Source: an optimization exercise on an open RTL-to-GDS flow (aim: small area, a short achievable clock period and few clock cycles). Production flows keep margins and buffers that such runs may drop. Function was checked by simulation only, so behaviour that the tests miss may differ from the original. The series may have gaps, and a smaller design here may also do less where the tests do not look.

<file path="design.v">
`timescale 1ns / 1ps
module toplama
	(
	input 	[31:0] sayi1,
	input 	[31:0] sayi2,
	input 	clk,
	input 	rst,
	input 	basla,
	output 	[63:0] sonuc,
	output 	hazir,
	output  gecerli,
	output	tasma
	);
	reg [31:0] temp_sonuc;
	reg [31:0] temp_sayi1;
	reg [31:0] temp_sayi2;
	reg carry_out;                           
	reg temp_hazir;
	reg temp_carry;
	reg [5:0] i;
	always@(posedge clk) begin
	   if (rst) begin
	       temp_hazir <= 1'b1;
	       i <= 6'd0;
	   end
	   else if (temp_hazir) begin
	       if (basla) begin
	           temp_hazir <= 1'b0;
	           temp_sonuc <= 32'b0;
	           temp_sayi1 <= sayi1;
	           temp_sayi2 <= sayi2;
	           carry_out <= 1'b0;
	           i <= 6'd0;
	       end
	   end
	   else begin
	       i <= i + 6'd1;
	       if (i < 6'd32) begin
	           temp_sonuc <= {temp_sayi1[0] ^ temp_sayi2[0] ^ carry_out, temp_sonuc[31:1]};
	           carry_out  <= (temp_sayi1[0] & temp_sayi2[0]) | (carry_out & (temp_sayi1[0] ^ temp_sayi2[0]));
	           temp_sayi1 <= temp_sayi1 >> 1;
	           temp_sayi2 <= temp_sayi2 >> 1;
	       end
	       else begin
	           temp_hazir <= 1'b1;
	           temp_carry <= carry_out;
	       end
	   end
	end
    assign sonuc[63:0] = {15'b0, temp_carry, temp_sonuc, 16'b0};
    assign hazir = temp_hazir;
    assign gecerli = 1'b1;
    assign tasma = 1'b0;                     
endmodule
`timescale 1ns / 1ps
module cikarma
    (
	input 	[31:0] sayi1,
	input 	[31:0] sayi2,
	input 	clk,
	input 	rst,
	input 	basla,
	output 	[63:0] sonuc,
	output 	hazir,
	output  gecerli,
	output	tasma
	);
	reg [31:0] temp_sonuc;
	reg [31:0] temp_sayi1;
	reg [31:0] temp_sayi2;
	reg carry_out;                           
	reg temp_hazir;
	reg temp_carry;
	reg [5:0] i;
	always@(posedge clk) begin
	   if (rst) begin
	       temp_hazir <= 1'b1;
	       i <= 6'd0;
	   end
	   else if (temp_hazir) begin
	       if (basla) begin
	           temp_hazir <= 1'b0;
	           temp_sonuc <= 32'b0;
	           temp_sayi1 <= sayi1;
	           temp_sayi2 <= ~sayi2;            
	           carry_out <= 1'b1;
	           i <= 6'd0;
	       end
	   end
	   else begin
	       i <= i + 6'd1;
	       if (i < 6'd32) begin
	           temp_sonuc <= {temp_sayi1[0] ^ temp_sayi2[0] ^ carry_out, temp_sonuc[31:1]};
	           carry_out  <= (temp_sayi1[0] & temp_sayi2[0]) | (carry_out & (temp_sayi1[0] ^ temp_sayi2[0]));
	           temp_sayi1 <= temp_sayi1 >> 1;
	           temp_sayi2 <= temp_sayi2 >> 1;
	       end
	       else begin
	           temp_hazir <= 1'b1;
	           temp_carry <= carry_out;         
	       end
	   end
	end
    assign sonuc[63:0] = {{16{~temp_carry}}, temp_sonuc, 16'b0};
    assign hazir = temp_hazir;
    assign gecerli = 1'b1;
    assign tasma = ~temp_carry;              
endmodule
`timescale 1ns / 1ps
module carpma(
    input clk, rst, basla,
    input [31:0] sayi1, 
    input [31:0] sayi2,
    output hazir,
    output gecerli, tasma, 
    output [63:0] sonuc
    );
    reg [64:0] sonuc_temp;
    reg [31:0] temp_sayi1;
    reg [5:0] i;
    reg temp_hazir;
    always @(posedge clk) begin
        if (rst) begin
            temp_hazir <= 1'b1;
        end
        else if (temp_hazir) begin
            if (basla) begin
                temp_hazir <= 1'b0;
                sonuc_temp <= {33'b0, sayi2};
                temp_sayi1 <= sayi1;
                i <= 6'd1;
            end
        end
        else begin
            if (sonuc_temp[0] == 1)
                sonuc_temp <= ({1'b0, temp_sayi1, 32'b0} + sonuc_temp) >> 1;   
            else
                sonuc_temp <= sonuc_temp >> 1;
            i <= i + 6'd1;
            if (i == 6'd32)
                temp_hazir <= 1'b1;
        end
    end
    assign sonuc = sonuc_temp[63:0];
    assign hazir = temp_hazir;
    assign gecerli = 1'b1;
    assign tasma = 1'b0;
endmodule
`timescale 1ns / 1ps
module bolme
	(
	input 	[31:0] bolunen,
	input 	[31:0] bolen,
	input 	clk,
	input 	rst,
	input 	basla,
	output 	[63:0] sonuc,
	output 	hazir,
	output  gecerli,
	output	tasma
	);
	reg [47:0] temp_sonuc;														 
	reg [31:0] reg_sonuc;														 
	reg [47:0] temp_bolunen;													 
	reg [79:0] temp_bolen;														 
	reg [5:0] tur;
	reg	temp_hazir;
	reg temp_gecerli;
	reg	temp_tasma;
	always @( posedge clk ) begin
		if (rst) begin
			temp_hazir <= 1'b1;
		end
		else if( temp_hazir ) begin										 
			if (basla) begin
				temp_hazir <= 1'b0;
				tur <= 47;
				temp_sonuc <= 0;												 
				temp_tasma <= 1'b0;												 
				temp_gecerli <= 1'b1;
				temp_bolunen <= {bolunen[31:0], 16'b0};							 
				temp_bolen <= {1'b0, bolen[31:0], 47'b0};
				if(bolen == 32'd0 || bolunen == 32'd0)begin						 
					temp_hazir <= 1'b1;											 
					temp_gecerli <= (bolen != 32'd0);
					reg_sonuc <= 32'd0;
				end
			end
		end
		else begin
			temp_bolen <= temp_bolen >> 1;										 
			tur <= tur - 1;														 
			if({32'b0, temp_bolunen} >= temp_bolen) begin						 
				temp_sonuc[tur] <= 1'b1;										 
				temp_bolunen <= temp_bolunen - temp_bolen[47:0];
			end
			if(tur == 0) begin													 
				temp_hazir <= 1'b1;
				reg_sonuc <= {temp_sonuc[31:1], ({32'b0, temp_bolunen} >= temp_bolen)};
				if (temp_sonuc[47:32] != 16'd0)									 
					temp_tasma <= 1'b1;
            end
		end
	end
	assign sonuc[63:0] = {16'b0, reg_sonuc[31:0], 16'b0};								
	assign hazir = temp_hazir;
	assign gecerli = temp_gecerli;
	assign tasma = temp_tasma;													 
endmodule
`timescale 1ns / 1ps
module karekok
    (
    input [31:0] sayi,
    input clk,
    input rst,
    input basla,
    output [63:0] sonuc,
    output hazir,
    output gecerli,
    output tasma
    );
    reg [31:0] temp_sayi;
    reg [15:0] temp_sonuc;
    reg [15:0] temp;
    reg [17:0] sol,sag,hatirlat;
    integer i;
    always@(*)begin
    temp_sayi = sayi;
    temp_sonuc = 0;
    sol = 0;    
    sag = 0;  
    hatirlat = 0;   
        for(i=0;i<16;i=i+1) begin 
            sag = {temp_sonuc,hatirlat[17],1'b1};
            sol = {hatirlat[15:0],temp_sayi[31:30]};
            temp_sayi = {temp_sayi[29:0],2'b00};     
            if (hatirlat[17] == 1)  
                hatirlat = sol + sag;
            else     
                hatirlat = sol - sag;
            temp_sonuc = {temp_sonuc[14:0],!hatirlat[17]};
        end
    end
    always@(posedge clk)begin
        if (basla && !rst)
            temp <= temp_sonuc;
    end
    assign sonuc = {24'b0, temp, 24'b0};
    assign hazir = 1'b1;
    assign tasma = 1'b0;
    assign gecerli = 1'b1;
endmodule
`timescale 1ns / 1ps
module anaModul
    (
	input 	[31:0] sayi1,
	input 	[31:0] sayi2,
	input   [2:0] tur,
	input   basla,
	input 	clk,
	input   rst,
	output 	[63:0] sonuc,
	output 	hazir,
	output  gecerli,
	output	tasma
	);
	reg [2:0] temp_tur;
	wire [63:0] temp_sonuc[4:0];
	wire temp_tasma [4:0];
	wire temp_hazir [4:0];
	wire temp_gecerli [4:0];
	wire [4:0] temp_basla;
	reg [63:0] son_sonuc;
	reg son_hazir;
	reg son_tasma;
	reg son_gecerli;
	wire kabul = basla & son_hazir & ~rst;            
	assign temp_basla[0] = kabul & (tur == 3'b000);
	assign temp_basla[1] = kabul & (tur == 3'b001);
	assign temp_basla[2] = kabul & (tur == 3'b010);
	assign temp_basla[3] = kabul & (tur == 3'b011);
	assign temp_basla[4] = kabul & (tur == 3'b100);
    toplama toplama1(.sayi1(sayi1),.sayi2(sayi2),.clk(clk),.rst(rst),.basla(temp_basla[0]),.sonuc(temp_sonuc[0]),.hazir( temp_hazir[0]),.gecerli(temp_gecerli[0]),.tasma(temp_tasma[0]));
	cikarma cikarma1(.sayi1(sayi1),.sayi2(sayi2),.clk(clk),.rst(rst),.basla(temp_basla[1]),.sonuc(temp_sonuc[1]),.hazir( temp_hazir[1]),.gecerli(temp_gecerli[1]),.tasma(temp_tasma[1]));
	carpma carpma1(.sayi1(sayi1),.sayi2(sayi2),.clk(clk),.rst(rst),.basla(temp_basla[2]),.sonuc(temp_sonuc[2]),.hazir( temp_hazir[2]),.gecerli(temp_gecerli[2]),.tasma(temp_tasma[2]));
	bolme bolme1(.bolunen(sayi1),.bolen(sayi2),.clk(clk),.rst(rst),.basla(temp_basla[3]),.sonuc(temp_sonuc[3]),.hazir( temp_hazir[3]),.gecerli(temp_gecerli[3]),.tasma(temp_tasma[3]));
	karekok karekok1(.sayi(sayi1),.clk(clk),.rst(rst),.basla(temp_basla[4]),.sonuc(temp_sonuc[4]),.hazir( temp_hazir[4]),.gecerli(temp_gecerli[4]),.tasma(temp_tasma[4]));
    always@(posedge clk) begin
        if (rst)
            temp_tur <= 3'b111;
        else if (kabul)
            temp_tur <= tur;
    end
    always@* begin
        case (temp_tur)
            3'b000:  begin son_sonuc = temp_sonuc[0]; son_hazir = temp_hazir[0]; son_gecerli = temp_gecerli[0]; son_tasma = temp_tasma[0]; end
            3'b001:  begin son_sonuc = temp_sonuc[1]; son_hazir = temp_hazir[1]; son_gecerli = temp_gecerli[1]; son_tasma = temp_tasma[1]; end
            3'b010:  begin son_sonuc = temp_sonuc[2]; son_hazir = temp_hazir[2]; son_gecerli = temp_gecerli[2]; son_tasma = temp_tasma[2]; end
            3'b011:  begin son_sonuc = temp_sonuc[3]; son_hazir = temp_hazir[3]; son_gecerli = temp_gecerli[3]; son_tasma = temp_tasma[3]; end
            3'b100:  begin son_sonuc = temp_sonuc[4]; son_hazir = temp_hazir[4]; son_gecerli = temp_gecerli[4]; son_tasma = temp_tasma[4]; end
            default: begin son_sonuc = 64'b0;         son_hazir = 1'b1;          son_gecerli = 1'b0;            son_tasma = 1'b0;          end
        endcase
    end
	assign sonuc[63:0] = son_sonuc[63:0];
	assign tasma = son_tasma;
	assign gecerli = son_gecerli;
	assign hazir = son_hazir;
endmodule
</file>
<file path="run.sh">
#!/bin/bash
# synth_recipe.tcl (not shown) runs the flow's synth.tcl, then flattens the netlist and writes it again
# the make line also repeats each setting of config.mk as NAME=value (left out here)
make -C /OpenROAD-flow-scripts/flow DESIGN_CONFIG=/design/flow/config.mk WORK_HOME=/design/flow/orfs CLKGATE_MAP_FILE= SYNTH_SCRIPT=/design/flow/synth_recipe.tcl finish
</file>
<file path="config.mk">
export PLATFORM = sky130hd
export DESIGN_NAME = anaModul
export DESIGN_NICKNAME = anaModul
export VERILOG_FILES = /design/flow/design.v
export SDC_FILE = /design/flow/constraint.sdc
export NUM_CORES = 4
export LEC_CHECK = 0
export CAP_MARGIN = 20
export CORE_MARGIN = 2
export CORE_UTILIZATION = 40
export SLEW_MARGIN = 20
</file>
<file path="constraint.sdc">
create_clock -name core_clock -period 55.0 [get_ports {clk}]
set_input_delay 11.0000 -clock core_clock [delete_from_list [all_inputs] [get_ports {clk}]]
set_output_delay 11.0000 -clock core_clock [all_outputs]
set_load 0.01 [all_outputs]
</file>
==> impl_metrics.json, run 1 <==
{
  "synth_edf_count": 528,
  "worstSetupStartpoint": "sayi1[28]",
  "holdPathEnd": "toplama1.i[1]$_SDFFE_PP0P_",
  "synth-main-ff-cell": "edfxtp_1",
  "detail-route-antenna-nets": 0,
  "syn_nets": 3828,
  "htree_num_levels": 2,
  "synthDistinctLibCells": 111,
  "layout_setup_ws_ns": 3.53,
  "crit_type": "primary input to register",
  "skew_ns": 0.0382,
  "syn_to_final_growth_pct": 13.2,
  "netlist.top_cell.by_area": "edfxtp_1",
  "r2r_start": "bolme1.temp_bolen[1]$_SDFFCE_PP0P_",
  "setup_viol": 0,
  "busiest_layer": "met2",
  "worstPathRequired_ns": 55.37,
  "fin_area_um2": 41800,
  "crit_path_top_delay_cell": "clkdlybuf4s50_1",
  "fin_nets": 3959,
  "hold-worst-slack_ns": 0.491,
  "dieHeight_um": 308,
  "post-place-ws_ns": -0.117,
  "avgSynthCellArea_um2": 10.6,
  "dp.cells": 4721,
  "cts_buffers": 57,
  "tightest_slew_ns": 1.07,
  "use_met1_pct": 27.5,
  "vias_per_cell": 5.42,
  "core_um2": 91500,
  "fillers": 8480,
  "max_stage_delay_ns": 0.63,
  "worstSkewPairLatency_ns": 0.63,
  "max_freq_mhz": 19.4,
  "antenna_found_initial": 2,
  "seqCellArea_um2": 16300,
  "min_from": "toplama1.i[1]$_SDFFE_PP0P_",
  "clk_path_buf_depth": 3,
  "maxSlewHeadroom_pct": 28.7,
  "grt_max_degree": 88,
  "crit_arrival_ns": 51.84,
  "crit_family": "compound AO/OA/AOI/OAI gates",
  "drtIter0Drc": 1908,
  "num_io_pins": 137,
  "cp_num_cells": 234,
  "dp_hpwl_um": 67600,
  "post_cts_buffers": 0,
  "drc_errors": 0,
  "biggestRegsByFlops": "bolme1.temp_bolen x79, carpma1.sonuc_temp x64, bolme1.temp_bolunen x48",
  "cts_tree": "done",
  "clk_pin_slew_ns": 0.06,
  "grt_first_pass_wirelength_um": 147000,
  "ys_seq_elements": 547,
  "final_cell_mix": "edfxtp_1, nor2_1, ha_1, inv_1, xnor2_1",
  "period_minus_slack_ns": 51.47,
  "synthCells": 3485,
  "r2r-end": "bolme1.temp_bolunen[9]$_SDFFCE_PP0P_",
  "drv_cap": 0,
  "hold_path_depth": 2,
  "synth_area_leaders": "edfxtp_1, ha_1, xnor2_1, mux2_2, nor2_1",
  "synthesis.area_um2": 36900,
  "worstRegToRegCells": 30,
  "gp_congestion": 0.864,
  "multi_input_area_um2": 19400,
  "critical_path.max_fanout": 12,
  "die_w_um": 308,
  "outcome": "no timing/DRC/antenna violations",
  "grt_pass1_vias": 25670,
  "cts_root_buffer": "clkbuf_16",
  "setup.worst_path.end_class": "register",
  "yosysMostFrequentCell": "edfxtp_1",
  "ys_warn_count": 6,
  "synth_top_area_share_pct": 43.0,
  "overflow": 0,
  "startpoint_type": "primary input",
  "cp-endpoint": "karekok1.temp[0]$_DFFE_PP_",
  "fp-row-count": 111,
  "dieArea_um2": 94700,
  "largest_reg_flops": 79,
  "cts.sinks": 547,
  "hold_path_class": "register to register",
  "slew_viol_final": 0,
  "drtPass1Iterations": 6,
  "ys_top_cells_by_count": "edfxtp_1, nor2_1, ha_1",
  "ys_seq_area_share_pct": 44.0,
  "drive_above_1_share_pct": 11.5,
  "worst-path-buf-inv": 10,
  "io_buffer_count": 136,
  "largest_register": "bolme1.temp_bolen",
  "cts_hold_buf": 0,
  "worst-r2r-setup-slack_ns": 46.88,
  "period_share_pct": 93.6,
  "final_hold_viol_count": 0,
  "postCtsResizedCells": 0,
  "start_util_pct": 40.3,
  "placed_area_um2": 39600,
  "async_flop_share_pct": 0,
  "crit_top_cell": "o21a_1"
}
Testbench counts for the RTL of run 1, summed over its fixed seeds: cycles 48,230.
-- run 1: through the flow --
stage	setup TNS (ns)	util, %
after floorplan	0	-
after global routing	-0.0477	45.7
final	0	45.7
after detailed placement	-0.117	43.3
after global placement	0	43.3
after CTS	0	45.3
-- run 1: metal layers --
layer	up-vias	wire, µm
met5	-	0
met4	0	1690
met3	92	4590
met2	556	43500
met1	12796	44000
li1	12848	-
-- run 1: logic make-up (layout without fill, tap and decap cells) --
| kind of cell | after synthesis | count (layout) | synth area share [%] |
|---|---|---|---|
| other | 0 | 1 | 0 |
| xor gates and xnor gates | 337 | 337 | 8.55 |
| and+or+nand+nor | 971 | 971 | 13.2 |
| muxes | 244 | 244 | 7.76 |
| adders and majority gates | 277 | 277 | 9.45 |
| buffers and inverters | 375 | 553 | 4.00 |
| AOI/OAI and AO/OA | 734 | 734 | 13.0 |
| DFF | 547 | 547 | 44.0 |
-- run 1: cell type report --
class | count | share of cell area, %
multi-input combinational | 2563 | 46.4
sequential | 547 | 38.9
timing repair buffer | 205 | 4.53
tap | 1186 | 3.55
clock buffer | 72 | 3.55
inverter | 242 | 2.20
clock inverter | 34 | 0.838
antenna | 1 | 0.00599
==> run_1/final_congestion.png <==
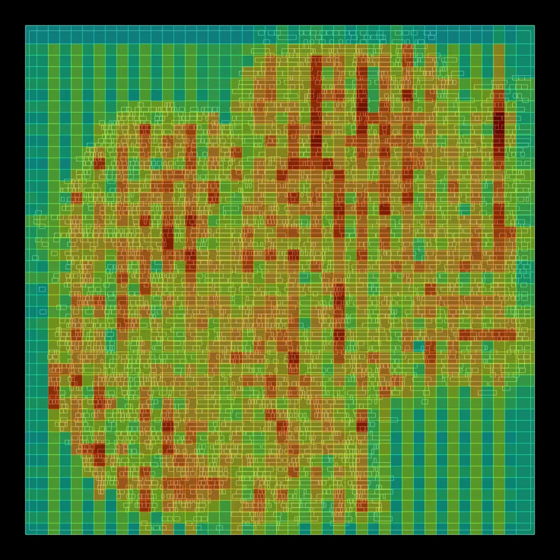
GR Layer Usage met2: 32.2%
met3 Use GR: 2.85%
Overall Global Routing Usage: 19.6%

==> run_1/metal_stack.png <==
Two of the layers only.
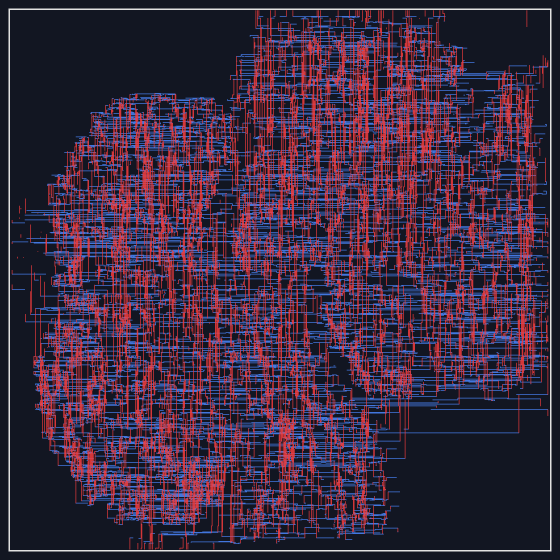
| color | layer | wire length |
|---|---|---|
| blue | met1 | 44.0 mm |
| red | met2 | 43.5 mm |
via count: 26292
DR WL/cell: 19.3 µm
Total Wirelength: 93700 µm

==> run_1/gate_families.png <==
Bar = 100 µm.
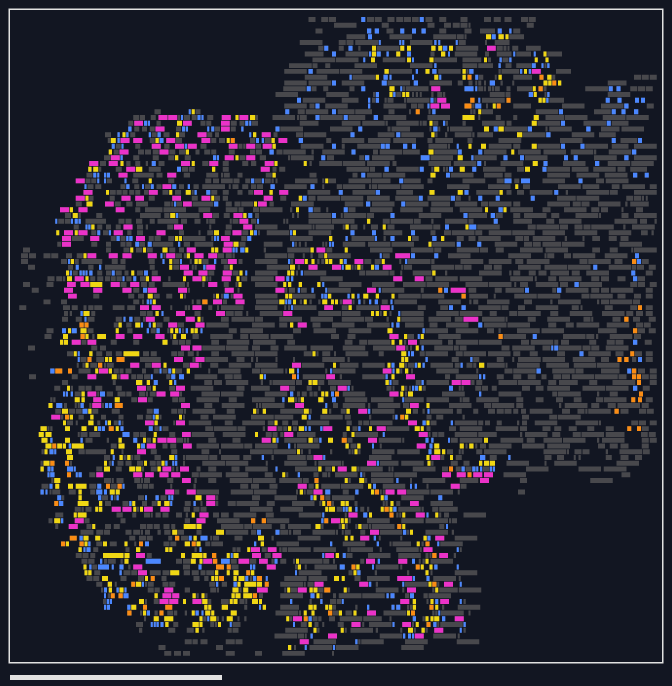
| color | family | cells | most used |
|---|---|---|---|
| yellow | inverting AOI/OAI gates | 536 | a21oi_1 |
| blue | NOR gates | 595 | nor2_1 |
| orange | AND and OR gates | 99 | and2_1 |
| magenta | adder and majority cells | 277 | ha_1 |
Non-Filler Instances: 4850
multi-input gate share of total cell area: 46.4%
commonest non-fill, non-tap cell in the layout: edfxtp_1

==> run_1/clock_map.png <==
Bar = 100 µm.
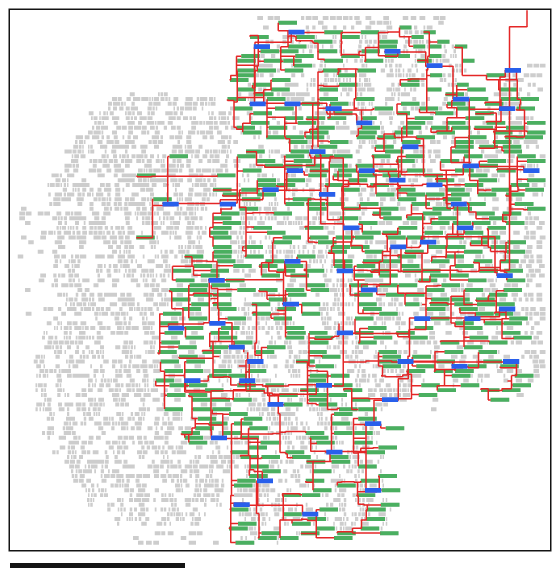

==> run 2, diff against run 1 <==
==> design.v (replaced) <==
module anaModul
    (
    input   [31:0] sayi1,
    input   [31:0] sayi2,
    input   [2:0] tur,
    input   basla,
    input   clk,
    input   rst,
    output  [63:0] sonuc,
    output  hazir,
    output  gecerli,
    output  tasma
    );
    localparam K = 2;            
    reg        busy;
    reg [2:0]  op;
    reg [5:0]  cnt;              
    reg [63:0] P;
    reg [31:0] X;
    reg        gec, tas;
    wire op_add = (op == 3'd0);
    wire op_sub = (op == 3'd1);
    wire op_mul = (op == 3'd2);
    wire op_div = (op == 3'd3);
    wire op_sqr = (op == 3'd4);
    reg [31:0] hi, lo;
    reg [15:0] q;
    reg [32:0] a, b, s;
    reg        ci, co, ge, ovf;
    reg [33:0] sum;
    reg [32:0] s0;               
    reg        ge0;
    integer i;
    always @* begin
        hi  = P[63:32];
        lo  = P[31:0];
        q   = (cnt == 6'd0) ? 16'd0 : X[15:0];
        ovf = 1'b0;
        for (i = 0; i < K; i = i + 1) begin
            if (op_mul)
                a = {1'b0, hi};
            else if (i == 0 && (op_add | op_sub))
                a = {1'b0, lo};
            else
                a = {hi, lo[31] & ~cnt[5]};
            if (op_mul)
                b = lo[0] ? {1'b0, X} : 33'd0;
            else if (op_sqr)
                b = ~{15'd0, q, ~lo[30]};
            else if (op_add)
                b = {1'b0, X};
            else
                b = ~{1'b0, X};
            ci  = ~(op_mul | op_add);
            sum = {1'b0, a} + {1'b0, b} + {33'd0, ci};
            s   = sum[32:0];
            ge  = sum[33];
            if (i == 0) begin s0 = s; ge0 = ge; end
            ovf = ovf | (lo[31] & cnt[5]);
            if (op_mul) begin
                hi = s[32:1];
                lo = {s[0], lo[31:1]};
            end else if (op_sqr) begin
                hi = ge ? {s[30:0], ~lo[30]} : {a[30:0], lo[30]};
                lo = {lo[29:0], 2'b00};
                q  = {q[14:0], ge};
            end else begin
                hi = ge ? s[31:0] : a[31:0];
                lo = {lo[30:0], ge};
            end
        end
    end
    wire [5:0] cnt_n = cnt + K;
    wire last = op_mul ? (cnt_n == 6'd32) : op_div ? (cnt_n == 6'd48) : (cnt_n == 6'd16);
    always @(posedge clk) begin
        if (rst)
            busy <= 1'b0;
        else if (!busy)
            busy <= basla;
        else if (!(op_mul | op_div | op_sqr) || (op_div && X == 32'd0) || last)
            busy <= 1'b0;
    end
    always @(posedge clk) begin
        if (!busy) begin
            if (basla) begin
                op  <= tur;
                cnt <= 6'd0;
                P   <= {32'd0, sayi1};
                X   <= sayi2;
            end
        end else begin
            cnt <= cnt_n;
            case (op)
            3'd0: begin
                P <= {15'd0, s0, 16'd0};
                gec <= 1'b1; tas <= 1'b0;
            end
            3'd1: begin
                P <= {{16{~ge0}}, s0[31:0], 16'd0};
                gec <= 1'b1; tas <= ~ge0;
            end
            3'd2: begin
                P <= {hi, lo};
                gec <= 1'b1; tas <= 1'b0;
            end
            3'd3: begin
                if (X == 32'd0) begin
                    P <= 64'd0; gec <= 1'b0; tas <= 1'b0;
                end else begin
                    if (cnt == 6'd0) tas <= 1'b0;
                    if (ovf) tas <= 1'b1;
                    gec <= 1'b1;
                    P <= last ? {16'd0, lo, 16'd0} : {hi, lo};
                end
            end
            3'd4: begin
                X[15:0] <= q;
                P <= last ? {24'd0, q, 24'd0} : {hi, lo};
                gec <= 1'b1; tas <= 1'b0;
            end
            default: begin
                P <= 64'd0; gec <= 1'b0; tas <= 1'b0;
            end
            endcase
        end
    end
    assign sonuc   = P;
    assign hazir   = ~busy;
    assign gecerli = gec;
    assign tasma   = tas;
endmodule
==> run_2/clock_map.png <==
Bar = 50 µm.
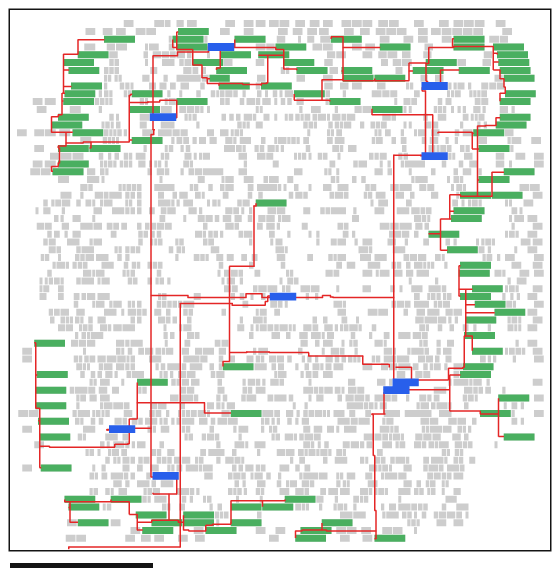
[red] clock wires | length: 1850 µm
[green] flip-flops | count: 107
[blue] cells driving clock nets | count: 9
routed clock nets: 10
Clock Latency Late Sink: 0.40 ns
clock skew: 0.0208 ns

==> run_2/metal_stack.png <==
Two of the layers only.
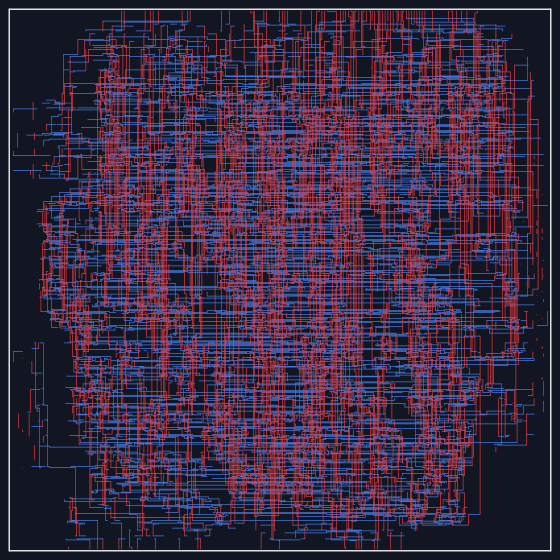
| color | layer | wire length |
|---|---|---|
| blue | met1 | 27.2 mm |
| red | met2 | 24.9 mm |
DR WL/cell: 26.4 µm
Total Wirelength: 61600 µm
Overall Global Routing Usage: 33.8%
via count: 15483

==> run_2/final_congestion.png <==
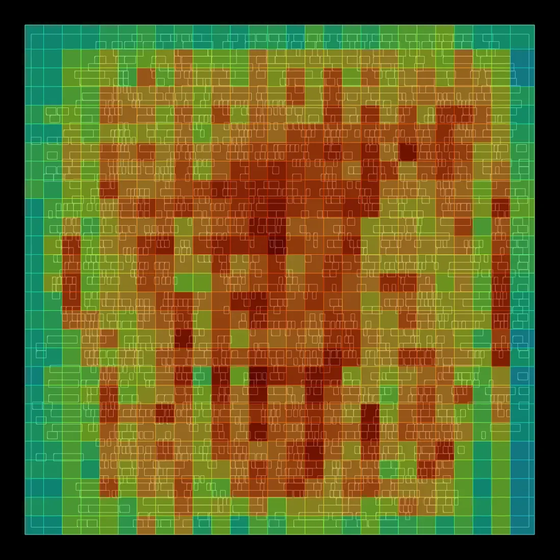
GR Layer Usage met2: 47.4%
grt met1 use: 49.7%
Util after Layout: 46.0%

==> run_2/final_clocks.png <==
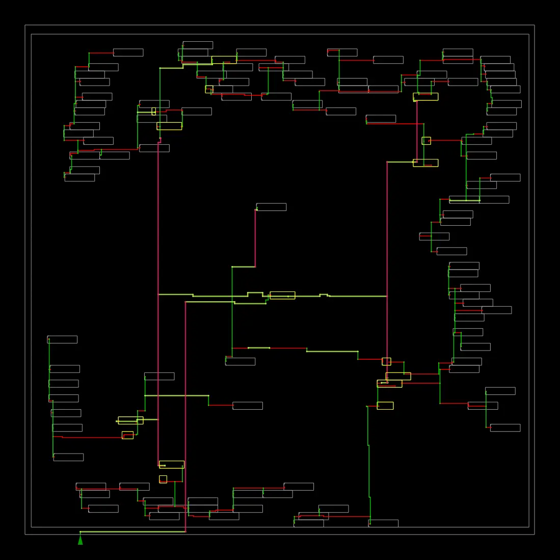
Sink Count: 107
clock buffer count: 10
Seq cells: 107
CTS buffer count: 9

==> run 2 against run 1 <==
Still clean. Final area down 63%. Critical path depth down 232. Non-clock buffer count down 41. Critical path type is now register to primary output. Critical endpoint is now hazir. Highest routed layer unchanged.
==> impl_metrics.json, run 2 <==
{
  "syn_nets": 1999,
  "wl_met1_um": 27200,
  "fp-row-count": 67,
  "slew_viol_final": 0,
  "period_share_pct": 23.9,
  "antenna_found_initial": 0,
  "yosysMostFrequentCell": "nand2_1",
  "fillers": 3444,
  "drtIter0Drc": 2738,
  "insertedDiodeCount": 0,
  "io_buffer_count": 136,
  "fin_area_um2": 15400,
  "period_minus_slack_ns": 13.16,
  "worstRegToRegCells": 29,
  "post-place-ws_ns": 42.23,
  "crit_family": "flip-flops",
  "synth_area_leaders": "edfxtp_1, a21oi_1, nand2_1, ha_1, nor2_1",
  "met3_length_um": 7340,
  "drv_cap": 0,
  "placed_area_um2": 15100,
  "dieHeight_um": 188,
  "fin_nets": 2018,
  "postCtsResizedCells": 0,
  "start_util_pct": 40.5,
  "largest_register": "P",
  "synth_edf_count": 106,
  "cts_tree": "done",
  "vias_per_cell": 6.64,
  "final_cell_mix": "nand2_1, a21oi_1, nor2_1, o21ai_0, clkdlybuf4s50_1",
  "hold-worst-slack_ns": 0.675,
  "drtPass1Iterations": 6,
  "post_cts_buffers": 0,
  "biggestRegsByFlops": "P x64, X x32, cnt x5",
  "cp_num_cells": 2,
  "max_freq_mhz": 76.0,
  "worst-r2r-setup-slack_ns": 44.86,
  "layout.cells.most_common": "nand2_1",
  "worstPathRequired_ns": 44.00,
  "clk_path_buf_depth": 2,
  "max_stage_delay_ns": 1.02,
  "dieArea_um2": 35500,
  "drc_errors": 0,
  "synthCells": 1860,
  "r2r-end": "P[33]$_SDFFCE_PN0P_",
  "drive_above_1_share_pct": 5.41,
  "synth-main-ff-cell": "edfxtp_1",
  "cts_hold_buf": 0,
  "grt_pass1_vias": 13652,
  "grt_first_pass_wirelength_um": 89800,
  "ys_seq_area_share_pct": 23.6,
  "die_w_um": 188,
  "synthDistinctLibCells": 89,
  "outcome": "no timing/DRC/antenna violations",
  "crit_path_top_delay_cell": "dfxtp_1",
  "critical_path.max_fanout": 25,
  "core_um2": 33500,
  "holdPathEnd": "cnt[1]$_SDFFCE_PN0P_",
  "min_from": "cnt[1]$_SDFFCE_PN0P_",
  "ys_warn_count": 1,
  "hold_path_depth": 1,
  "dp_hpwl_um": 46400,
  "gp_congestion": 1.03,
  "final_hold_viol_count": 0,
  "avgSynthCellArea_um2": 7.31,
  "grt_max_degree": 79,
  "cts_root_buffer": "clkbuf_16",
  "tightest_slew_ns": 1.14,
  "r2r_start": "op[1]$_DFFE_PP_",
  "final_cells": 2332,
  "overflow": 0,
  "layout_setup_ws_ns": 41.84,
  "dr_wl_met2_um": 24900,
  "setup.worst_path.end_class": "primary output",
  "synthesis.area_um2": 13600,
  "htree_num_levels": 3,
  "worst-path-buf-inv": 2,
  "setup_viol": 0,
  "crit_type": "register to primary output",
  "syn_to_final_growth_pct": 13.5,
  "detail-route-antenna-nets": 0,
  "startpoint_type": "register",
  "top_layer_used": "met4",
  "hold_path_class": "register to register",
  "async_flop_share_pct": 0,
  "maxSlewHeadroom_pct": 23.2,
  "grtUsageMet3_pct": 8.18,
  "setup-tns-final_ns": 0,
  "clk_pin_slew_ns": 0.07,
  "synth_top_area_share_pct": 23.4,
  "busiest_layer": "met1",
  "num_io_pins": 137,
  "netlist.top_cell.by_area": "edfxtp_1",
  "largest_reg_flops": 64,
  "ys_seq_elements": 107,
  "crit_arrival_ns": 2.16,
  "dp.cells": 2316,
  "ys_top_cells_by_count": "nand2_1, a21oi_1, nor2_1"
}
Testbench counts for the RTL of run 2, summed over its fixed seeds: cycles 17,799.
-- run 2: cell count changes in the layout (fill, tap and decap cells not counted), sizes merged, moves of 98 or more --
cell / delta
nor2b: -144
inv: -213
nand2: +98
edfxtp: -422
ha: -204
xnor2: -197
mux2: -143
-- run 2: cells by family after synthesis --
family	share of synthesized area, %
AO/OA/AOI/OAI	35.5
XOR/XNOR	3.91
adder cells (fa/ha/maj)	6.57
buffers and inverters	5.68
flip-flops	23.6
multiplexers	4.15
AND/OR/NAND/NOR	20.7
-- run 2: worst max path at each step --
stage	from	to	slack [ns]
global route	busy$_SDFF_PP0_	hazir	41.63
finish	busy$_SDFF_PP0_	hazir	41.84
global placement	busy$_SDFF_PP0_	hazir	42.21
CTS	busy$_SDFF_PP0_	hazir	41.81
floorplan	basla	X[0]$_DFFE_PP_	42.22
detailed placement	busy$_SDFF_PP0_	hazir	42.23
-- run 2: area by class of cell --
class                   count  area, µm²  area share [%]
well taps                 448        561            3.63
inverters                  29        109           0.706
clock inverters             6       60.1           0.389
multi-input cells        1568       9690            62.8
clock buffers              10        229            1.48
repair buffers            164       1570            10.2
flip-flops and latches    107       3200            20.8
==> run_2/gate_families.png <==
Bar = 50 µm.
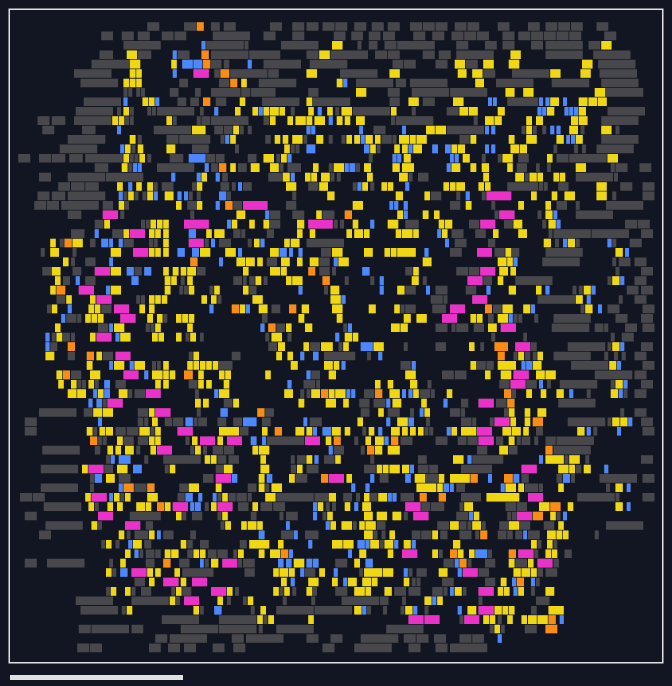

==> run 3, diff against run 2 <==
--- a/design.v
+++ b/design.v
@@ -12,6 +12,8 @@
     output  tasma
     );
     localparam K = 2;            
+    localparam MSTEPS = (32 % K == 0) ? 32 : 33;
+    localparam SREM = 16 % K;    
     reg        busy;
     reg [2:0]  op;
     reg [5:0]  cnt;              
@@ -24,16 +26,17 @@
     wire op_div = (op == 3'd3);
     wire op_sqr = (op == 3'd4);
     reg [31:0] hi, lo;
-    reg [15:0] q;
+    reg [15:0] q, q1;
     reg [32:0] a, b, s;
     reg        ci, co, ge, ovf;
     reg [33:0] sum;
     reg [32:0] s0;               
     reg        ge0;
     integer i;
+    wire skip = op_div & (cnt == 6'd0) & (|X[31:24]);
     always @* begin
-        hi  = P[63:32];
-        lo  = P[31:0];
+        hi  = skip ? {8'd0, P[31:8]}   : P[63:32];
+        lo  = skip ? {P[7:0], 24'd0}   : P[31:0];
         q   = (cnt == 6'd0) ? 16'd0 : X[15:0];
         ovf = 1'b0;
         for (i = 0; i < K; i = i + 1) begin
@@ -42,7 +45,7 @@
             else if (i == 0 && (op_add | op_sub))
                 a = {1'b0, lo};
             else
-                a = {hi, lo[31] & ~cnt[5]};
+                a = {hi, lo[31] & (cnt + i < 32)};
             if (op_mul)
                 b = lo[0] ? {1'b0, X} : 33'd0;
             else if (op_sqr)
@@ -56,7 +59,7 @@
             s   = sum[32:0];
             ge  = sum[33];
             if (i == 0) begin s0 = s; ge0 = ge; end
-            ovf = ovf | (lo[31] & cnt[5]);
+            ovf = ovf | (lo[31] & (cnt + i >= 32));
             if (op_mul) begin
                 hi = s[32:1];
                 lo = {s[0], lo[31:1]};
@@ -64,28 +67,32 @@
                 hi = ge ? {s[30:0], ~lo[30]} : {a[30:0], lo[30]};
                 lo = {lo[29:0], 2'b00};
                 q  = {q[14:0], ge};
+                if (i == SREM - 1) q1 = q;
             end else begin
                 hi = ge ? s[31:0] : a[31:0];
                 lo = {lo[30:0], ge};
             end
         end
     end
-    wire [5:0] cnt_n = cnt + K;
-    wire last = op_mul ? (cnt_n == 6'd32) : op_div ? (cnt_n == 6'd48) : (cnt_n == 6'd16);
+    wire [5:0] cnt_n = (skip ? 6'd24 : cnt) + K;
+    wire last = op_mul ? (cnt_n == MSTEPS) : op_div ? (cnt_n == 6'd48) : (cnt_n >= 6'd16);
+    wire [15:0] qfin = (SREM == 0) ? q : q1;
+    wire done = !(op_mul | op_div | op_sqr) || (op_div && X == 32'd0) || last;
+    wire busy_n = rst ? 1'b0 : busy ? ~done : basla;
+    reg  hazir_q;                
     always @(posedge clk) begin
-        if (rst)
-            busy <= 1'b0;
-        else if (!busy)
-            busy <= basla;
-        else if (!(op_mul | op_div | op_sqr) || (op_div && X == 32'd0) || last)
-            busy <= 1'b0;
+        busy    <= busy_n;
+        hazir_q <= ~busy_n;
     end
     always @(posedge clk) begin
         if (!busy) begin
             if (basla) begin
                 op  <= tur;
                 cnt <= 6'd0;
-                P   <= {32'd0, sayi1};
+                if (MSTEPS == 33 && tur == 3'd2)
+                    P <= {31'd0, sayi1, 1'b0};
+                else
+                    P <= {32'd0, sayi1};
                 X   <= sayi2;
             end
         end else begin
@@ -115,7 +122,7 @@
             end
             3'd4: begin
                 X[15:0] <= q;
-                P <= last ? {24'd0, q, 24'd0} : {hi, lo};
+                P <= last ? {24'd0, qfin, 24'd0} : {hi, lo};
                 gec <= 1'b1; tas <= 1'b0;
             end
             default: begin
@@ -125,7 +132,7 @@
         end
     end
     assign sonuc   = P;
-    assign hazir   = ~busy;
+    assign hazir   = hazir_q;
     assign gecerli = gec;
     assign tasma   = tas;
 endmodule
==> run_3/gate_families.png <==
Bar = 50 µm.
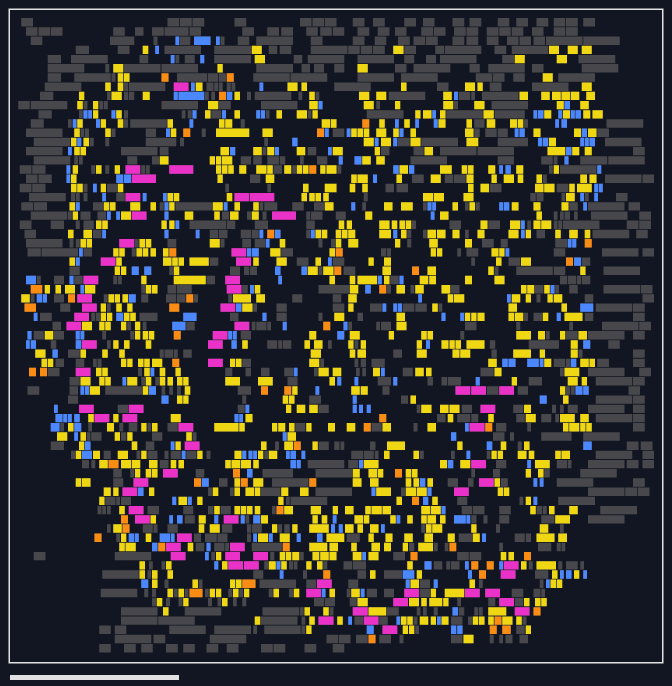
| color | family | cells | most used |
|---|---|---|---|
| orange | AND and OR gates | 58 | and2_1 |
| magenta | adder and majority cells | 69 | ha_1 |
| yellow | inverting AOI/OAI gates | 709 | a21oi_1 |
| blue | NOR gates | 275 | nor2_1 |
commonest non-fill, non-tap cell in the layout: nand2_1
Non-Filler Instances: 2396

==> run_3/clock_map.png <==
Bar = 50 µm.
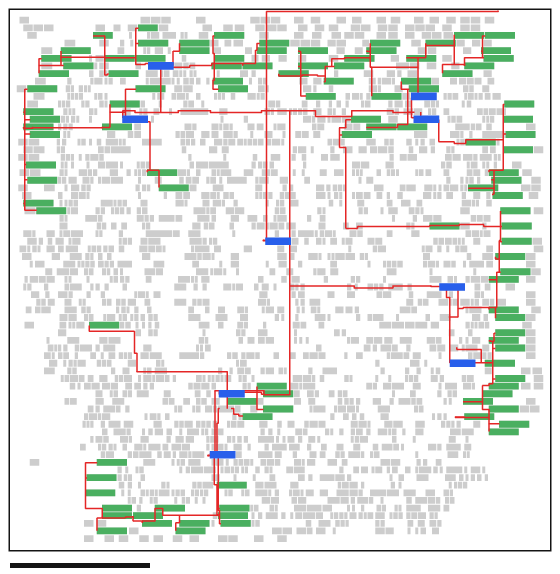
[green] flip-flops | count: 109
[blue] cells driving clock nets | count: 9
[red] clock wires | length: 1730 µm
routed clock nets: 10
flops lie: all over the die
clock skew: 0.0188 ns

==> run 3 against run 2 <==
Synthesized area is 4.7% higher. Global-route usage is 3.7 points higher. Still clean on timing, DRC and antenna. Highest routed layer is now met5. Setup slack better by 0.40 ns. First-iteration DRC count is 8.2% higher. Clock skew is 0.0020 ns lower. Fmax is 3.1% higher. Register-to-register slack worse by 0.65 ns. Synthesized cell count is 2.5% higher. Utilization is 0.34 points lower. Via count is 7.1% higher. Final area is 4.5% higher.
==> impl_metrics.json, run 3 <==
{
  "synthDistinctLibCells": 110,
  "post_cts_buffers": 0,
  "dieArea_um2": 37100,
  "fillers": 3614,
  "insertedDiodeCount": 1,
  "synth_area_leaders": "edfxtp_1, a21oi_1, nand2_1, ha_1, o21ai_0",
  "maxSlewHeadroom_pct": 26.7,
  "dr_wl_met2_um": 28600,
  "postCtsResizedCells": 0,
  "grt_pass1_vias": 14741,
  "ys_seq_elements": 109,
  "tap_cells": 461,
  "cts_tree": "done",
  "n_clock_buffer": 10,
  "dominant_cells": "multi-input combinational cells",
  "clk_path_buf_depth": 2,
  "hold_path_class": "register to register",
  "drc_errors": 0,
  "avgSynthCellArea_um2": 7.47,
  "grtUsageMet3_pct": 13.8,
  "use_met1_pct": 53.1,
  "layout_setup_ws_ns": 42.24,
  "detail-route-antenna-nets": 0,
  "yosysMostFrequentCell": "nand2_1",
  "grt_first_pass_wirelength_um": 101000,
  "io_buffer_count": 136,
  "gp_congestion": 1.04,
  "hold-worst-slack_ns": 0.686,
  "core_um2": 35300,
  "grt_use_total_pct": 37.4,
  "syn_nets": 2045,
  "grt_use_met2_pct": 52.1,
  "buffer_area_share_pct": 10.2,
  "start_util_pct": 40.3,
  "num_io_pins": 137,
  "synth_edf_count": 107,
  "drv_cap": 0,
  "crit_arrival_ns": 1.76,
  "inverters": 33,
  "ys_top_cells_by_count": "nand2_1, a21oi_1, nor2_1",
  "cts_hold_buf": 0,
  "largest_register": "P",
  "worst-path-buf-inv": 1,
  "drtIter0Drc": 2963,
  "vias": 16586,
  "multi_input_area_share_pct": 63.4,
  "crit_path_top_delay_cell": "edfxtp_1",
  "overflow": 0,
  "fp-row-count": 69,
  "period_share_pct": 23.2,
  "top_layer_used": "met5",
  "slew_viol_final": 0,
  "critical_path.max_fanout": 7,
  "wl_um": 70700,
  "tightest_slew_ns": 1.09,
  "dp.cells": 2379,
  "synthCells": 1906,
  "wl_per_cell_um": 29.5,
  "die_w_um": 193,
  "final_cell_mix": "nand2_1, a21oi_1, nor2_1, o21ai_0, clkdlybuf4s50_1",
  "max_stage_delay_ns": 0.73,
  "placed_area_um2": 15800,
  "netlist.top_cell.by_area": "edfxtp_1",
  "htree_num_levels": 3,
  "wl_met1_um": 29200,
  "outcome": "no timing/DRC/antenna violations",
  "largest_reg_flops": 64,
  "dieHeight_um": 193,
  "setup_viol": 0,
  "cts_buffers": 9,
  "crit_type": "register to primary output",
  "max_freq_mhz": 78.3,
  "setup-tns-final_ns": 0,
  "synthesis.area_um2": 14200,
  "setup.worst_path.end_class": "primary output",
  "syn_to_final_growth_pct": 13.2,
  "dp_hpwl_um": 53600,
  "worstPathRequired_ns": 44.00,
  "drtPass1Iterations": 7
}
Testbench counts for the RTL of run 3, summed over its fixed seeds: cycles 15,231.
==> run_3/final_clocks.png <==
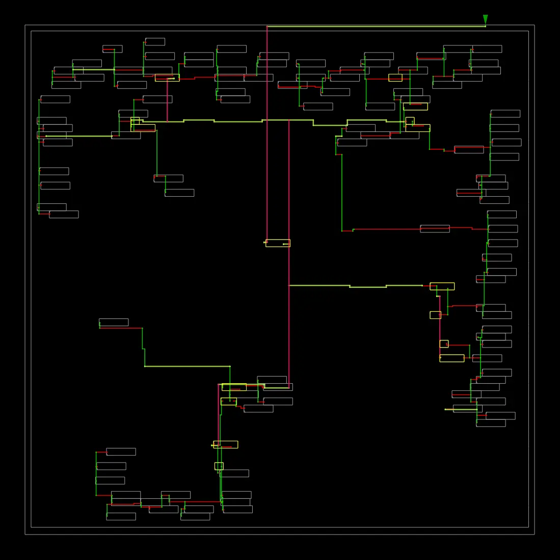
Seq cells: 109
Sink Count: 109

==> run_3/registers.png <==
Bar = 50 µm. Other sequential cells in the stronger gray, the rest of the logic in the fainter gray.
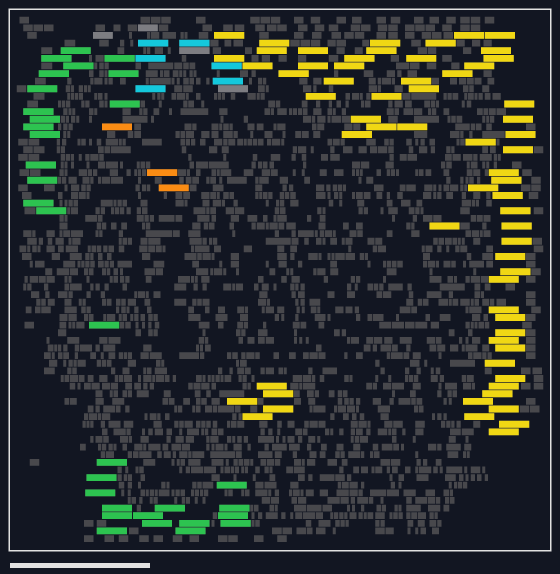
| color | netlist name | placed flops |
|---|---|---|
| green | X | 32 |
| orange | op | 3 |
| cyan | cnt | 6 |
| yellow | P | 64 |
not colored: 4
Util after Layout: 45.7%
fraction of area in registers: 20.2%
Sequential Area: 3250 µm²

run 3: final timing paths:
path | start | endpoint | slack [ns] | cells past startpoint
worst min-delay path | cnt[0]$_SDFFCE_PN0P_ | cnt[0]$_SDFFCE_PN0P_ | 0.69 | 1
worst max-delay path | P[19]$_DFFE_PP_ | sonuc[19] | 42.24 | 1
worst min register to register | cnt[0]$_SDFFCE_PN0P_ | cnt[0]$_SDFFCE_PN0P_ | 0.69 | 1
worst max register to register | op[0]$_DFFE_PP_ | P[34]$_SDFFCE_PN0P_ | 44.21 | 30
run 3: logic make-up (layout without fill, tap and decap cells):
kind of cell	Yosys count	after routing	synth area share, %
AND/OR/NAND/NOR	623	623	19.6
adder cells (fa/ha/maj)	69	69	6.27
buffers and inverters	194	222	5.83
flip-flops	109	109	22.8
AO/OA/AOI/OAI	801	801	37.9
other	0	1	0
multiplexers	54	54	4.13
XOR/XNOR	56	56	3.44
==> run_3/final_congestion.png <==
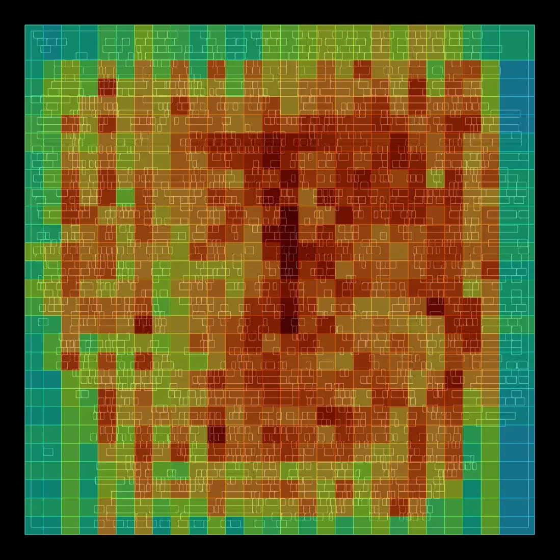

==> run 4, diff against run 3 <==
==> flow/run.sh (new file) <==
#!/bin/bash
# The standard layout (standard.sh: the standard flow's synthesis and ORFS flow), with one
# change: the buffers that ORFS puts on the input and output ports are buf_2
# cells instead of the cell buffer_ports picks by default (clkdlybuf4s50_1).
set -e
export BUFFER_PORTS_ARGS="-buffer_cell sky130_fd_sc_hd__buf_2"
bash standard.sh > standard.log 2>&1
==> standard.sh (new file) <==
#!/bin/bash
# synth_recipe.tcl (not shown) runs the flow's synth.tcl, then flattens the netlist and writes it again
# the make line also repeats each setting of config.mk as NAME=value (left out here)
make -C /OpenROAD-flow-scripts/flow DESIGN_CONFIG=/design/flow/config.mk WORK_HOME=/design/flow/orfs CLKGATE_MAP_FILE= SYNTH_SCRIPT=/design/flow/synth_recipe.tcl "${@:-finish}"
removed: run.sh
==> run_4/final_congestion.png <==
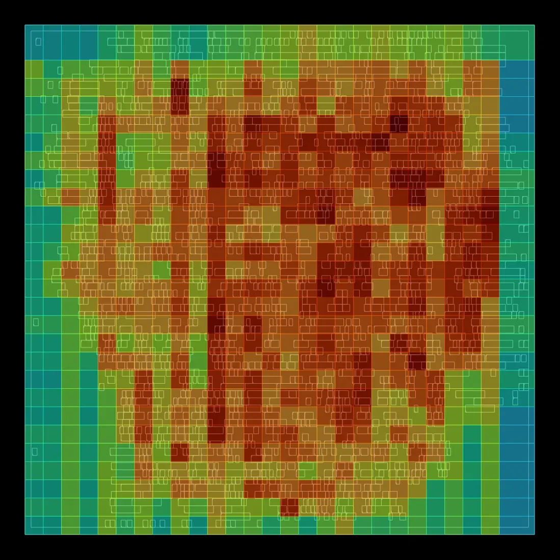
DR WL/cell: 28.3 µm
grt met1 use: 49.1%
GR Layer Usage met2: 49.9%
Util after Layout: 43.8%

==> run_4/final_clocks.png <==
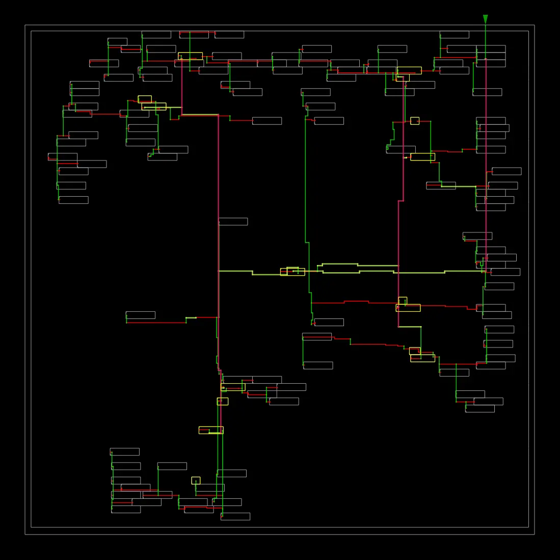
clock buffer count: 11

==> run_4/clock_map.png <==
Bar = 50 µm.
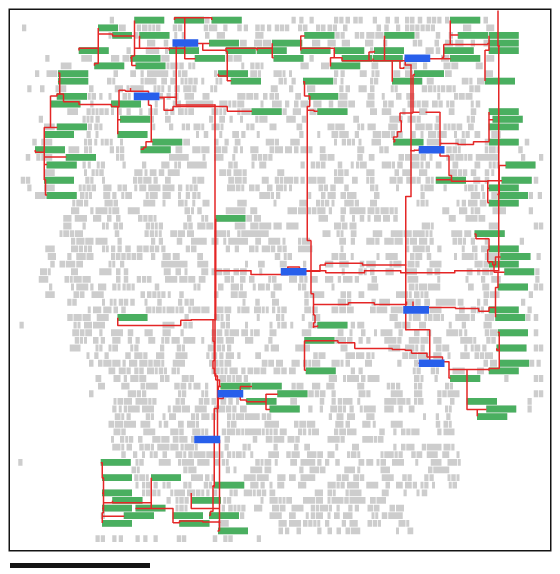
[green] flip-flops | count: 109
[blue] cells driving clock nets | count: 9
[red] clock wires | length: 1900 µm
routed clock nets: 10
clock skew: 0.0182 ns

==> run_4/registers.png <==
Bar = 50 µm. Other sequential cells in the stronger gray, the rest of the logic in the fainter gray.
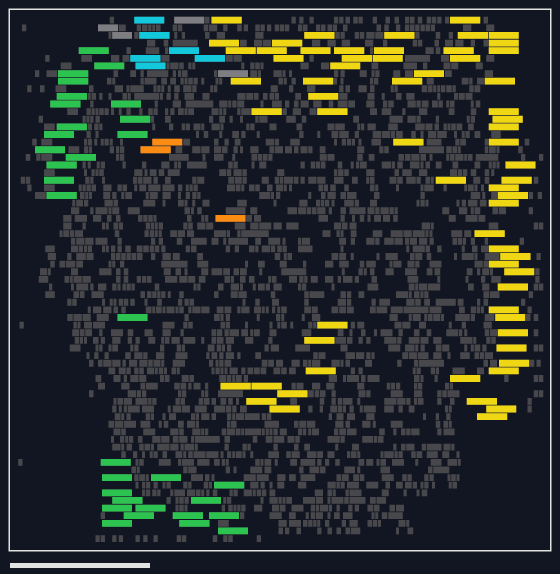
| color | netlist name | placed flops |
|---|---|---|
| orange | op | 3 |
| green | X | 32 |
| cyan | cnt | 6 |
| yellow | P | 64 |
fraction of area in registers: 21.0%

==> run 4 against run 3 <==
Setup slack gained 0.40 ns. Routed wire length fell by 4.1%.
==> impl_metrics.json, run 4 <==
{
  "cts_buffers": 9,
  "multi_input_area_share_pct": 66.1,
  "dieHeight_um": 193,
  "syn_to_final_growth_pct": 8.54,
  "grtUsageMet3_pct": 11.7,
  "ys_seq_elements": 109,
  "crit_type": "register to primary output",
  "drive_above_1_share_pct": 14.8,
  "wl_um": 67800,
  "cts_hold_buf": 0,
  "flops_and_latches": 109,
  "hold-worst-slack_ns": 0.658,
  "multi_input_cells": 1603,
  "detail-route-antenna-nets": 0,
  "syn_nets": 2045,
  "setup-tns-final_ns": 0,
  "largest_reg_flops": 64,
  "min_from": "cnt[0]$_SDFFCE_PN0P_",
  "final_cell_mix": "nand2_1, a21oi_1, nor2_1, o21ai_0, buf_2",
  "critical_path.max_fanout": 6,
  "hold_path_depth": 1,
  "vias": 16613,
  "fillers": 3626,
  "wl_met1_um": 27200,
  "drc_errors": 0,
  "period_minus_slack_ns": 12.36,
  "multi_input_area_um2": 10200,
  "post_cts_buffers": 0,
  "gp_congestion": 1.06,
  "dr_wl_met2_um": 27700,
  "fp-row-count": 69,
  "synth_edf_count": 107,
  "drv_cap": 0,
  "grt_pass1_vias": 14408,
  "crit_path_top_delay_cell": "edfxtp_1",
  "outcome": "no timing/DRC/antenna violations",
  "start_util_pct": 40.3,
  "netlist.top_cell.by_area": "edfxtp_1",
  "antenna_found_initial": 2,
  "crit_arrival_ns": 1.36,
  "synth_area_leaders": "edfxtp_1, a21oi_1, nand2_1, ha_1, o21ai_0",
  "seqCellArea_um2": 3250,
  "synthesis.area_um2": 14200,
  "post-place-ws_ns": 42.49,
  "ys_warn_count": 1,
  "setup.worst_path.end_class": "primary output",
  "async_flop_share_pct": 0,
  "r2r_start": "op[0]$_DFFE_PP_",
  "fin_area_um2": 15500,
  "postCtsResizedCells": 0,
  "largest_register": "P",
  "worst-path-buf-inv": 1,
  "inverters": 33,
  "drtIter0Drc": 2738,
  "final_hold_viol_count": 0,
  "dieArea_um2": 37100,
  "yosysMostFrequentCell": "nand2_1",
  "synth-main-ff-cell": "edfxtp_1",
  "crit_family": "flip-flops",
  "worstRegToRegCells": 33,
  "clk_path_buf_depth": 2,
  "startpoint_type": "register",
  "dp.cells": 2378,
  "synth_top_area_share_pct": 22.6,
  "maxSlewHeadroom_pct": 27.8,
  "worstSkewPairLatency_ns": 0.40,
  "htree_num_levels": 3,
  "cts.sinks": 109,
  "busiest_layer": "met2",
  "crit_chain": "buf_2",
  "overflow": 0,
  "final_cells": 2395,
  "die_w_um": 193,
  "tap_cells": 461,
  "grt_use_total_pct": 35.4,
  "layout_setup_ws_ns": 42.64,
  "cts_root_buffer": "clkbuf_16",
  "drtPass1Iterations": 10,
  "period_share_pct": 22.5,
  "max_freq_mhz": 80.9,
  "placed_area_um2": 15100,
  "synthDistinctLibCells": 110,
  "worst-r2r-setup-slack_ns": 44.24,
  "cts_tree": "done",
  "clk_share_pct": 1.95,
  "biggestRegsByFlops": "P x64, X x32, cnt x6",
  "avgSynthCellArea_um2": 7.47,
  "clk_pin_slew_ns": 0.09,
  "max_stage_delay_ns": 0.72,
  "worstPathRequired_ns": 44.00,
  "holdPathEnd": "cnt[0]$_SDFFCE_PN0P_",
  "num_io_pins": 137,
  "dominant_cells": "multi-input combinational cells",
  "setup_viol": 0,
  "insertedDiodeCount": 0,
  "hold_path_class": "register to register",
  "grt_max_degree": 81,
  "r2r-end": "P[48]$_SDFFCE_PN0P_",
  "top_layer_used": "met5",
  "core_um2": 35300,
  "ys_seq_area_share_pct": 22.8,
  "met3_length_um": 9730,
  "fin_nets": 2068,
  "synthCells": 1906,
  "buffer_area_share_pct": 6.33,
  "slew_viol_final": 0,
  "grt_first_pass_wirelength_um": 96200,
  "buffers": 173,
  "rsz0062_at_grt": "no",
  "ys_top_cells_by_count": "nand2_1, a21oi_1, nor2_1",
  "layout.cells.most_common": "nand2_1",
  "tightest_slew_ns": 1.08,
  "vias_per_cell": 6.94,
  "dp_hpwl_um": 51200,
  "io_buffer_count": 136
}
==> run 4: logic make-up (layout without fill, tap and decap cells) <==
| kind of cell | after synthesis | count (layout) | synth area share, % |
|---|---|---|---|
| flops | 109 | 109 | 22.8 |
| simple gates | 623 | 623 | 19.6 |
| xor+xnor | 56 | 56 | 3.44 |
| buf+inv | 194 | 222 | 5.83 |
| compound gates | 801 | 801 | 37.9 |
| mux | 54 | 54 | 4.13 |
| fa+ha+maj | 69 | 69 | 6.27 |
==> run 4: worst max path at each step <==
| stage | start | to | slack, ns | cells past startpoint |
|---|---|---|---|---|
| 3_3_place_gp | basla | P[55]$_SDFFCE_PN0P_ | 42.52 | 4 |
| 6_report | P[28]$_DFFE_PP_ | sonuc[28] | 42.64 | 1 |
| 3_5_place_dp | basla | P[51]$_SDFFCE_PN0P_ | 42.49 | 4 |
| 5_1_grt | P[19]$_DFFE_PP_ | sonuc[19] | 42.65 | 1 |
| 4_1_cts | P[28]$_DFFE_PP_ | sonuc[28] | 42.73 | 1 |
| 2_1_floorplan | basla | P[0]$_DFFE_PP_ | 42.15 | 2 |
==> run 5, diff against run 4 <==
--- a/design.v
+++ b/design.v
@@ -27,9 +27,10 @@
     wire op_sqr = (op == 3'd4);
     reg [31:0] hi, lo;
     reg [15:0] q, q1;
-    reg [32:0] a, b, s;
-    reg        ci, co, ge, ovf;
-    reg [33:0] sum;
+    reg [32:0] s;
+    reg [33:0] a, b, sum;
+    reg        ci, ge, ovf, neg;
+    reg        rn;               
     reg [32:0] s0;               
     reg        ge0;
     integer i;
@@ -39,38 +40,40 @@
         lo  = skip ? {P[7:0], 24'd0}   : P[31:0];
         q   = (cnt == 6'd0) ? 16'd0 : X[15:0];
         ovf = 1'b0;
+        neg = rn & (cnt != 6'd0);
         for (i = 0; i < K; i = i + 1) begin
             if (op_mul)
-                a = {1'b0, hi};
+                a = {2'b0, hi};
             else if (i == 0 && (op_add | op_sub))
-                a = {1'b0, lo};
+                a = {2'b0, lo};
             else
-                a = {hi, lo[31] & (cnt + i < 32)};
+                a = {neg & op_div, hi, lo[31] & (cnt + i < 32)};
             if (op_mul)
-                b = lo[0] ? {1'b0, X} : 33'd0;
+                b = lo[0] ? {2'b0, X} : 34'd0;
             else if (op_sqr)
-                b = ~{15'd0, q, ~lo[30]};
-            else if (op_add)
-                b = {1'b0, X};
+                b = ~{16'd0, q, ~lo[30]};
+            else if (op_add | (op_div & neg))
+                b = {2'b0, X};
             else
-                b = ~{1'b0, X};
-            ci  = ~(op_mul | op_add);
-            sum = {1'b0, a} + {1'b0, b} + {33'd0, ci};
+                b = ~{2'b0, X};
+            ci  = ~(op_mul | op_add | (op_div & neg));
+            sum = a + b + {33'd0, ci};
             s   = sum[32:0];
-            ge  = sum[33];
+            ge  = ~sum[33];
             if (i == 0) begin s0 = s; ge0 = ge; end
             ovf = ovf | (lo[31] & (cnt + i >= 32));
             if (op_mul) begin
                 hi = s[32:1];
                 lo = {s[0], lo[31:1]};
             end else if (op_sqr) begin
-                hi = ge ? {s[30:0], ~lo[30]} : {a[30:0], lo[30]};
+                hi = {12'd0, ge ? {s[18:0], ~lo[30]} : {a[18:0], lo[30]}};
                 lo = {lo[29:0], 2'b00};
                 q  = {q[14:0], ge};
                 if (i == SREM - 1) q1 = q;
             end else begin
-                hi = ge ? s[31:0] : a[31:0];
-                lo = {lo[30:0], ge};
+                hi  = s[31:0];
+                neg = ~ge;
+                lo  = {lo[30:0], ge};
             end
         end
     end
@@ -114,6 +117,7 @@
                 if (X == 32'd0) begin
                     P <= 64'd0; gec <= 1'b0; tas <= 1'b0;
                 end else begin
+                    rn <= neg;
                     if (cnt == 6'd0) tas <= 1'b0;
                     if (ovf) tas <= 1'b1;
                     gec <= 1'b1;
==> run.sh (new file) <==
#!/bin/bash
# synth_recipe.tcl (not shown) runs the flow's synth.tcl, then flattens the netlist and writes it again
# the make line also repeats each setting of config.mk as NAME=value (left out here)
make -C /OpenROAD-flow-scripts/flow DESIGN_CONFIG=/design/flow/config.mk WORK_HOME=/design/flow/orfs CLKGATE_MAP_FILE= SYNTH_SCRIPT=/design/flow/synth_recipe.tcl finish
removed: flow/run.sh
removed: standard.sh
==> run_5/registers.png <==
Bar = 50 µm. Other sequential cells in the stronger gray, the rest of the logic in the fainter gray.
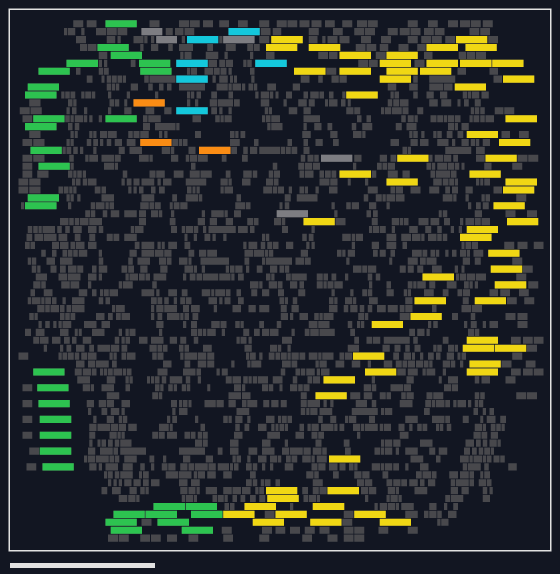
| color | netlist name | placed flops |
|---|---|---|
| orange | op | 3 |
| cyan | cnt | 6 |
| yellow | P | 64 |
| green | X | 32 |
Util after Layout: 46.6%
fraction of area in registers: 21.7%

==> run_5/metal_stack.png <==
Two of the layers only.
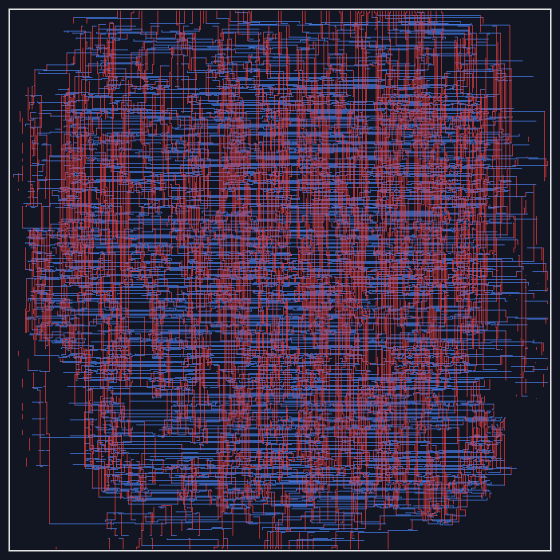
| color | layer | wire length |
|---|---|---|
| red | met2 | 26.0 mm |
| blue | met1 | 28.1 mm |
Overall Global Routing Usage: 38.1%
via count: 15550
Total Wirelength: 66400 µm
DR WL/cell: 30.0 µm

==> run 5 against run 4 <==
Die area down 7.2%. Flip-flop and latch count grew 1. Critical endpoint is now sonuc[31]. Setup slack worse by 0.35 ns. Routed wire length decreased by 2.1%. Cell count decreased by 7.6%. Largest cell class unchanged. Non-clock buffer count is 1 higher. Utilization grew 2.8 points. Critical path depth unchanged. Clock skew decreased by 0.0032 ns. Via count down 6.4%.
==> impl_metrics.json, run 5 <==
{
  "startpoint_type": "register",
  "max_stage_delay_ns": 0.68,
  "grt_max_degree": 71,
  "r2r_start": "cnt[0]$_SDFFCE_PN0P_",
  "cts_tree": "done",
  "synthDistinctLibCells": 92,
  "fin_area_um2": 15200,
  "crit_arrival_ns": 1.71,
  "placed_area_um2": 14800,
  "yosysMostFrequentCell": "nand2_1",
  "worst-r2r-setup-slack_ns": 43.19,
  "netlist.top_cell.by_area": "edfxtp_1",
  "fp-row-count": 66,
  "drtPass1Iterations": 8,
  "synth_xor_xnor_area_share_pct": 3.98,
  "grtUsageMet3_pct": 11.1,
  "synth-compound-area-share_pct": 36.8,
  "dp.cells": 2196,
  "grt_pass1_vias": 13567,
  "cp_num_cells": 1,
  "clk_path_buf_depth": 2,
  "biggestRegsByFlops": "P x64, X x32, cnt x6",
  "worstSkewPairLatency_ns": 0.40,
  "worst-path-buf-inv": 1,
  "post-place-ws_ns": 42.14,
  "ys_seq_elements": 110,
  "tightest_slew_ns": 1.13,
  "muxShareOfSynthArea_pct": 3.43,
  "synth_top_family_by_area": "compound AO/OA/AOI/OAI gates",
  "largest_reg_flops": 64,
  "die_w_um": 186,
  "setup.worst_path.end_class": "primary output",
  "setup-tns-final_ns": 0,
  "layout_setup_ws_ns": 42.29,
  "layout.cells.most_common": "nand2_1",
  "drive_above_1_share_pct": 6.10,
  "htree_num_levels": 3,
  "final_hold_viol_count": 0,
  "gp_congestion": 1.02,
  "hold_path_class": "register to register",
  "synth_top_area_share_pct": 24.6,
  "syn_to_final_growth_pct": 14.9,
  "period_share_pct": 23.1,
  "drtIter0Drc": 2414,
  "io_buffer_count": 136,
  "synth_area_leaders": "edfxtp_1, a21oi_1, ha_1, nand2_1, nor2_1",
  "synth-simple-area-share_pct": 18.5,
  "setup_viol": 0,
  "ys_warn_count": 1,
  "ys_seq_area_share_pct": 24.9,
  "post_cts_buffers": 0,
  "antenna_found_initial": 1,
  "cts_root_buffer": "clkbuf_16",
  "overflow": 0,
  "worstPathRequired_ns": 44.00,
  "wl_met1_um": 28100,
  "grt_first_pass_wirelength_um": 94600,
  "dieHeight_um": 186,
  "hold_path_depth": 1,
  "synthCells": 1727,
  "dieArea_um2": 34500,
  "synth_adder_area_share_pct": 6.77,
  "synth-main-ff-cell": "edfxtp_1",
  "insertedDiodeCount": 0,
  "crit_chain": "clkdlybuf4s50_1",
  "synthesis.area_um2": 13200,
  "max_freq_mhz": 78.6,
  "crit_path_top_delay_cell": "edfxtp_1",
  "cts_buffers": 9,
  "clk_pin_slew_ns": 0.09,
  "grt_use_met2_pct": 52.0,
  "detail-route-antenna-nets": 0,
  "drv_cap": 0,
  "met3_length_um": 9330,
  "ys_top_cells_by_count": "nand2_1, nor2_1, a21oi_1",
  "top_layer_used": "met4",
  "maxSlewHeadroom_pct": 24.2,
  "vias_per_cell": 7.03,
  "core_um2": 32500,
  "period_minus_slack_ns": 12.71,
  "use_met1_pct": 55.7,
  "cts.sinks": 110,
  "slew_viol_final": 0,
  "holdPathEnd": "cnt[1]$_SDFFCE_PN0P_",
  "worstRegToRegCells": 32,
  "synth_edf_count": 108,
  "dr_wl_met2_um": 26000,
  "outcome": "no timing/DRC/antenna violations",
  "postCtsResizedCells": 0,
  "start_util_pct": 40.5,
  "cts_hold_buf": 0,
  "crit_type": "register to primary output",
  "rsz0062_at_grt": "no"
}
Testbench counts for the RTL of run 5, summed over its fixed seeds: cycles 15,231.
==> run_5/clock_map.png <==
Bar = 50 µm.
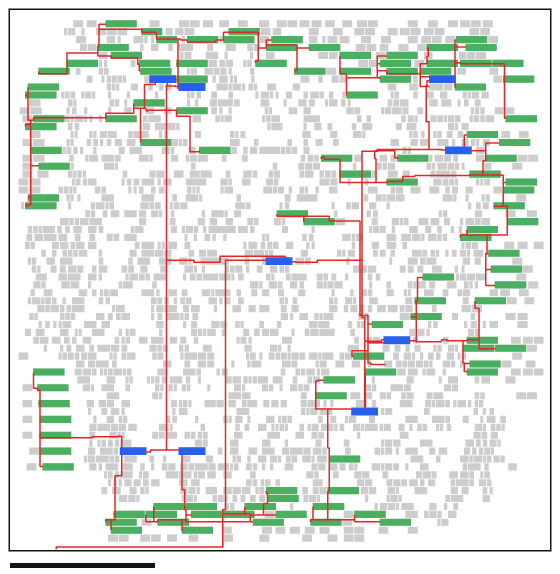
[red] clock wires | length: 1800 µm
[blue] cells driving clock nets | count: 9
[green] flip-flops | count: 110
routed clock nets: 10
clock skew: 0.0150 ns

==> run_5/gate_families.png <==
Bar = 50 µm.
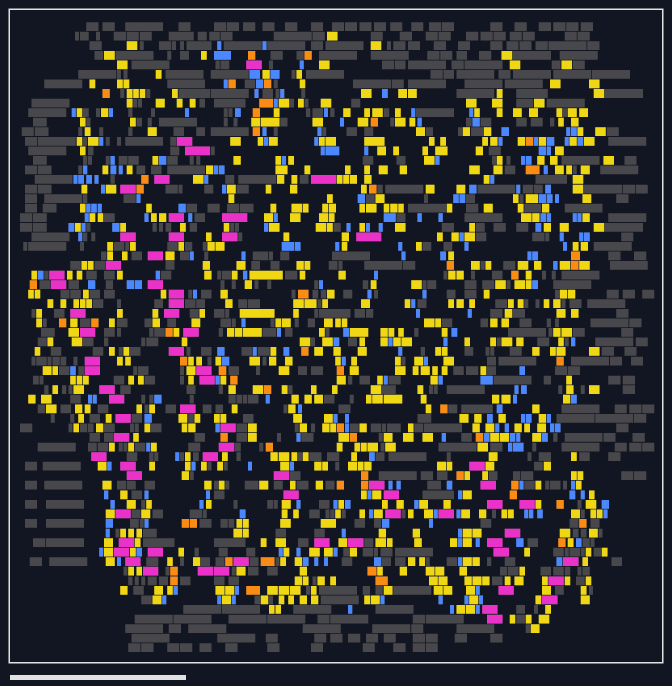
| color | family | cells | most used |
|---|---|---|---|
| yellow | inverting AOI/OAI gates | 606 | a21oi_1 |
| magenta | adder and majority cells | 69 | ha_1 |
| blue | NOR gates | 248 | nor2_1 |
| orange | AND and OR gates | 54 | and3_1 |
Non-Filler Instances: 2212
multi-input gate share of total cell area: 61.0%

-- run 5: cell count changes after synthesis, moves of 15 or more --
| cell | delta |
|---|---|
| a22o_1 | +19 |
| a211oi_1 | +21 |
| a22oi_1 | -15 |
| o21ai_1 | -21 |
| a21oi_1 | -56 |
| nand2_1 | -52 |
| o21ai_0 | -42 |
| nor2_1 | -25 |
| o22ai_1 | +32 |
-- run 5: layout make-up --
class | instances | area (µm²)
tap | 442 | 553
clock buffer | 11 | 253
multi-input combinational | 1435 | 9240
clock inverter | 5 | 48.8
inverter | 35 | 131
fill | 3316 | 17400
timing repair buffer | 174 | 1650
sequential | 110 | 3280
-- run 5: how the worst max path moves through the flow --
stage | to | from | slack, ns
global route | sonuc[31] | P[31]$_DFFE_PP_ | 42.26
global placement | X[26]$_DFFE_PP_ | basla | 42.18
detailed placement | X[26]$_DFFE_PP_ | basla | 42.14
finish | sonuc[31] | P[31]$_DFFE_PP_ | 42.29
CTS | sonuc[31] | P[31]$_DFFE_PP_ | 42.27
floorplan | P[0]$_DFFE_PP_ | basla | 42.15
==> run_5/final_congestion.png <==
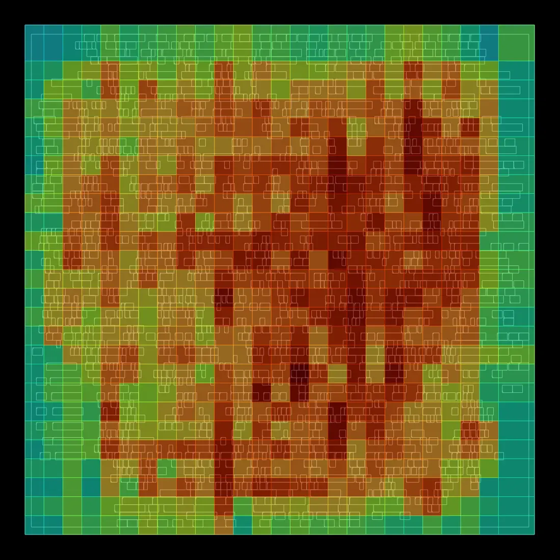

==> run 6, diff against run 5 <==
--- a/design.v
+++ b/design.v
@@ -36,7 +36,7 @@
     integer i;
     wire skip = op_div & (cnt == 6'd0) & (|X[31:24]);
     always @* begin
-        hi  = skip ? {8'd0, P[31:8]}   : P[63:32];
+        hi  = skip ? {8'd0, P[31:8]} : (cnt == 6'd0) ? 32'd0 : P[63:32];
         lo  = skip ? {P[7:0], 24'd0}   : P[31:0];
         q   = (cnt == 6'd0) ? 16'd0 : X[15:0];
         ovf = 1'b0;
@@ -89,15 +89,11 @@
     end
     always @(posedge clk) begin
         if (!busy) begin
-            if (basla) begin
-                op  <= tur;
-                cnt <= 6'd0;
-                if (MSTEPS == 33 && tur == 3'd2)
-                    P <= {31'd0, sayi1, 1'b0};
-                else
-                    P <= {32'd0, sayi1};
-                X   <= sayi2;
-            end
+            op  <= tur;
+            cnt <= 6'd0;
+            X   <= sayi2;
+            if (basla)
+                P[31:0] <= sayi1;
         end else begin
             cnt <= cnt_n;
             case (op)
==> flow/run.sh (new file) <==
#!/bin/bash
# The standard layout (standard.sh: the standard flow's synthesis and ORFS flow), with one
# change: the buffers that ORFS puts on the input and output ports are buf_1
# cells instead of the cell buffer_ports picks by default (clkdlybuf4s50_1).
set -e
export BUFFER_PORTS_ARGS="-buffer_cell sky130_fd_sc_hd__buf_1"
bash standard.sh > standard.log 2>&1
==> standard.sh (new file) <==
#!/bin/bash
# synth_recipe.tcl (not shown) runs the flow's synth.tcl, then flattens the netlist and writes it again
# the make line also repeats each setting of config.mk as NAME=value (left out here)
make -C /OpenROAD-flow-scripts/flow DESIGN_CONFIG=/design/flow/config.mk WORK_HOME=/design/flow/orfs CLKGATE_MAP_FILE= SYNTH_SCRIPT=/design/flow/synth_recipe.tcl "${@:-finish}"
removed: run.sh
==> run_6/final_congestion.png <==
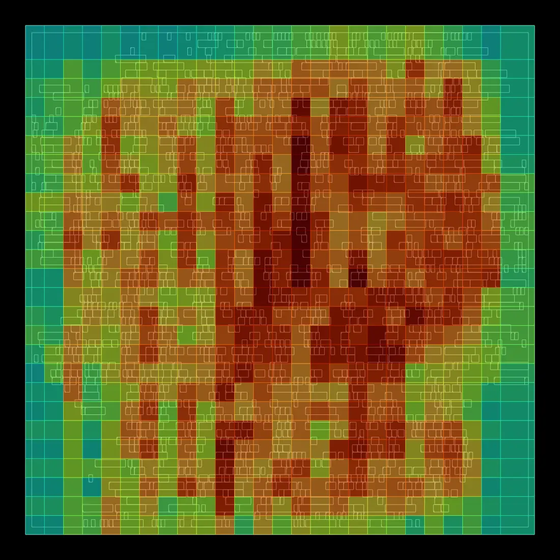
grt met1 use: 49.9%
GRT Max-Usage Layer: met2
Util after Layout: 43.7%
DR WL/cell: 29.4 µm
Overall Global Routing Usage: 36.1%

==> run_6/gate_families.png <==
Bar = 50 µm.
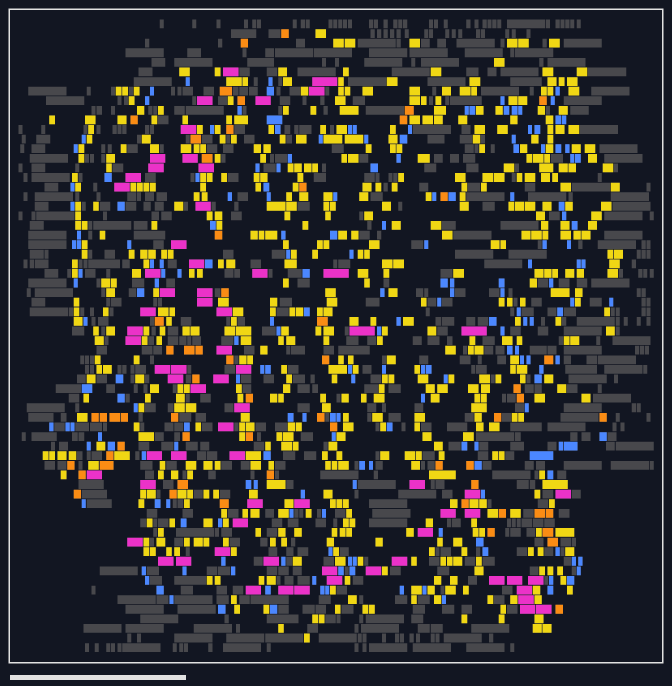
| color | family | cells | most used |
|---|---|---|---|
| magenta | adder and majority cells | 69 | ha_1 |
| orange | AND and OR gates | 59 | and2_1 |
| blue | NOR gates | 197 | nor2_1 |
| yellow | inverting AOI/OAI gates | 568 | a21oi_1 |
multi-input gate share of total cell area: 64.5%
commonest non-fill, non-tap cell in the layout: a21oi_1

==> run 6 against run 5 <==
Worst hold slack got worse by 0.17 ns. Setup slack improved by 0.41 ns. Synthesized area decreased by 0.84%. Critical path depth unchanged. Cell count decreased by 3.4%. Critical endpoint is now sonuc[22]. Highest routed layer is now met5.
==> impl_metrics.json, run 6 <==
{
  "start_util_pct": 40.4,
  "post-place-ws_ns": 42.86,
  "worstRegToRegCells": 32,
  "synthCells": 1647,
  "cts_root_buffer": "clkbuf_16",
  "crit_family": "flip-flops",
  "period_share_pct": 22.4,
  "slew_viol_final": 0,
  "period_minus_slack_ns": 12.30,
  "num_io_pins": 137,
  "synth-main-ff-cell": "edfxtp_1",
  "fp-row-count": 66,
  "setup.worst_path.end_class": "primary output",
  "synthDistinctLibCells": 99,
  "cp-endpoint": "sonuc[22]",
  "largest_register": "P",
  "r2r-end": "P[60]$_DFFE_PP_",
  "ys_seq_elements": 110,
  "crit_chain": "buf_1",
  "dp.cells": 2121,
  "gp_congestion": 1.01,
  "grt_first_pass_wirelength_um": 89400,
  "cts_tree": "done",
  "insertedDiodeCount": 0,
  "synth_edf_count": 102,
  "setup_viol": 0,
  "dr_wl_met2_um": 25900,
  "cp_num_cells": 1,
  "layout_setup_ws_ns": 42.70,
  "setup-tns-final_ns": 0,
  "syn_nets": 1786,
  "hold-worst-slack_ns": 0.519,
  "yosysMostFrequentCell": "a21oi_1",
  "final_cell_mix": "a21oi_1, nand2_1, buf_1, nor2_1, o21ai_0",
  "holdPathEnd": "cnt[1]$_SDFF_PN0_",
  "wl_um": 62800,
  "r2r_start": "op[2]$_DFFE_PN_",
  "die_w_um": 185,
  "dp_hpwl_um": 47300,
  "drtIter0Drc": 2641,
  "grt_max_degree": 62,
  "post_cts_buffers": 0,
  "fin_area_um2": 14200,
  "drtPass1Iterations": 7,
  "drive_above_1_share_pct": 8.14,
  "cts_hold_buf": 0,
  "met3_length_um": 7840,
  "synthesis.area_um2": 13100,
  "drv_cap": 0,
  "outcome": "no timing/DRC/antenna violations",
  "postCtsResizedCells": 0,
  "clk_pin_slew_ns": 0.08,
  "max_freq_mhz": 81.3,
  "top_layer_used": "met5",
  "dieArea_um2": 34200,
  "worst-path-buf-inv": 1,
  "io_buffer_count": 136,
  "largest_reg_flops": 64,
  "critical_path.max_fanout": 7,
  "htree_num_levels": 3,
  "vias": 14744,
  "biggestRegsByFlops": "P x64, X x32, cnt x6",
  "vias_per_cell": 6.90,
  "ys_top_cells_by_count": "a21oi_1, nand2_1, nor2_1",
  "synth_top_area_share_pct": 23.4,
  "final_cells": 2137,
  "clk_path_buf_depth": 2,
  "netlist.top_cell.by_area": "edfxtp_1",
  "maxSlewHeadroom_pct": 25.6,
  "dieHeight_um": 185,
  "antenna_found_initial": 2,
  "tightest_slew_ns": 1.11,
  "rsz0062_at_grt": "no",
  "worstSetupStartpoint": "P[22]$_DFFE_PP_",
  "worstPathRequired_ns": 44.00,
  "multi_input_area_um2": 9130,
  "final_hold_viol_count": 0,
  "crit_arrival_ns": 1.30,
  "fin_nets": 1829,
  "worst-r2r-setup-slack_ns": 43.76,
  "ys_warn_count": 1,
  "grt_pass1_vias": 13254,
  "placed_area_um2": 13800,
  "hold_path_class": "register to register",
  "detail-route-antenna-nets": 0,
  "avgSynthCellArea_um2": 7.94,
  "crit_type": "register to primary output",
  "startpoint_type": "register",
  "worstSkewPairLatency_ns": 0.41,
  "max_stage_delay_ns": 0.69,
  "core_um2": 32400,
  "drc_errors": 0,
  "cts.sinks": 110,
  "syn_to_final_growth_pct": 8.21,
  "cts_buffers": 9,
  "overflow": 0,
  "hold_path_depth": 1,
  "crit_path_top_delay_cell": "edfxtp_1",
  "ys_seq_area_share_pct": 24.6,
  "wl_met1_um": 25600,
  "async_flop_share_pct": 0,
  "synth_area_leaders": "edfxtp_1, a21oi_1, ha_1, nand2_1, o21ai_0",
  "fillers": 3372,
  "min_from": "cnt[1]$_SDFF_PN0_"
}
Testbench counts for the RTL of run 6, summed over its fixed seeds: cycles 15,231.
==> run_6/clock_map.png <==
Bar = 50 µm.
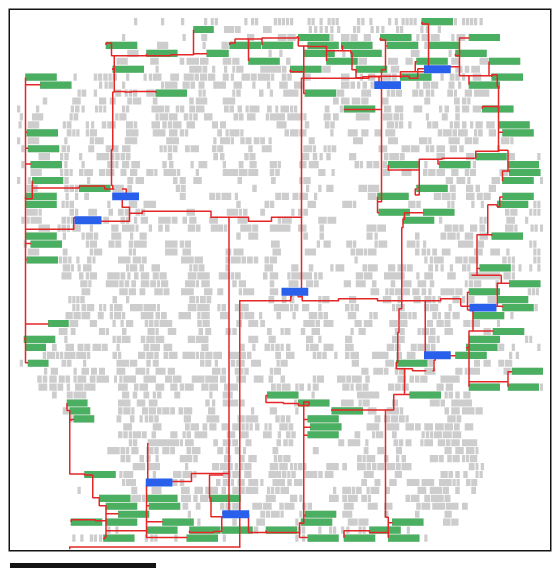
[blue] cells driving clock nets | count: 9
[red] clock wires | length: 1940 µm
[green] flip-flops | count: 110
routed clock nets: 10
clock skew: 0.0148 ns

==> run_6/registers.png <==
Bar = 50 µm. Other sequential cells in the stronger gray, the rest of the logic in the fainter gray.
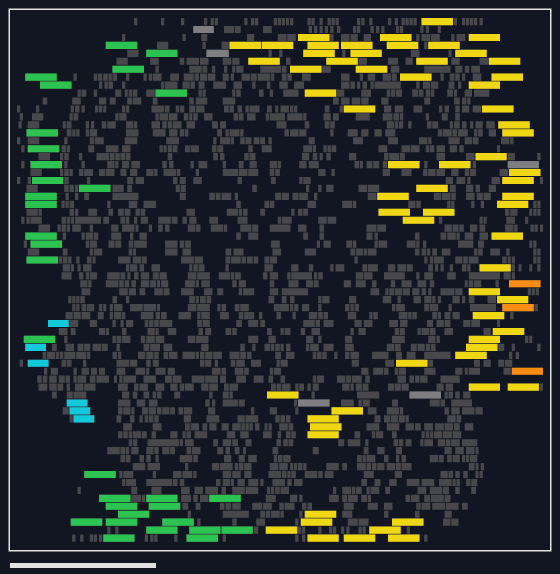
| color | netlist name | placed flops |
|---|---|---|
| yellow | P | 64 |
| cyan | cnt | 6 |
| orange | op | 3 |
| green | X | 32 |
not colored: 5
fraction of area in registers: 22.8%
Sequential Area: 3220 µm²

==> run 6: routing by layer <==
layer | global-route usage, % | up-vias
met3 | 9.08 | 221
met4 | 16.6 | 4
met2 | 52.6 | 1067
met1 | 49.9 | 7048
li1 | - | 6404
met5 | 0 | -
==> run 6: kinds of logic (layout without fill, tap and decap cells) <==
| group | count (synthesis) | count (layout) | share of synthesized area (%) |
|---|---|---|---|
| and+or+nand+nor | 471 | 471 | 16.6 |
| adders and majority gates | 69 | 69 | 6.83 |
| muxes | 68 | 68 | 5.37 |
| xor gates and xnor gates | 64 | 64 | 4.34 |
| buffers and inverters | 175 | 223 | 5.88 |
| DFF | 110 | 110 | 24.6 |
| AOI/OAI and AO/OA | 690 | 690 | 36.4 |
==> run 6: final cells by class <==
type,count,share of cell area (%)
flip-flops and latches,110,22.8
inverters,35,0.928
clock inverters,7,0.734
well taps,442,3.91
multi-input cells,1362,64.5
clock buffers,9,1.59
repair buffers,172,5.57
==> run 7, diff against run 6 <==
--- a/config.mk
+++ b/config.mk
@@ -7,5 +7,5 @@
 export LEC_CHECK = 0
 export CAP_MARGIN = 20
 export CORE_MARGIN = 2
-export CORE_UTILIZATION = 40
+export CORE_UTILIZATION = 60
 export SLEW_MARGIN = 20
==> run 7 against run 6 <==
Still clean on timing, DRC and antenna. Utilization rose by 20 points. Worst hold slack improved by 0.011 ns. Sequential share of layout area rose by 0.47 points. Via count rose by 1.6%. Clock skew fell by 0.00065 ns. Cell count fell by 7.8%. Setup slack improved by 0.036 ns. Register-to-register slack got worse by 0.18 ns. Flip-flop and latch count did not move. First-iteration DRC count rose by 2.5%.
==> impl_metrics.json, run 7 <==
{
  "largest_reg_flops": 64,
  "worstSetupStartpoint": "P[1]$_DFFE_PP_",
  "synth_adder_area_share_pct": 6.83,
  "dieHeight_um": 152,
  "cts_hold_buf": 0,
  "synth_edf_count": 102,
  "clk_share_pct": 2.24,
  "maxSlewHeadroom_pct": 26.4,
  "crit_path_top_delay_cell": "edfxtp_1",
  "io_buffer_count": 136,
  "synth-main-ff-cell": "edfxtp_1",
  "syn_nets": 1786,
  "biggestRegsByFlops": "P x64, X x32, cnt x6",
  "crit_type": "register to primary output",
  "post_cts_buffers": 0,
  "overflow": 0,
  "fin_nets": 1822,
  "tap_cells": 280,
  "period_minus_slack_ns": 12.27,
  "cts_buffers": 9,
  "drtIter0Drc": 2707,
  "seqCellArea_um2": 3220,
  "antenna_found_initial": 1,
  "buffer_area_share_pct": 5.25,
  "layout.cells.most_common": "a21oi_1",
  "num_io_pins": 137,
  "crit_chain": "buf_1",
  "tightest_slew_ns": 1.10,
  "post-place-ws_ns": 42.85,
  "synth_xor_xnor_area_share_pct": 4.34,
  "cts.sinks": 110,
  "ys_warn_count": 1,
  "final_cell_mix": "a21oi_1, nand2_1, nor2_1, buf_1, o21ai_0",
  "flops_and_latches": 110,
  "grt_use_met2_pct": 69.1,
  "fp-row-count": 54,
  "ys_top_cells_by_count": "a21oi_1, nand2_1, nor2_1",
  "muxShareOfSynthArea_pct": 5.37,
  "r2r-end": "P[43]$_DFFE_PP_",
  "top_layer_used": "met4",
  "clk_pin_slew_ns": 0.10,
  "netlist.top_cell.by_area": "edfxtp_1",
  "start_util_pct": 60.5,
  "die_w_um": 152,
  "worst-path-buf-inv": 1,
  "grtUsageMet3_pct": 18.9,
  "vias_per_cell": 7.60,
  "max_freq_mhz": 81.5,
  "core_um2": 21600,
  "insertedDiodeCount": 2,
  "n_clock_buffer": 9,
  "grt_max_degree": 72,
  "startpoint_type": "register",
  "setup_viol": 0,
  "met3_length_um": 9280,
  "synthCells": 1647,
  "cts_root_buffer": "clkbuf_16",
  "rsz0062_at_grt": "no",
  "setup.worst_path.end_class": "primary output",
  "async_flop_share_pct": 0,
  "final_hold_viol_count": 0,
  "cp-endpoint": "sonuc[1]",
  "critical_path.max_fanout": 8,
  "period_share_pct": 22.3,
  "dr_wl_met2_um": 23000,
  "dominant_cells": "multi-input combinational cells",
  "largest_register": "P",
  "multi_input_cells": 1362,
  "worstRegToRegCells": 27,
  "worstPathRequired_ns": 44.00,
  "grt_first_pass_wirelength_um": 82000,
  "drv_cap": 0,
  "outcome": "no timing/DRC/antenna violations",
  "dieArea_um2": 23000,
  "crit_arrival_ns": 1.27,
  "drtPass1Iterations": 9,
  "drive_above_1_share_pct": 7.64,
  "cts_tree": "done",
  "detail-route-antenna-nets": 0,
  "gp_congestion": 1.06,
  "grt_pass1_vias": 13216,
  "avgSynthCellArea_um2": 7.94,
  "postCtsResizedCells": 0,
  "synth-compound-area-share_pct": 36.4,
  "crit_family": "flip-flops",
  "syn_to_final_growth_pct": 6.03,
  "synth-simple-area-share_pct": 16.6,
  "synthDistinctLibCells": 99,
  "synth_top_area_share_pct": 23.4,
  "synth_top_family_by_area": "compound AO/OA/AOI/OAI gates",
  "synth_area_leaders": "edfxtp_1, a21oi_1, ha_1, nand2_1, o21ai_0",
  "htree_num_levels": 3,
  "hold-worst-slack_ns": 0.530,
  "wl_met1_um": 21000,
  "fillers": 1976,
  "yosysMostFrequentCell": "a21oi_1",
  "layout_setup_ws_ns": 42.73,
  "fin_area_um2": 13900,
  "ys_seq_elements": 110,
  "dp.cells": 1952,
  "clk_path_buf_depth": 2,
  "placed_area_um2": 13600,
  "slew_viol_final": 0,
  "setup-tns-final_ns": 0,
  "r2r_start": "op[1]$_DFFE_PN_",
  "inverters": 35,
  "use_met1_pct": 63.4,
  "dp_hpwl_um": 42000,
  "synthesis.area_um2": 13100,
  "max_stage_delay_ns": 0.68,
  "busiest_layer": "met2",
  "buffers": 165,
  "multi_input_area_um2": 9120,
  "worst-r2r-setup-slack_ns": 43.58,
  "hold_path_class": "register to register",
  "ys_seq_area_share_pct": 24.6,
  "wl_per_cell_um": 29.0,
  "cp_num_cells": 1,
  "drc_errors": 0
}
## run 7: cell counts after synthesis
No cell type changed its count.
## run 7: worst register-to-register path, delay by kind of cell, from the launching register on
family | cells | cell delay [ns]
buf+inv | 1 | 0.38
fa+ha+maj | 2 | 0.77
flops | 1 | 0.73
simple gates | 12 | 5.18
compound gates | 11 | 3.40
xor+xnor | 1 | 0.79
## run 7: how the worst min path moves through the flow
stage,startpoint,end,slack [ns],cells after the start
2_1_floorplan,cnt[1]$_SDFF_PN0_,cnt[1]$_SDFF_PN0_,0.46,1
3_3_place_gp,cnt[1]$_SDFF_PN0_,cnt[1]$_SDFF_PN0_,0.50,1
3_5_place_dp,cnt[1]$_SDFF_PN0_,cnt[1]$_SDFF_PN0_,0.51,1
4_1_cts,cnt[1]$_SDFF_PN0_,cnt[1]$_SDFF_PN0_,0.53,1
5_1_grt,cnt[0]$_SDFF_PN0_,cnt[0]$_SDFF_PN0_,0.53,1
6_report,cnt[0]$_SDFF_PN0_,cnt[0]$_SDFF_PN0_,0.53,1
==> run_7/clock_map.png <==
Bar = 50 µm.
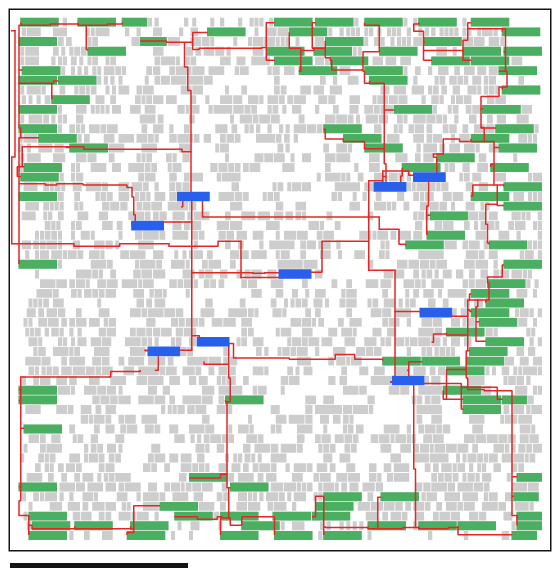
[red] clock wires | length: 1810 µm
[blue] cells driving clock nets | count: 9
[green] flip-flops | count: 110
routed clock nets: 10
clock skew: 0.0142 ns
Clock Latency Late Sink: 0.38 ns

==> run_7/registers.png <==
Bar = 50 µm. Other sequential cells in the stronger gray, the rest of the logic in the fainter gray.
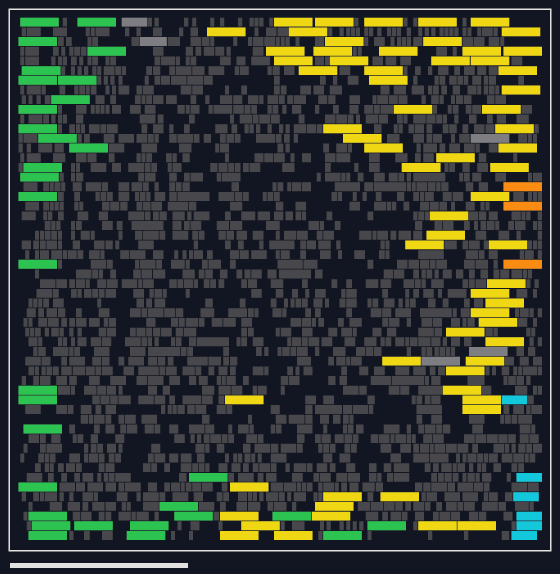
| color | netlist name | placed flops |
|---|---|---|
| cyan | cnt | 6 |
| green | X | 32 |
| orange | op | 3 |
| yellow | P | 64 |
not colored: 5
Util after Layout: 64.1%
fraction of area in registers: 23.2%

==> run_7/metal_stack.png <==
Two of the layers only.
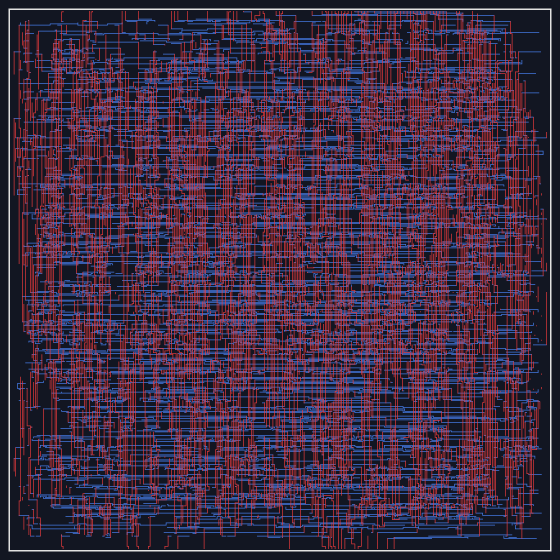
| color | layer | wire length |
|---|---|---|
| blue | met1 | 21.0 mm |
| red | met2 | 23.0 mm |
Overall Global Routing Usage: 48.3%
Total Wirelength: 57000 µm
via count: 14974

==> run_7/gate_families.png <==
Bar = 50 µm.
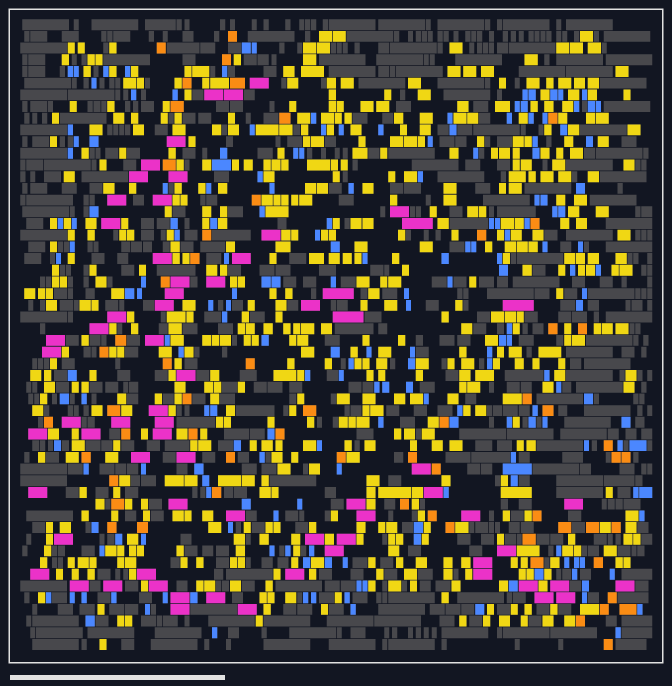
| color | family | cells | most used |
|---|---|---|---|
| blue | NOR gates | 197 | nor2_1 |
| orange | AND and OR gates | 59 | and2_1 |
| yellow | inverting AOI/OAI gates | 568 | a21oi_1 |
| magenta | adder and majority cells | 69 | ha_1 |
Non-Filler Instances: 1970
multi-input gate share of total cell area: 65.8%

==> run 8, diff against run 7 <==
--- a/design.v
+++ b/design.v
@@ -34,10 +34,14 @@
     reg [32:0] s0;               
     reg        ge0;
     integer i;
-    wire skip = op_div & (cnt == 6'd0) & (|X[31:24]);
+    wire dfirst = op_div & (cnt == 6'd0);
+    wire skip32 = 1'b0;
+    wire skip   = dfirst & (|X[31:24]);
+    wire skip16 = dfirst & ~(|X[31:24]) & (|X[23:16]);
     always @* begin
-        hi  = skip ? {8'd0, P[31:8]} : (cnt == 6'd0) ? 32'd0 : P[63:32];
-        lo  = skip ? {P[7:0], 24'd0}   : P[31:0];
+        hi  = skip32 ? P[31:0] : skip ? {8'd0, P[31:8]} : skip16 ? {16'd0, P[31:16]} :
+              (cnt == 6'd0) ? 32'd0 : P[63:32];
+        lo  = skip32 ? 32'd0 : skip ? {P[7:0], 24'd0} : skip16 ? {P[15:0], 16'd0} : P[31:0];
         q   = (cnt == 6'd0) ? 16'd0 : X[15:0];
         ovf = 1'b0;
         neg = rn & (cnt != 6'd0);
@@ -77,7 +81,7 @@
             end
         end
     end
-    wire [5:0] cnt_n = (skip ? 6'd24 : cnt) + K;
+    wire [5:0] cnt_n = (skip32 ? 6'd32 : skip ? 6'd24 : skip16 ? 6'd16 : cnt) + K;
     wire last = op_mul ? (cnt_n == MSTEPS) : op_div ? (cnt_n == 6'd48) : (cnt_n >= 6'd16);
     wire [15:0] qfin = (SREM == 0) ? q : q1;
     wire done = !(op_mul | op_div | op_sqr) || (op_div && X == 32'd0) || last;
--- a/config.mk
+++ b/config.mk
@@ -7,5 +7,5 @@
 export LEC_CHECK = 0
 export CAP_MARGIN = 20
 export CORE_MARGIN = 2
-export CORE_UTILIZATION = 60
+export CORE_UTILIZATION = 40
 export SLEW_MARGIN = 20
==> run_8/clock_map.png <==
Bar = 50 µm.
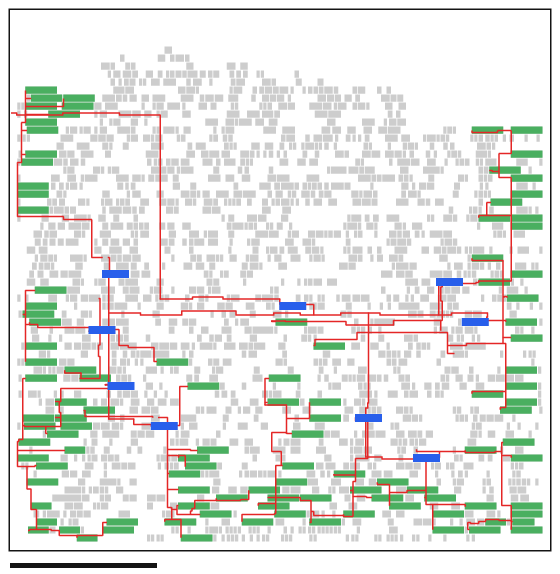
[blue] cells driving clock nets | count: 9
[green] flip-flops | count: 110
[red] clock wires | length: 1780 µm
flops lie: all over the die

==> run_8/metal_stack.png <==
Two of the layers only.
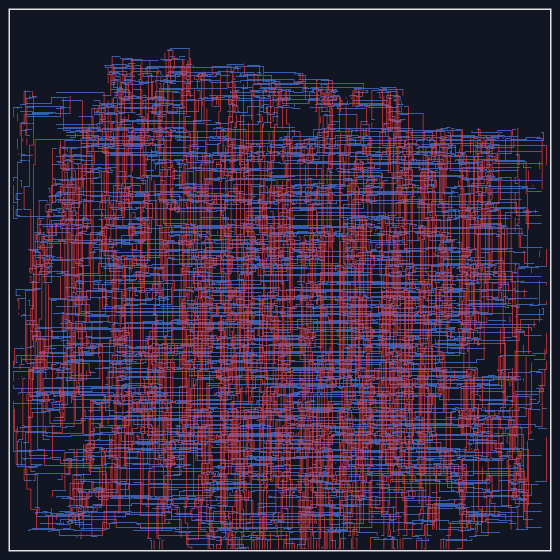
| color | layer | wire length |
|---|---|---|
| red | met2 | 25.4 mm |
| blue | met1 | 24.3 mm |
Total Wirelength: 61200 µm
via count: 14701

==> run_8/final_congestion.png <==
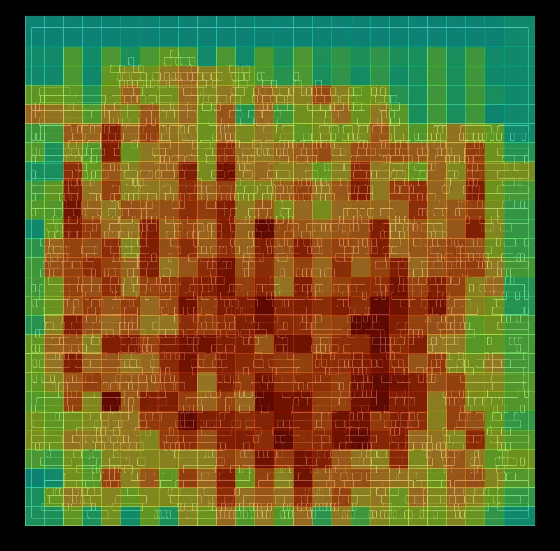
GR Layer Usage met2: 51.2%
grt met1 use: 48.2%
Overall Global Routing Usage: 35.4%
Util after Layout: 44.1%
met3 Use GR: 8.14%

==> run_8/registers.png <==
Bar = 50 µm. Other sequential cells in the stronger gray, the rest of the logic in the fainter gray.
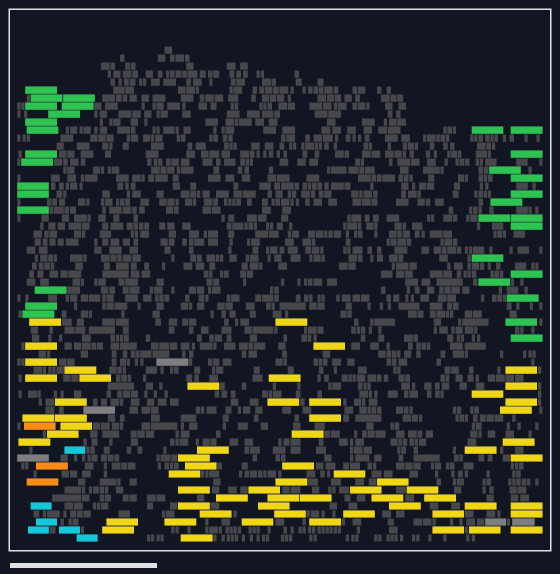
| color | netlist name | placed flops |
|---|---|---|
| orange | op | 3 |
| green | X | 32 |
| cyan | cnt | 6 |
| yellow | P | 64 |
not colored: 5
fraction of area in registers: 23.1%

==> run 8 against run 7 <==
Worst hold slack got worse by 0.030 ns. Non-clock buffer count increased by 3. Register-to-register slack worse by 0.71 ns. Sequential share of layout area down 0.13 points. Final area up 0.57%. Global-route usage decreased by 13 points. Synthesized cell count up 0.30%. Critical path depth did not move. Clock skew increased by 0.0016 ns. Highest routed layer unchanged.
==> impl_metrics.json, run 8 <==
{
  "setup.worst_path.end_class": "primary output",
  "drtIter0Drc": 2057,
  "skew_ns": 0.0158,
  "synth_xor_xnor_area_share_pct": 4.47,
  "startpoint_type": "register",
  "layout_setup_ws_ns": 42.74,
  "post-place-ws_ns": 43.03,
  "ys_warn_count": 1,
  "post_cts_buffers": 0,
  "postCtsResizedCells": 0,
  "dp.cells": 2087,
  "netlist.top_cell.by_area": "edfxtp_1",
  "met3_length_um": 7470,
  "max_stage_delay_ns": 0.67,
  "detail-route-antenna-nets": 0,
  "worstPathRequired_ns": 44.00,
  "outcome": "no timing/DRC/antenna violations",
  "final_hold_viol_count": 0,
  "drc_errors": 0,
  "synthDistinctLibCells": 89,
  "fin_area_um2": 13900,
  "drtPass1Iterations": 9,
  "period_minus_slack_ns": 12.26,
  "critical_path.max_fanout": 9,
  "maxSlewHeadroom_pct": 23.7,
  "drive_above_1_share_pct": 6.40,
  "antenna_found_initial": 0,
  "grt_first_pass_wirelength_um": 88300,
  "layout.cells.most_common": "nand2_1",
  "ys_seq_elements": 110,
  "synth_adder_area_share_pct": 6.92,
  "crit_chain": "buf_1",
  "async_flop_share_pct": 0,
  "worstSkewPairLatency_ns": 0.39,
  "synth-compound-area-share_pct": 37.6,
  "syn_nets": 1791,
  "cts.sinks": 110,
  "crit_family": "flip-flops",
  "tightest_slew_ns": 1.14,
  "dieHeight_um": 184,
  "clk_pin_slew_ns": 0.08,
  "max_freq_mhz": 81.6,
  "placed_area_um2": 13600,
  "slew_viol_final": 0,
  "ys_seq_area_share_pct": 25.0,
  "cts_buffers": 9,
  "clk_path_buf_depth": 2,
  "grt_pass1_vias": 13153,
  "die_w_um": 184,
  "multi_input_area_um2": 9060,
  "largest_reg_flops": 64,
  "fin_nets": 1836,
  "core_um2": 31600,
  "synth-simple-area-share_pct": 17.7,
  "final_cells": 2104,
  "rsz0062_at_grt": "no",
  "biggestRegsByFlops": "P x64, X x32, cnt x6",
  "fillers": 3224,
  "crit_arrival_ns": 1.26,
  "hold_path_class": "register to register",
  "htree_num_levels": 3,
  "gp_congestion": 1.05,
  "setup-tns-final_ns": 0,
  "vias_per_cell": 6.99,
  "wl_met1_um": 24300,
  "ys_top_cells_by_count": "nand2_1, nor2_1, a21oi_1",
  "period_share_pct": 22.3,
  "dieArea_um2": 33700,
  "fp-row-count": 65,
  "synth_area_leaders": "edfxtp_1, ha_1, nand2_1, a21oi_1, nor2_1",
  "synth_edf_count": 102,
  "io_buffer_count": 136,
  "start_util_pct": 40.8,
  "cts_hold_buf": 0,
  "crit_path_top_delay_cell": "edfxtp_1",
  "overflow": 0,
  "cts_root_buffer": "clkbuf_16",
  "muxShareOfSynthArea_pct": 3.10,
  "insertedDiodeCount": 0,
  "top_layer_used": "met4",
  "setup_viol": 0,
  "avgSynthCellArea_um2": 7.81,
  "synth-main-ff-cell": "edfxtp_1",
  "crit_type": "register to primary output",
  "dp_hpwl_um": 45700,
  "synth_top_area_share_pct": 23.7
}
Testbench counts for the RTL of run 8, summed over its fixed seeds: cycles 14,759.
[run 8: layout make-up]
| cell class | count | share of cell area (%) |
|---|---|---|
| well taps | 402 | 3.61 |
| clock buffers | 10 | 1.71 |
| flip-flops and latches | 110 | 23.1 |
| clock inverters | 6 | 0.386 |
| multi-input cells | 1378 | 65.0 |
| inverters | 30 | 0.807 |
| repair buffers | 168 | 5.38 |
[run 8: path summary, 6_finish.rpt]
path	cells past startpoint	to	slack (ns)	startpoint
worst max register to register	30	P[46]$_DFFE_PP_	42.87	op[0]$_DFFE_PN_
worst min register to register	1	cnt[1]$_SDFF_PN0_	0.50	cnt[1]$_SDFF_PN0_
worst max-delay path	1	sonuc[1]	42.74	P[1]$_DFFE_PP_
worst min-delay path	1	cnt[1]$_SDFF_PN0_	0.50	cnt[1]$_SDFF_PN0_
==> run 9, diff against run 8 <==
--- a/design.v
+++ b/design.v
@@ -38,10 +38,11 @@
     wire skip32 = 1'b0;
     wire skip   = dfirst & (|X[31:24]);
     wire skip16 = dfirst & ~(|X[31:24]) & (|X[23:16]);
+    wire sskip  = op_sqr & (cnt == 6'd0) & ~(|P[31:16]);
     always @* begin
         hi  = skip32 ? P[31:0] : skip ? {8'd0, P[31:8]} : skip16 ? {16'd0, P[31:16]} :
               (cnt == 6'd0) ? 32'd0 : P[63:32];
-        lo  = skip32 ? 32'd0 : skip ? {P[7:0], 24'd0} : skip16 ? {P[15:0], 16'd0} : P[31:0];
+        lo  = skip32 ? 32'd0 : skip ? {P[7:0], 24'd0} : (skip16 | sskip) ? {P[15:0], 16'd0} : P[31:0];
         q   = (cnt == 6'd0) ? 16'd0 : X[15:0];
         ovf = 1'b0;
         neg = rn & (cnt != 6'd0);
@@ -81,7 +82,7 @@
             end
         end
     end
-    wire [5:0] cnt_n = (skip32 ? 6'd32 : skip ? 6'd24 : skip16 ? 6'd16 : cnt) + K;
+    wire [5:0] cnt_n = (skip32 ? 6'd32 : skip ? 6'd24 : skip16 ? 6'd16 : sskip ? 6'd8 : cnt) + K;
     wire last = op_mul ? (cnt_n == MSTEPS) : op_div ? (cnt_n == 6'd48) : (cnt_n >= 6'd16);
     wire [15:0] qfin = (SREM == 0) ? q : q1;
     wire done = !(op_mul | op_div | op_sqr) || (op_div && X == 32'd0) || last;
==> run 9 against run 8 <==
First-iteration DRC count rose by 33%. Worst hold slack improved by 0.080 ns. Synthesized cell count rose by 2.4%. Critical endpoint unchanged. Largest cell class unchanged.
==> impl_metrics.json, run 9 <==
{
  "hold_path_depth": 1,
  "hold_path_class": "register to register",
  "fp-row-count": 66,
  "crit_family": "flip-flops",
  "worst-r2r-setup-slack_ns": 43.65,
  "wl_um": 63400,
  "worstSetupStartpoint": "P[1]$_DFFE_PP_",
  "cts.sinks": 110,
  "maxSlewHeadroom_pct": 17.0,
  "crit_path_top_delay_cell": "edfxtp_1",
  "crit_type": "register to primary output",
  "fin_area_um2": 14300,
  "synth-compound-area-share_pct": 36.9,
  "drtIter0Drc": 2730,
  "worstPathRequired_ns": 44.00,
  "postCtsResizedCells": 0,
  "vias_per_cell": 7.06,
  "r2r_start": "P[17]$_DFFE_PP_",
  "drv_cap": 0,
  "synthCells": 1691,
  "grt_first_pass_wirelength_um": 91000,
  "cp_num_cells": 1,
  "synth_top_family_by_area": "compound AO/OA/AOI/OAI gates",
  "crit_arrival_ns": 1.30,
  "syn_nets": 1830,
  "period_minus_slack_ns": 12.30,
  "async_flop_share_pct": 0,
  "gp_congestion": 1.07,
  "insertedDiodeCount": 0,
  "syn_to_final_growth_pct": 7.84,
  "antenna_found_initial": 1,
  "setup.worst_path.end_class": "primary output",
  "r2r-end": "X[0]$_DFFE_PP_",
  "holdPathEnd": "cnt[0]$_SDFF_PN0_",
  "biggestRegsByFlops": "P x64, X x32, cnt x6",
  "worst-path-buf-inv": 1,
  "clk_path_buf_depth": 2,
  "htree_num_levels": 3,
  "final_hold_viol_count": 0,
  "synthDistinctLibCells": 96,
  "grt_max_degree": 82,
  "max_stage_delay_ns": 0.71,
  "synth_xor_xnor_area_share_pct": 3.96,
  "cts_tree": "done",
  "yosysMostFrequentCell": "nor2_1",
  "io_buffer_count": 136,
  "muxShareOfSynthArea_pct": 4.28,
  "dieHeight_um": 186,
  "period_share_pct": 22.4,
  "setup_viol": 0,
  "grt_pass1_vias": 13445,
  "outcome": "no timing/DRC/antenna violations",
  "overflow": 0,
  "final_cell_mix": "nor2_1, nand2_1, a21oi_1, buf_1, edfxtp_1",
  "ys_top_cells_by_count": "nor2_1, nand2_1, a21oi_1",
  "die_w_um": 186,
  "fin_nets": 1868,
  "synthesis.area_um2": 13300,
  "synth-simple-area-share_pct": 18.5,
  "setup-tns-final_ns": 0,
  "detail-route-antenna-nets": 0,
  "dieArea_um2": 34600,
  "cts_root_buffer": "clkbuf_16",
  "cp-endpoint": "sonuc[1]",
  "cts_hold_buf": 0,
  "drc_errors": 0,
  "tightest_slew_ns": 1.24,
  "cts_buffers": 9,
  "synth_edf_count": 102,
  "wl_per_cell_um": 29.1
}
Testbench counts for the RTL of run 9, summed over its fixed seeds: cycles 14,587.
-- run 9: cell type report --
type,instances,area (µm²)
repair buffers,167,743
clock buffers,10,229
fillers,3356,18300
inverters,32,120
clock inverters,6,52.6
flip-flops and latches,110,3220
multi-input cells,1409,9390
well taps,442,553
-- run 9: cell families (layout without fill, tap and decap cells) --
group	after synthesis	after routing
mux	54	54
xor+xnor	60	60
buf+inv	172	215
fa+ha+maj	69	69
flops	110	110
simple gates	534	534
compound gates	692	692
-- run 9: per-stage QoR --
stage	util, %	hold slack, ns	std cells	worst slack (ns)
3_3_place_gp	43.0	0.540	2160	42.55
6_report	43.9	0.580	2176	42.70
4_1_cts	43.8	0.575	2176	42.74
2_1_floorplan	-	0.525	1691	42.93
3_5_place_dp	43.0	0.559	2160	42.93
5_1_grt	43.9	0.587	2176	42.68
-- run 9: per-layer routing --
metal	up-vias	GRT usage (%)	routed length, µm
met3	223	8.16	8240
met4	2	20.1	4160
met2	1226	51.4	25700
met1	7252	49.7	25200
li1	6670	-	-
met5	-	0	13
==> run_9/gate_families.png <==
Bar = 50 µm.
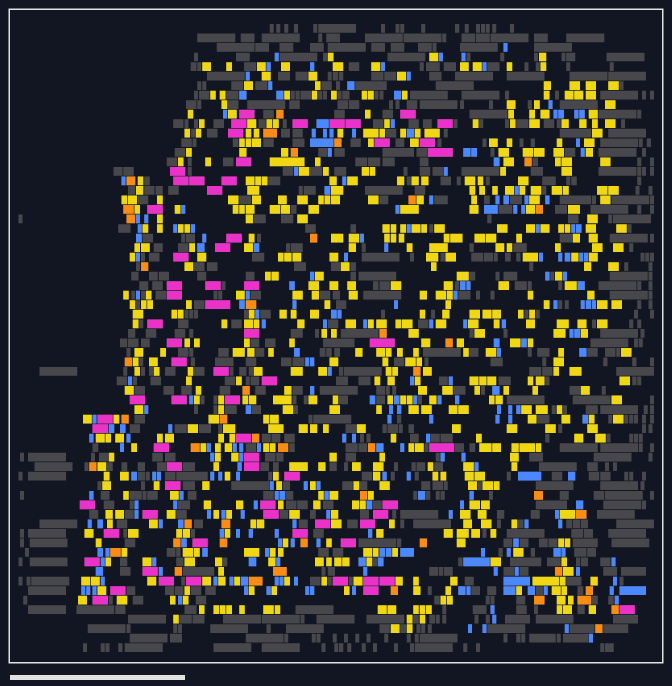
| color | family | cells | most used |
|---|---|---|---|
| orange | AND and OR gates | 45 | and3_1 |
| blue | NOR gates | 261 | nor2_1 |
| magenta | adder and majority cells | 69 | ha_1 |
| yellow | inverting AOI/OAI gates | 571 | a21oi_1 |
Non-Filler Instances: 2176
multi-input gate share of total cell area: 65.6%
commonest non-fill, non-tap cell in the layout: nor2_1

==> run_9/registers.png <==
Bar = 50 µm. Other sequential cells in the stronger gray, the rest of the logic in the fainter gray.
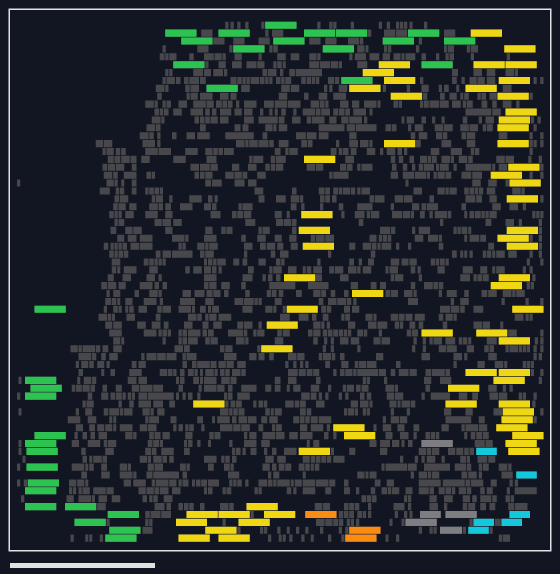
| color | netlist name | placed flops |
|---|---|---|
| orange | op | 3 |
| yellow | P | 64 |
| green | X | 32 |
| cyan | cnt | 6 |
not colored: 5
fraction of area in registers: 22.5%
Util after Layout: 43.9%

==> run_9/final_clocks.png <==
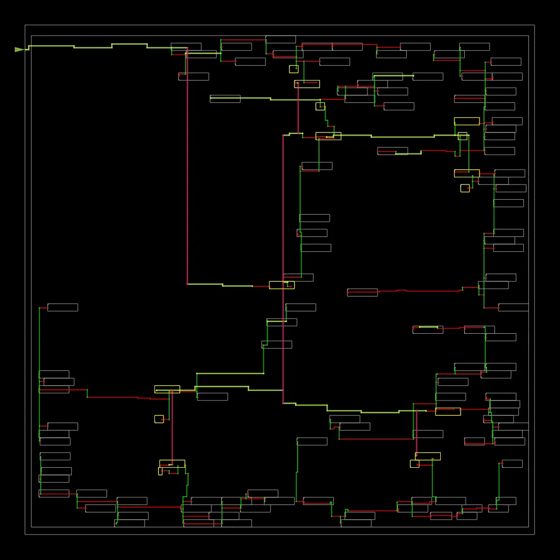
clock skew: 0.0115 ns
Clock Latency Late Sink: 0.39 ns
clock buffer count: 10
Seq cells: 110

==> run_9/clock_map.png <==
Bar = 50 µm.
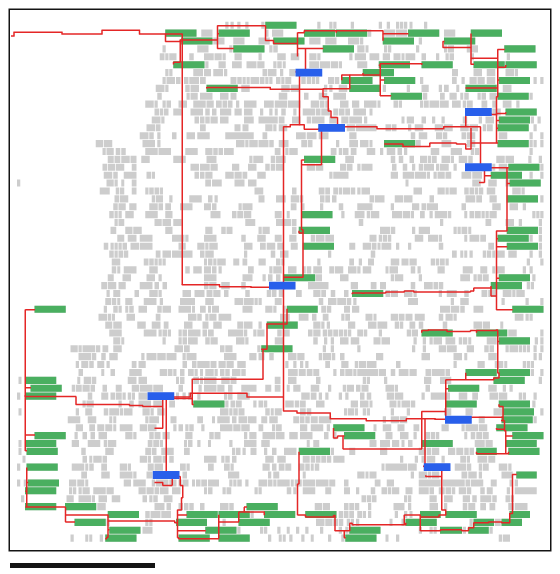
[green] flip-flops | count: 110
[blue] cells driving clock nets | count: 9
[red] clock wires | length: 1920 µm
flops lie: all over the die
routed clock nets: 10


## Gallery

Clock routing.
Plate I
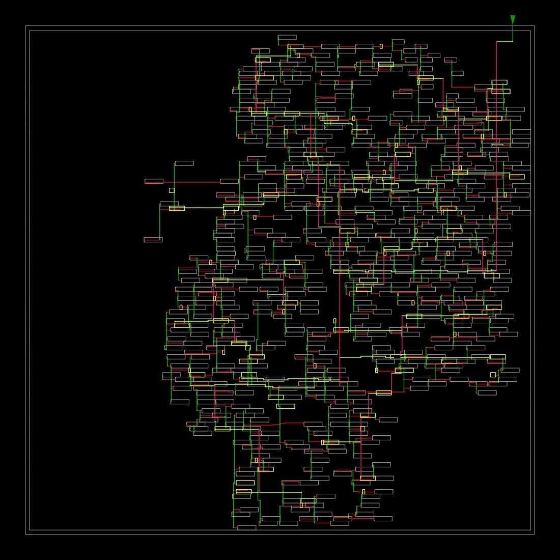
Plate II
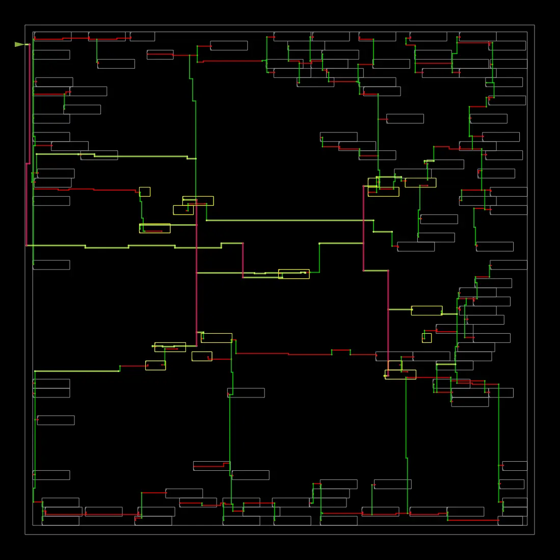
Plate III
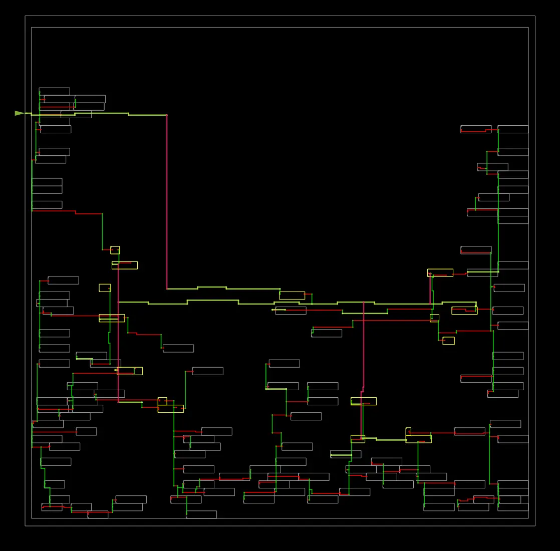
Plate IV
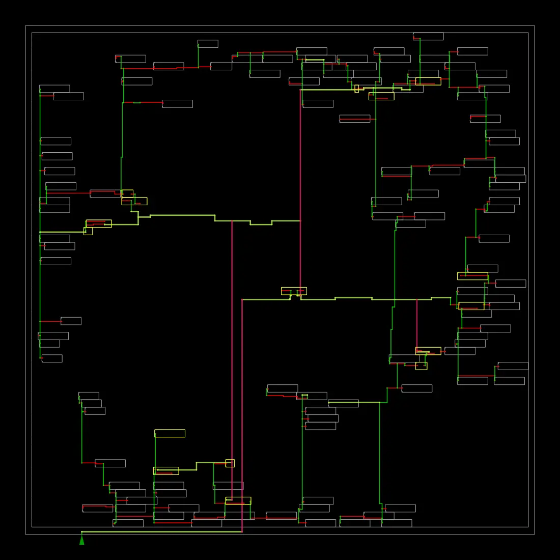
Plate V
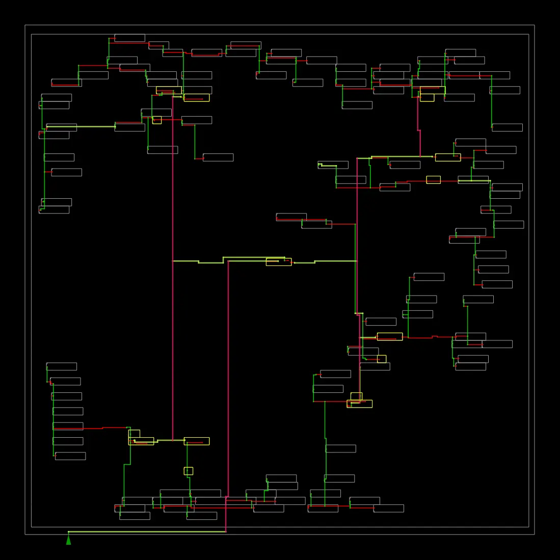
Of these, most clock buffers: Plate I
Of these, most sequential cells: Plate I
| picture | from |
|---|---|
| Plate III | run 8 |
| Plate IV | run 6 |
| Plate I | run 1 |
| Plate V | run 5 |
| Plate II | run 7 |

==> what the ideal ports hide <==
How much do the figures lean on ideal ports? The routed layouts below were timed once more, with nothing changed but the port constraints. Step 1, drivers: a clkbuf_16 drives clk and a buf_2 each remaining input, both assumed. Step 2, shift: input delay + t, output delay - t, t = (earliest + latest rising clock arrival at the registers) / 2. This alone moves slack from input paths to output paths. Three values: ideal ports, drivers, drivers and shift; two values: the first two.
| run | shift t [ns] | slack for setup (ns) | hold WS [ns] | slew at the worst register clock pin (ns) |
|---|---|---|---|---|
| run 1 | 0.679 | 3.528 / 3.543 / 2.863 | 0.491 / 0.491 / 0.491 | 0.07 / 0.07 |
| run 2 | 0.442 | 41.839 / 41.789 / 42.231 | 0.675 / 0.675 / 0.675 | 0.09 / 0.09 |
| run 3 | 0.443 | 42.236 / 42.185 / 42.006 | 0.686 / 0.686 / 0.686 | 0.09 / 0.09 |
| run 4 | 0.450 | 42.640 / 42.584 / 42.457 | 0.658 / 0.658 / 0.658 | 0.09 / 0.09 |
| run 5 | 0.443 | 42.285 / 42.231 / 42.158 | 0.685 / 0.685 / 0.685 | 0.09 / 0.09 |
| run 6 | 0.453 | 42.698 / 42.648 / 42.852 | 0.519 / 0.519 / 0.519 | 0.09 / 0.09 |
| run 7 | 0.427 | 42.734 / 42.682 / 42.832 | 0.530 / 0.530 / 0.530 | 0.10 / 0.10 |
| run 8 | 0.433 | 42.738 / 42.685 / 42.872 | 0.500 / 0.500 / 0.500 | 0.09 / 0.09 |
| run 9 | 0.441 | 42.696 / 42.643 / 42.919 | 0.580 / 0.580 / 0.580 | 0.09 / 0.09 |
After both steps every run listed still meets setup and hold. For run 1, which loses most, drivers alone change the setup slack by +0.015 ns; drivers and shift together by -0.665 ns.
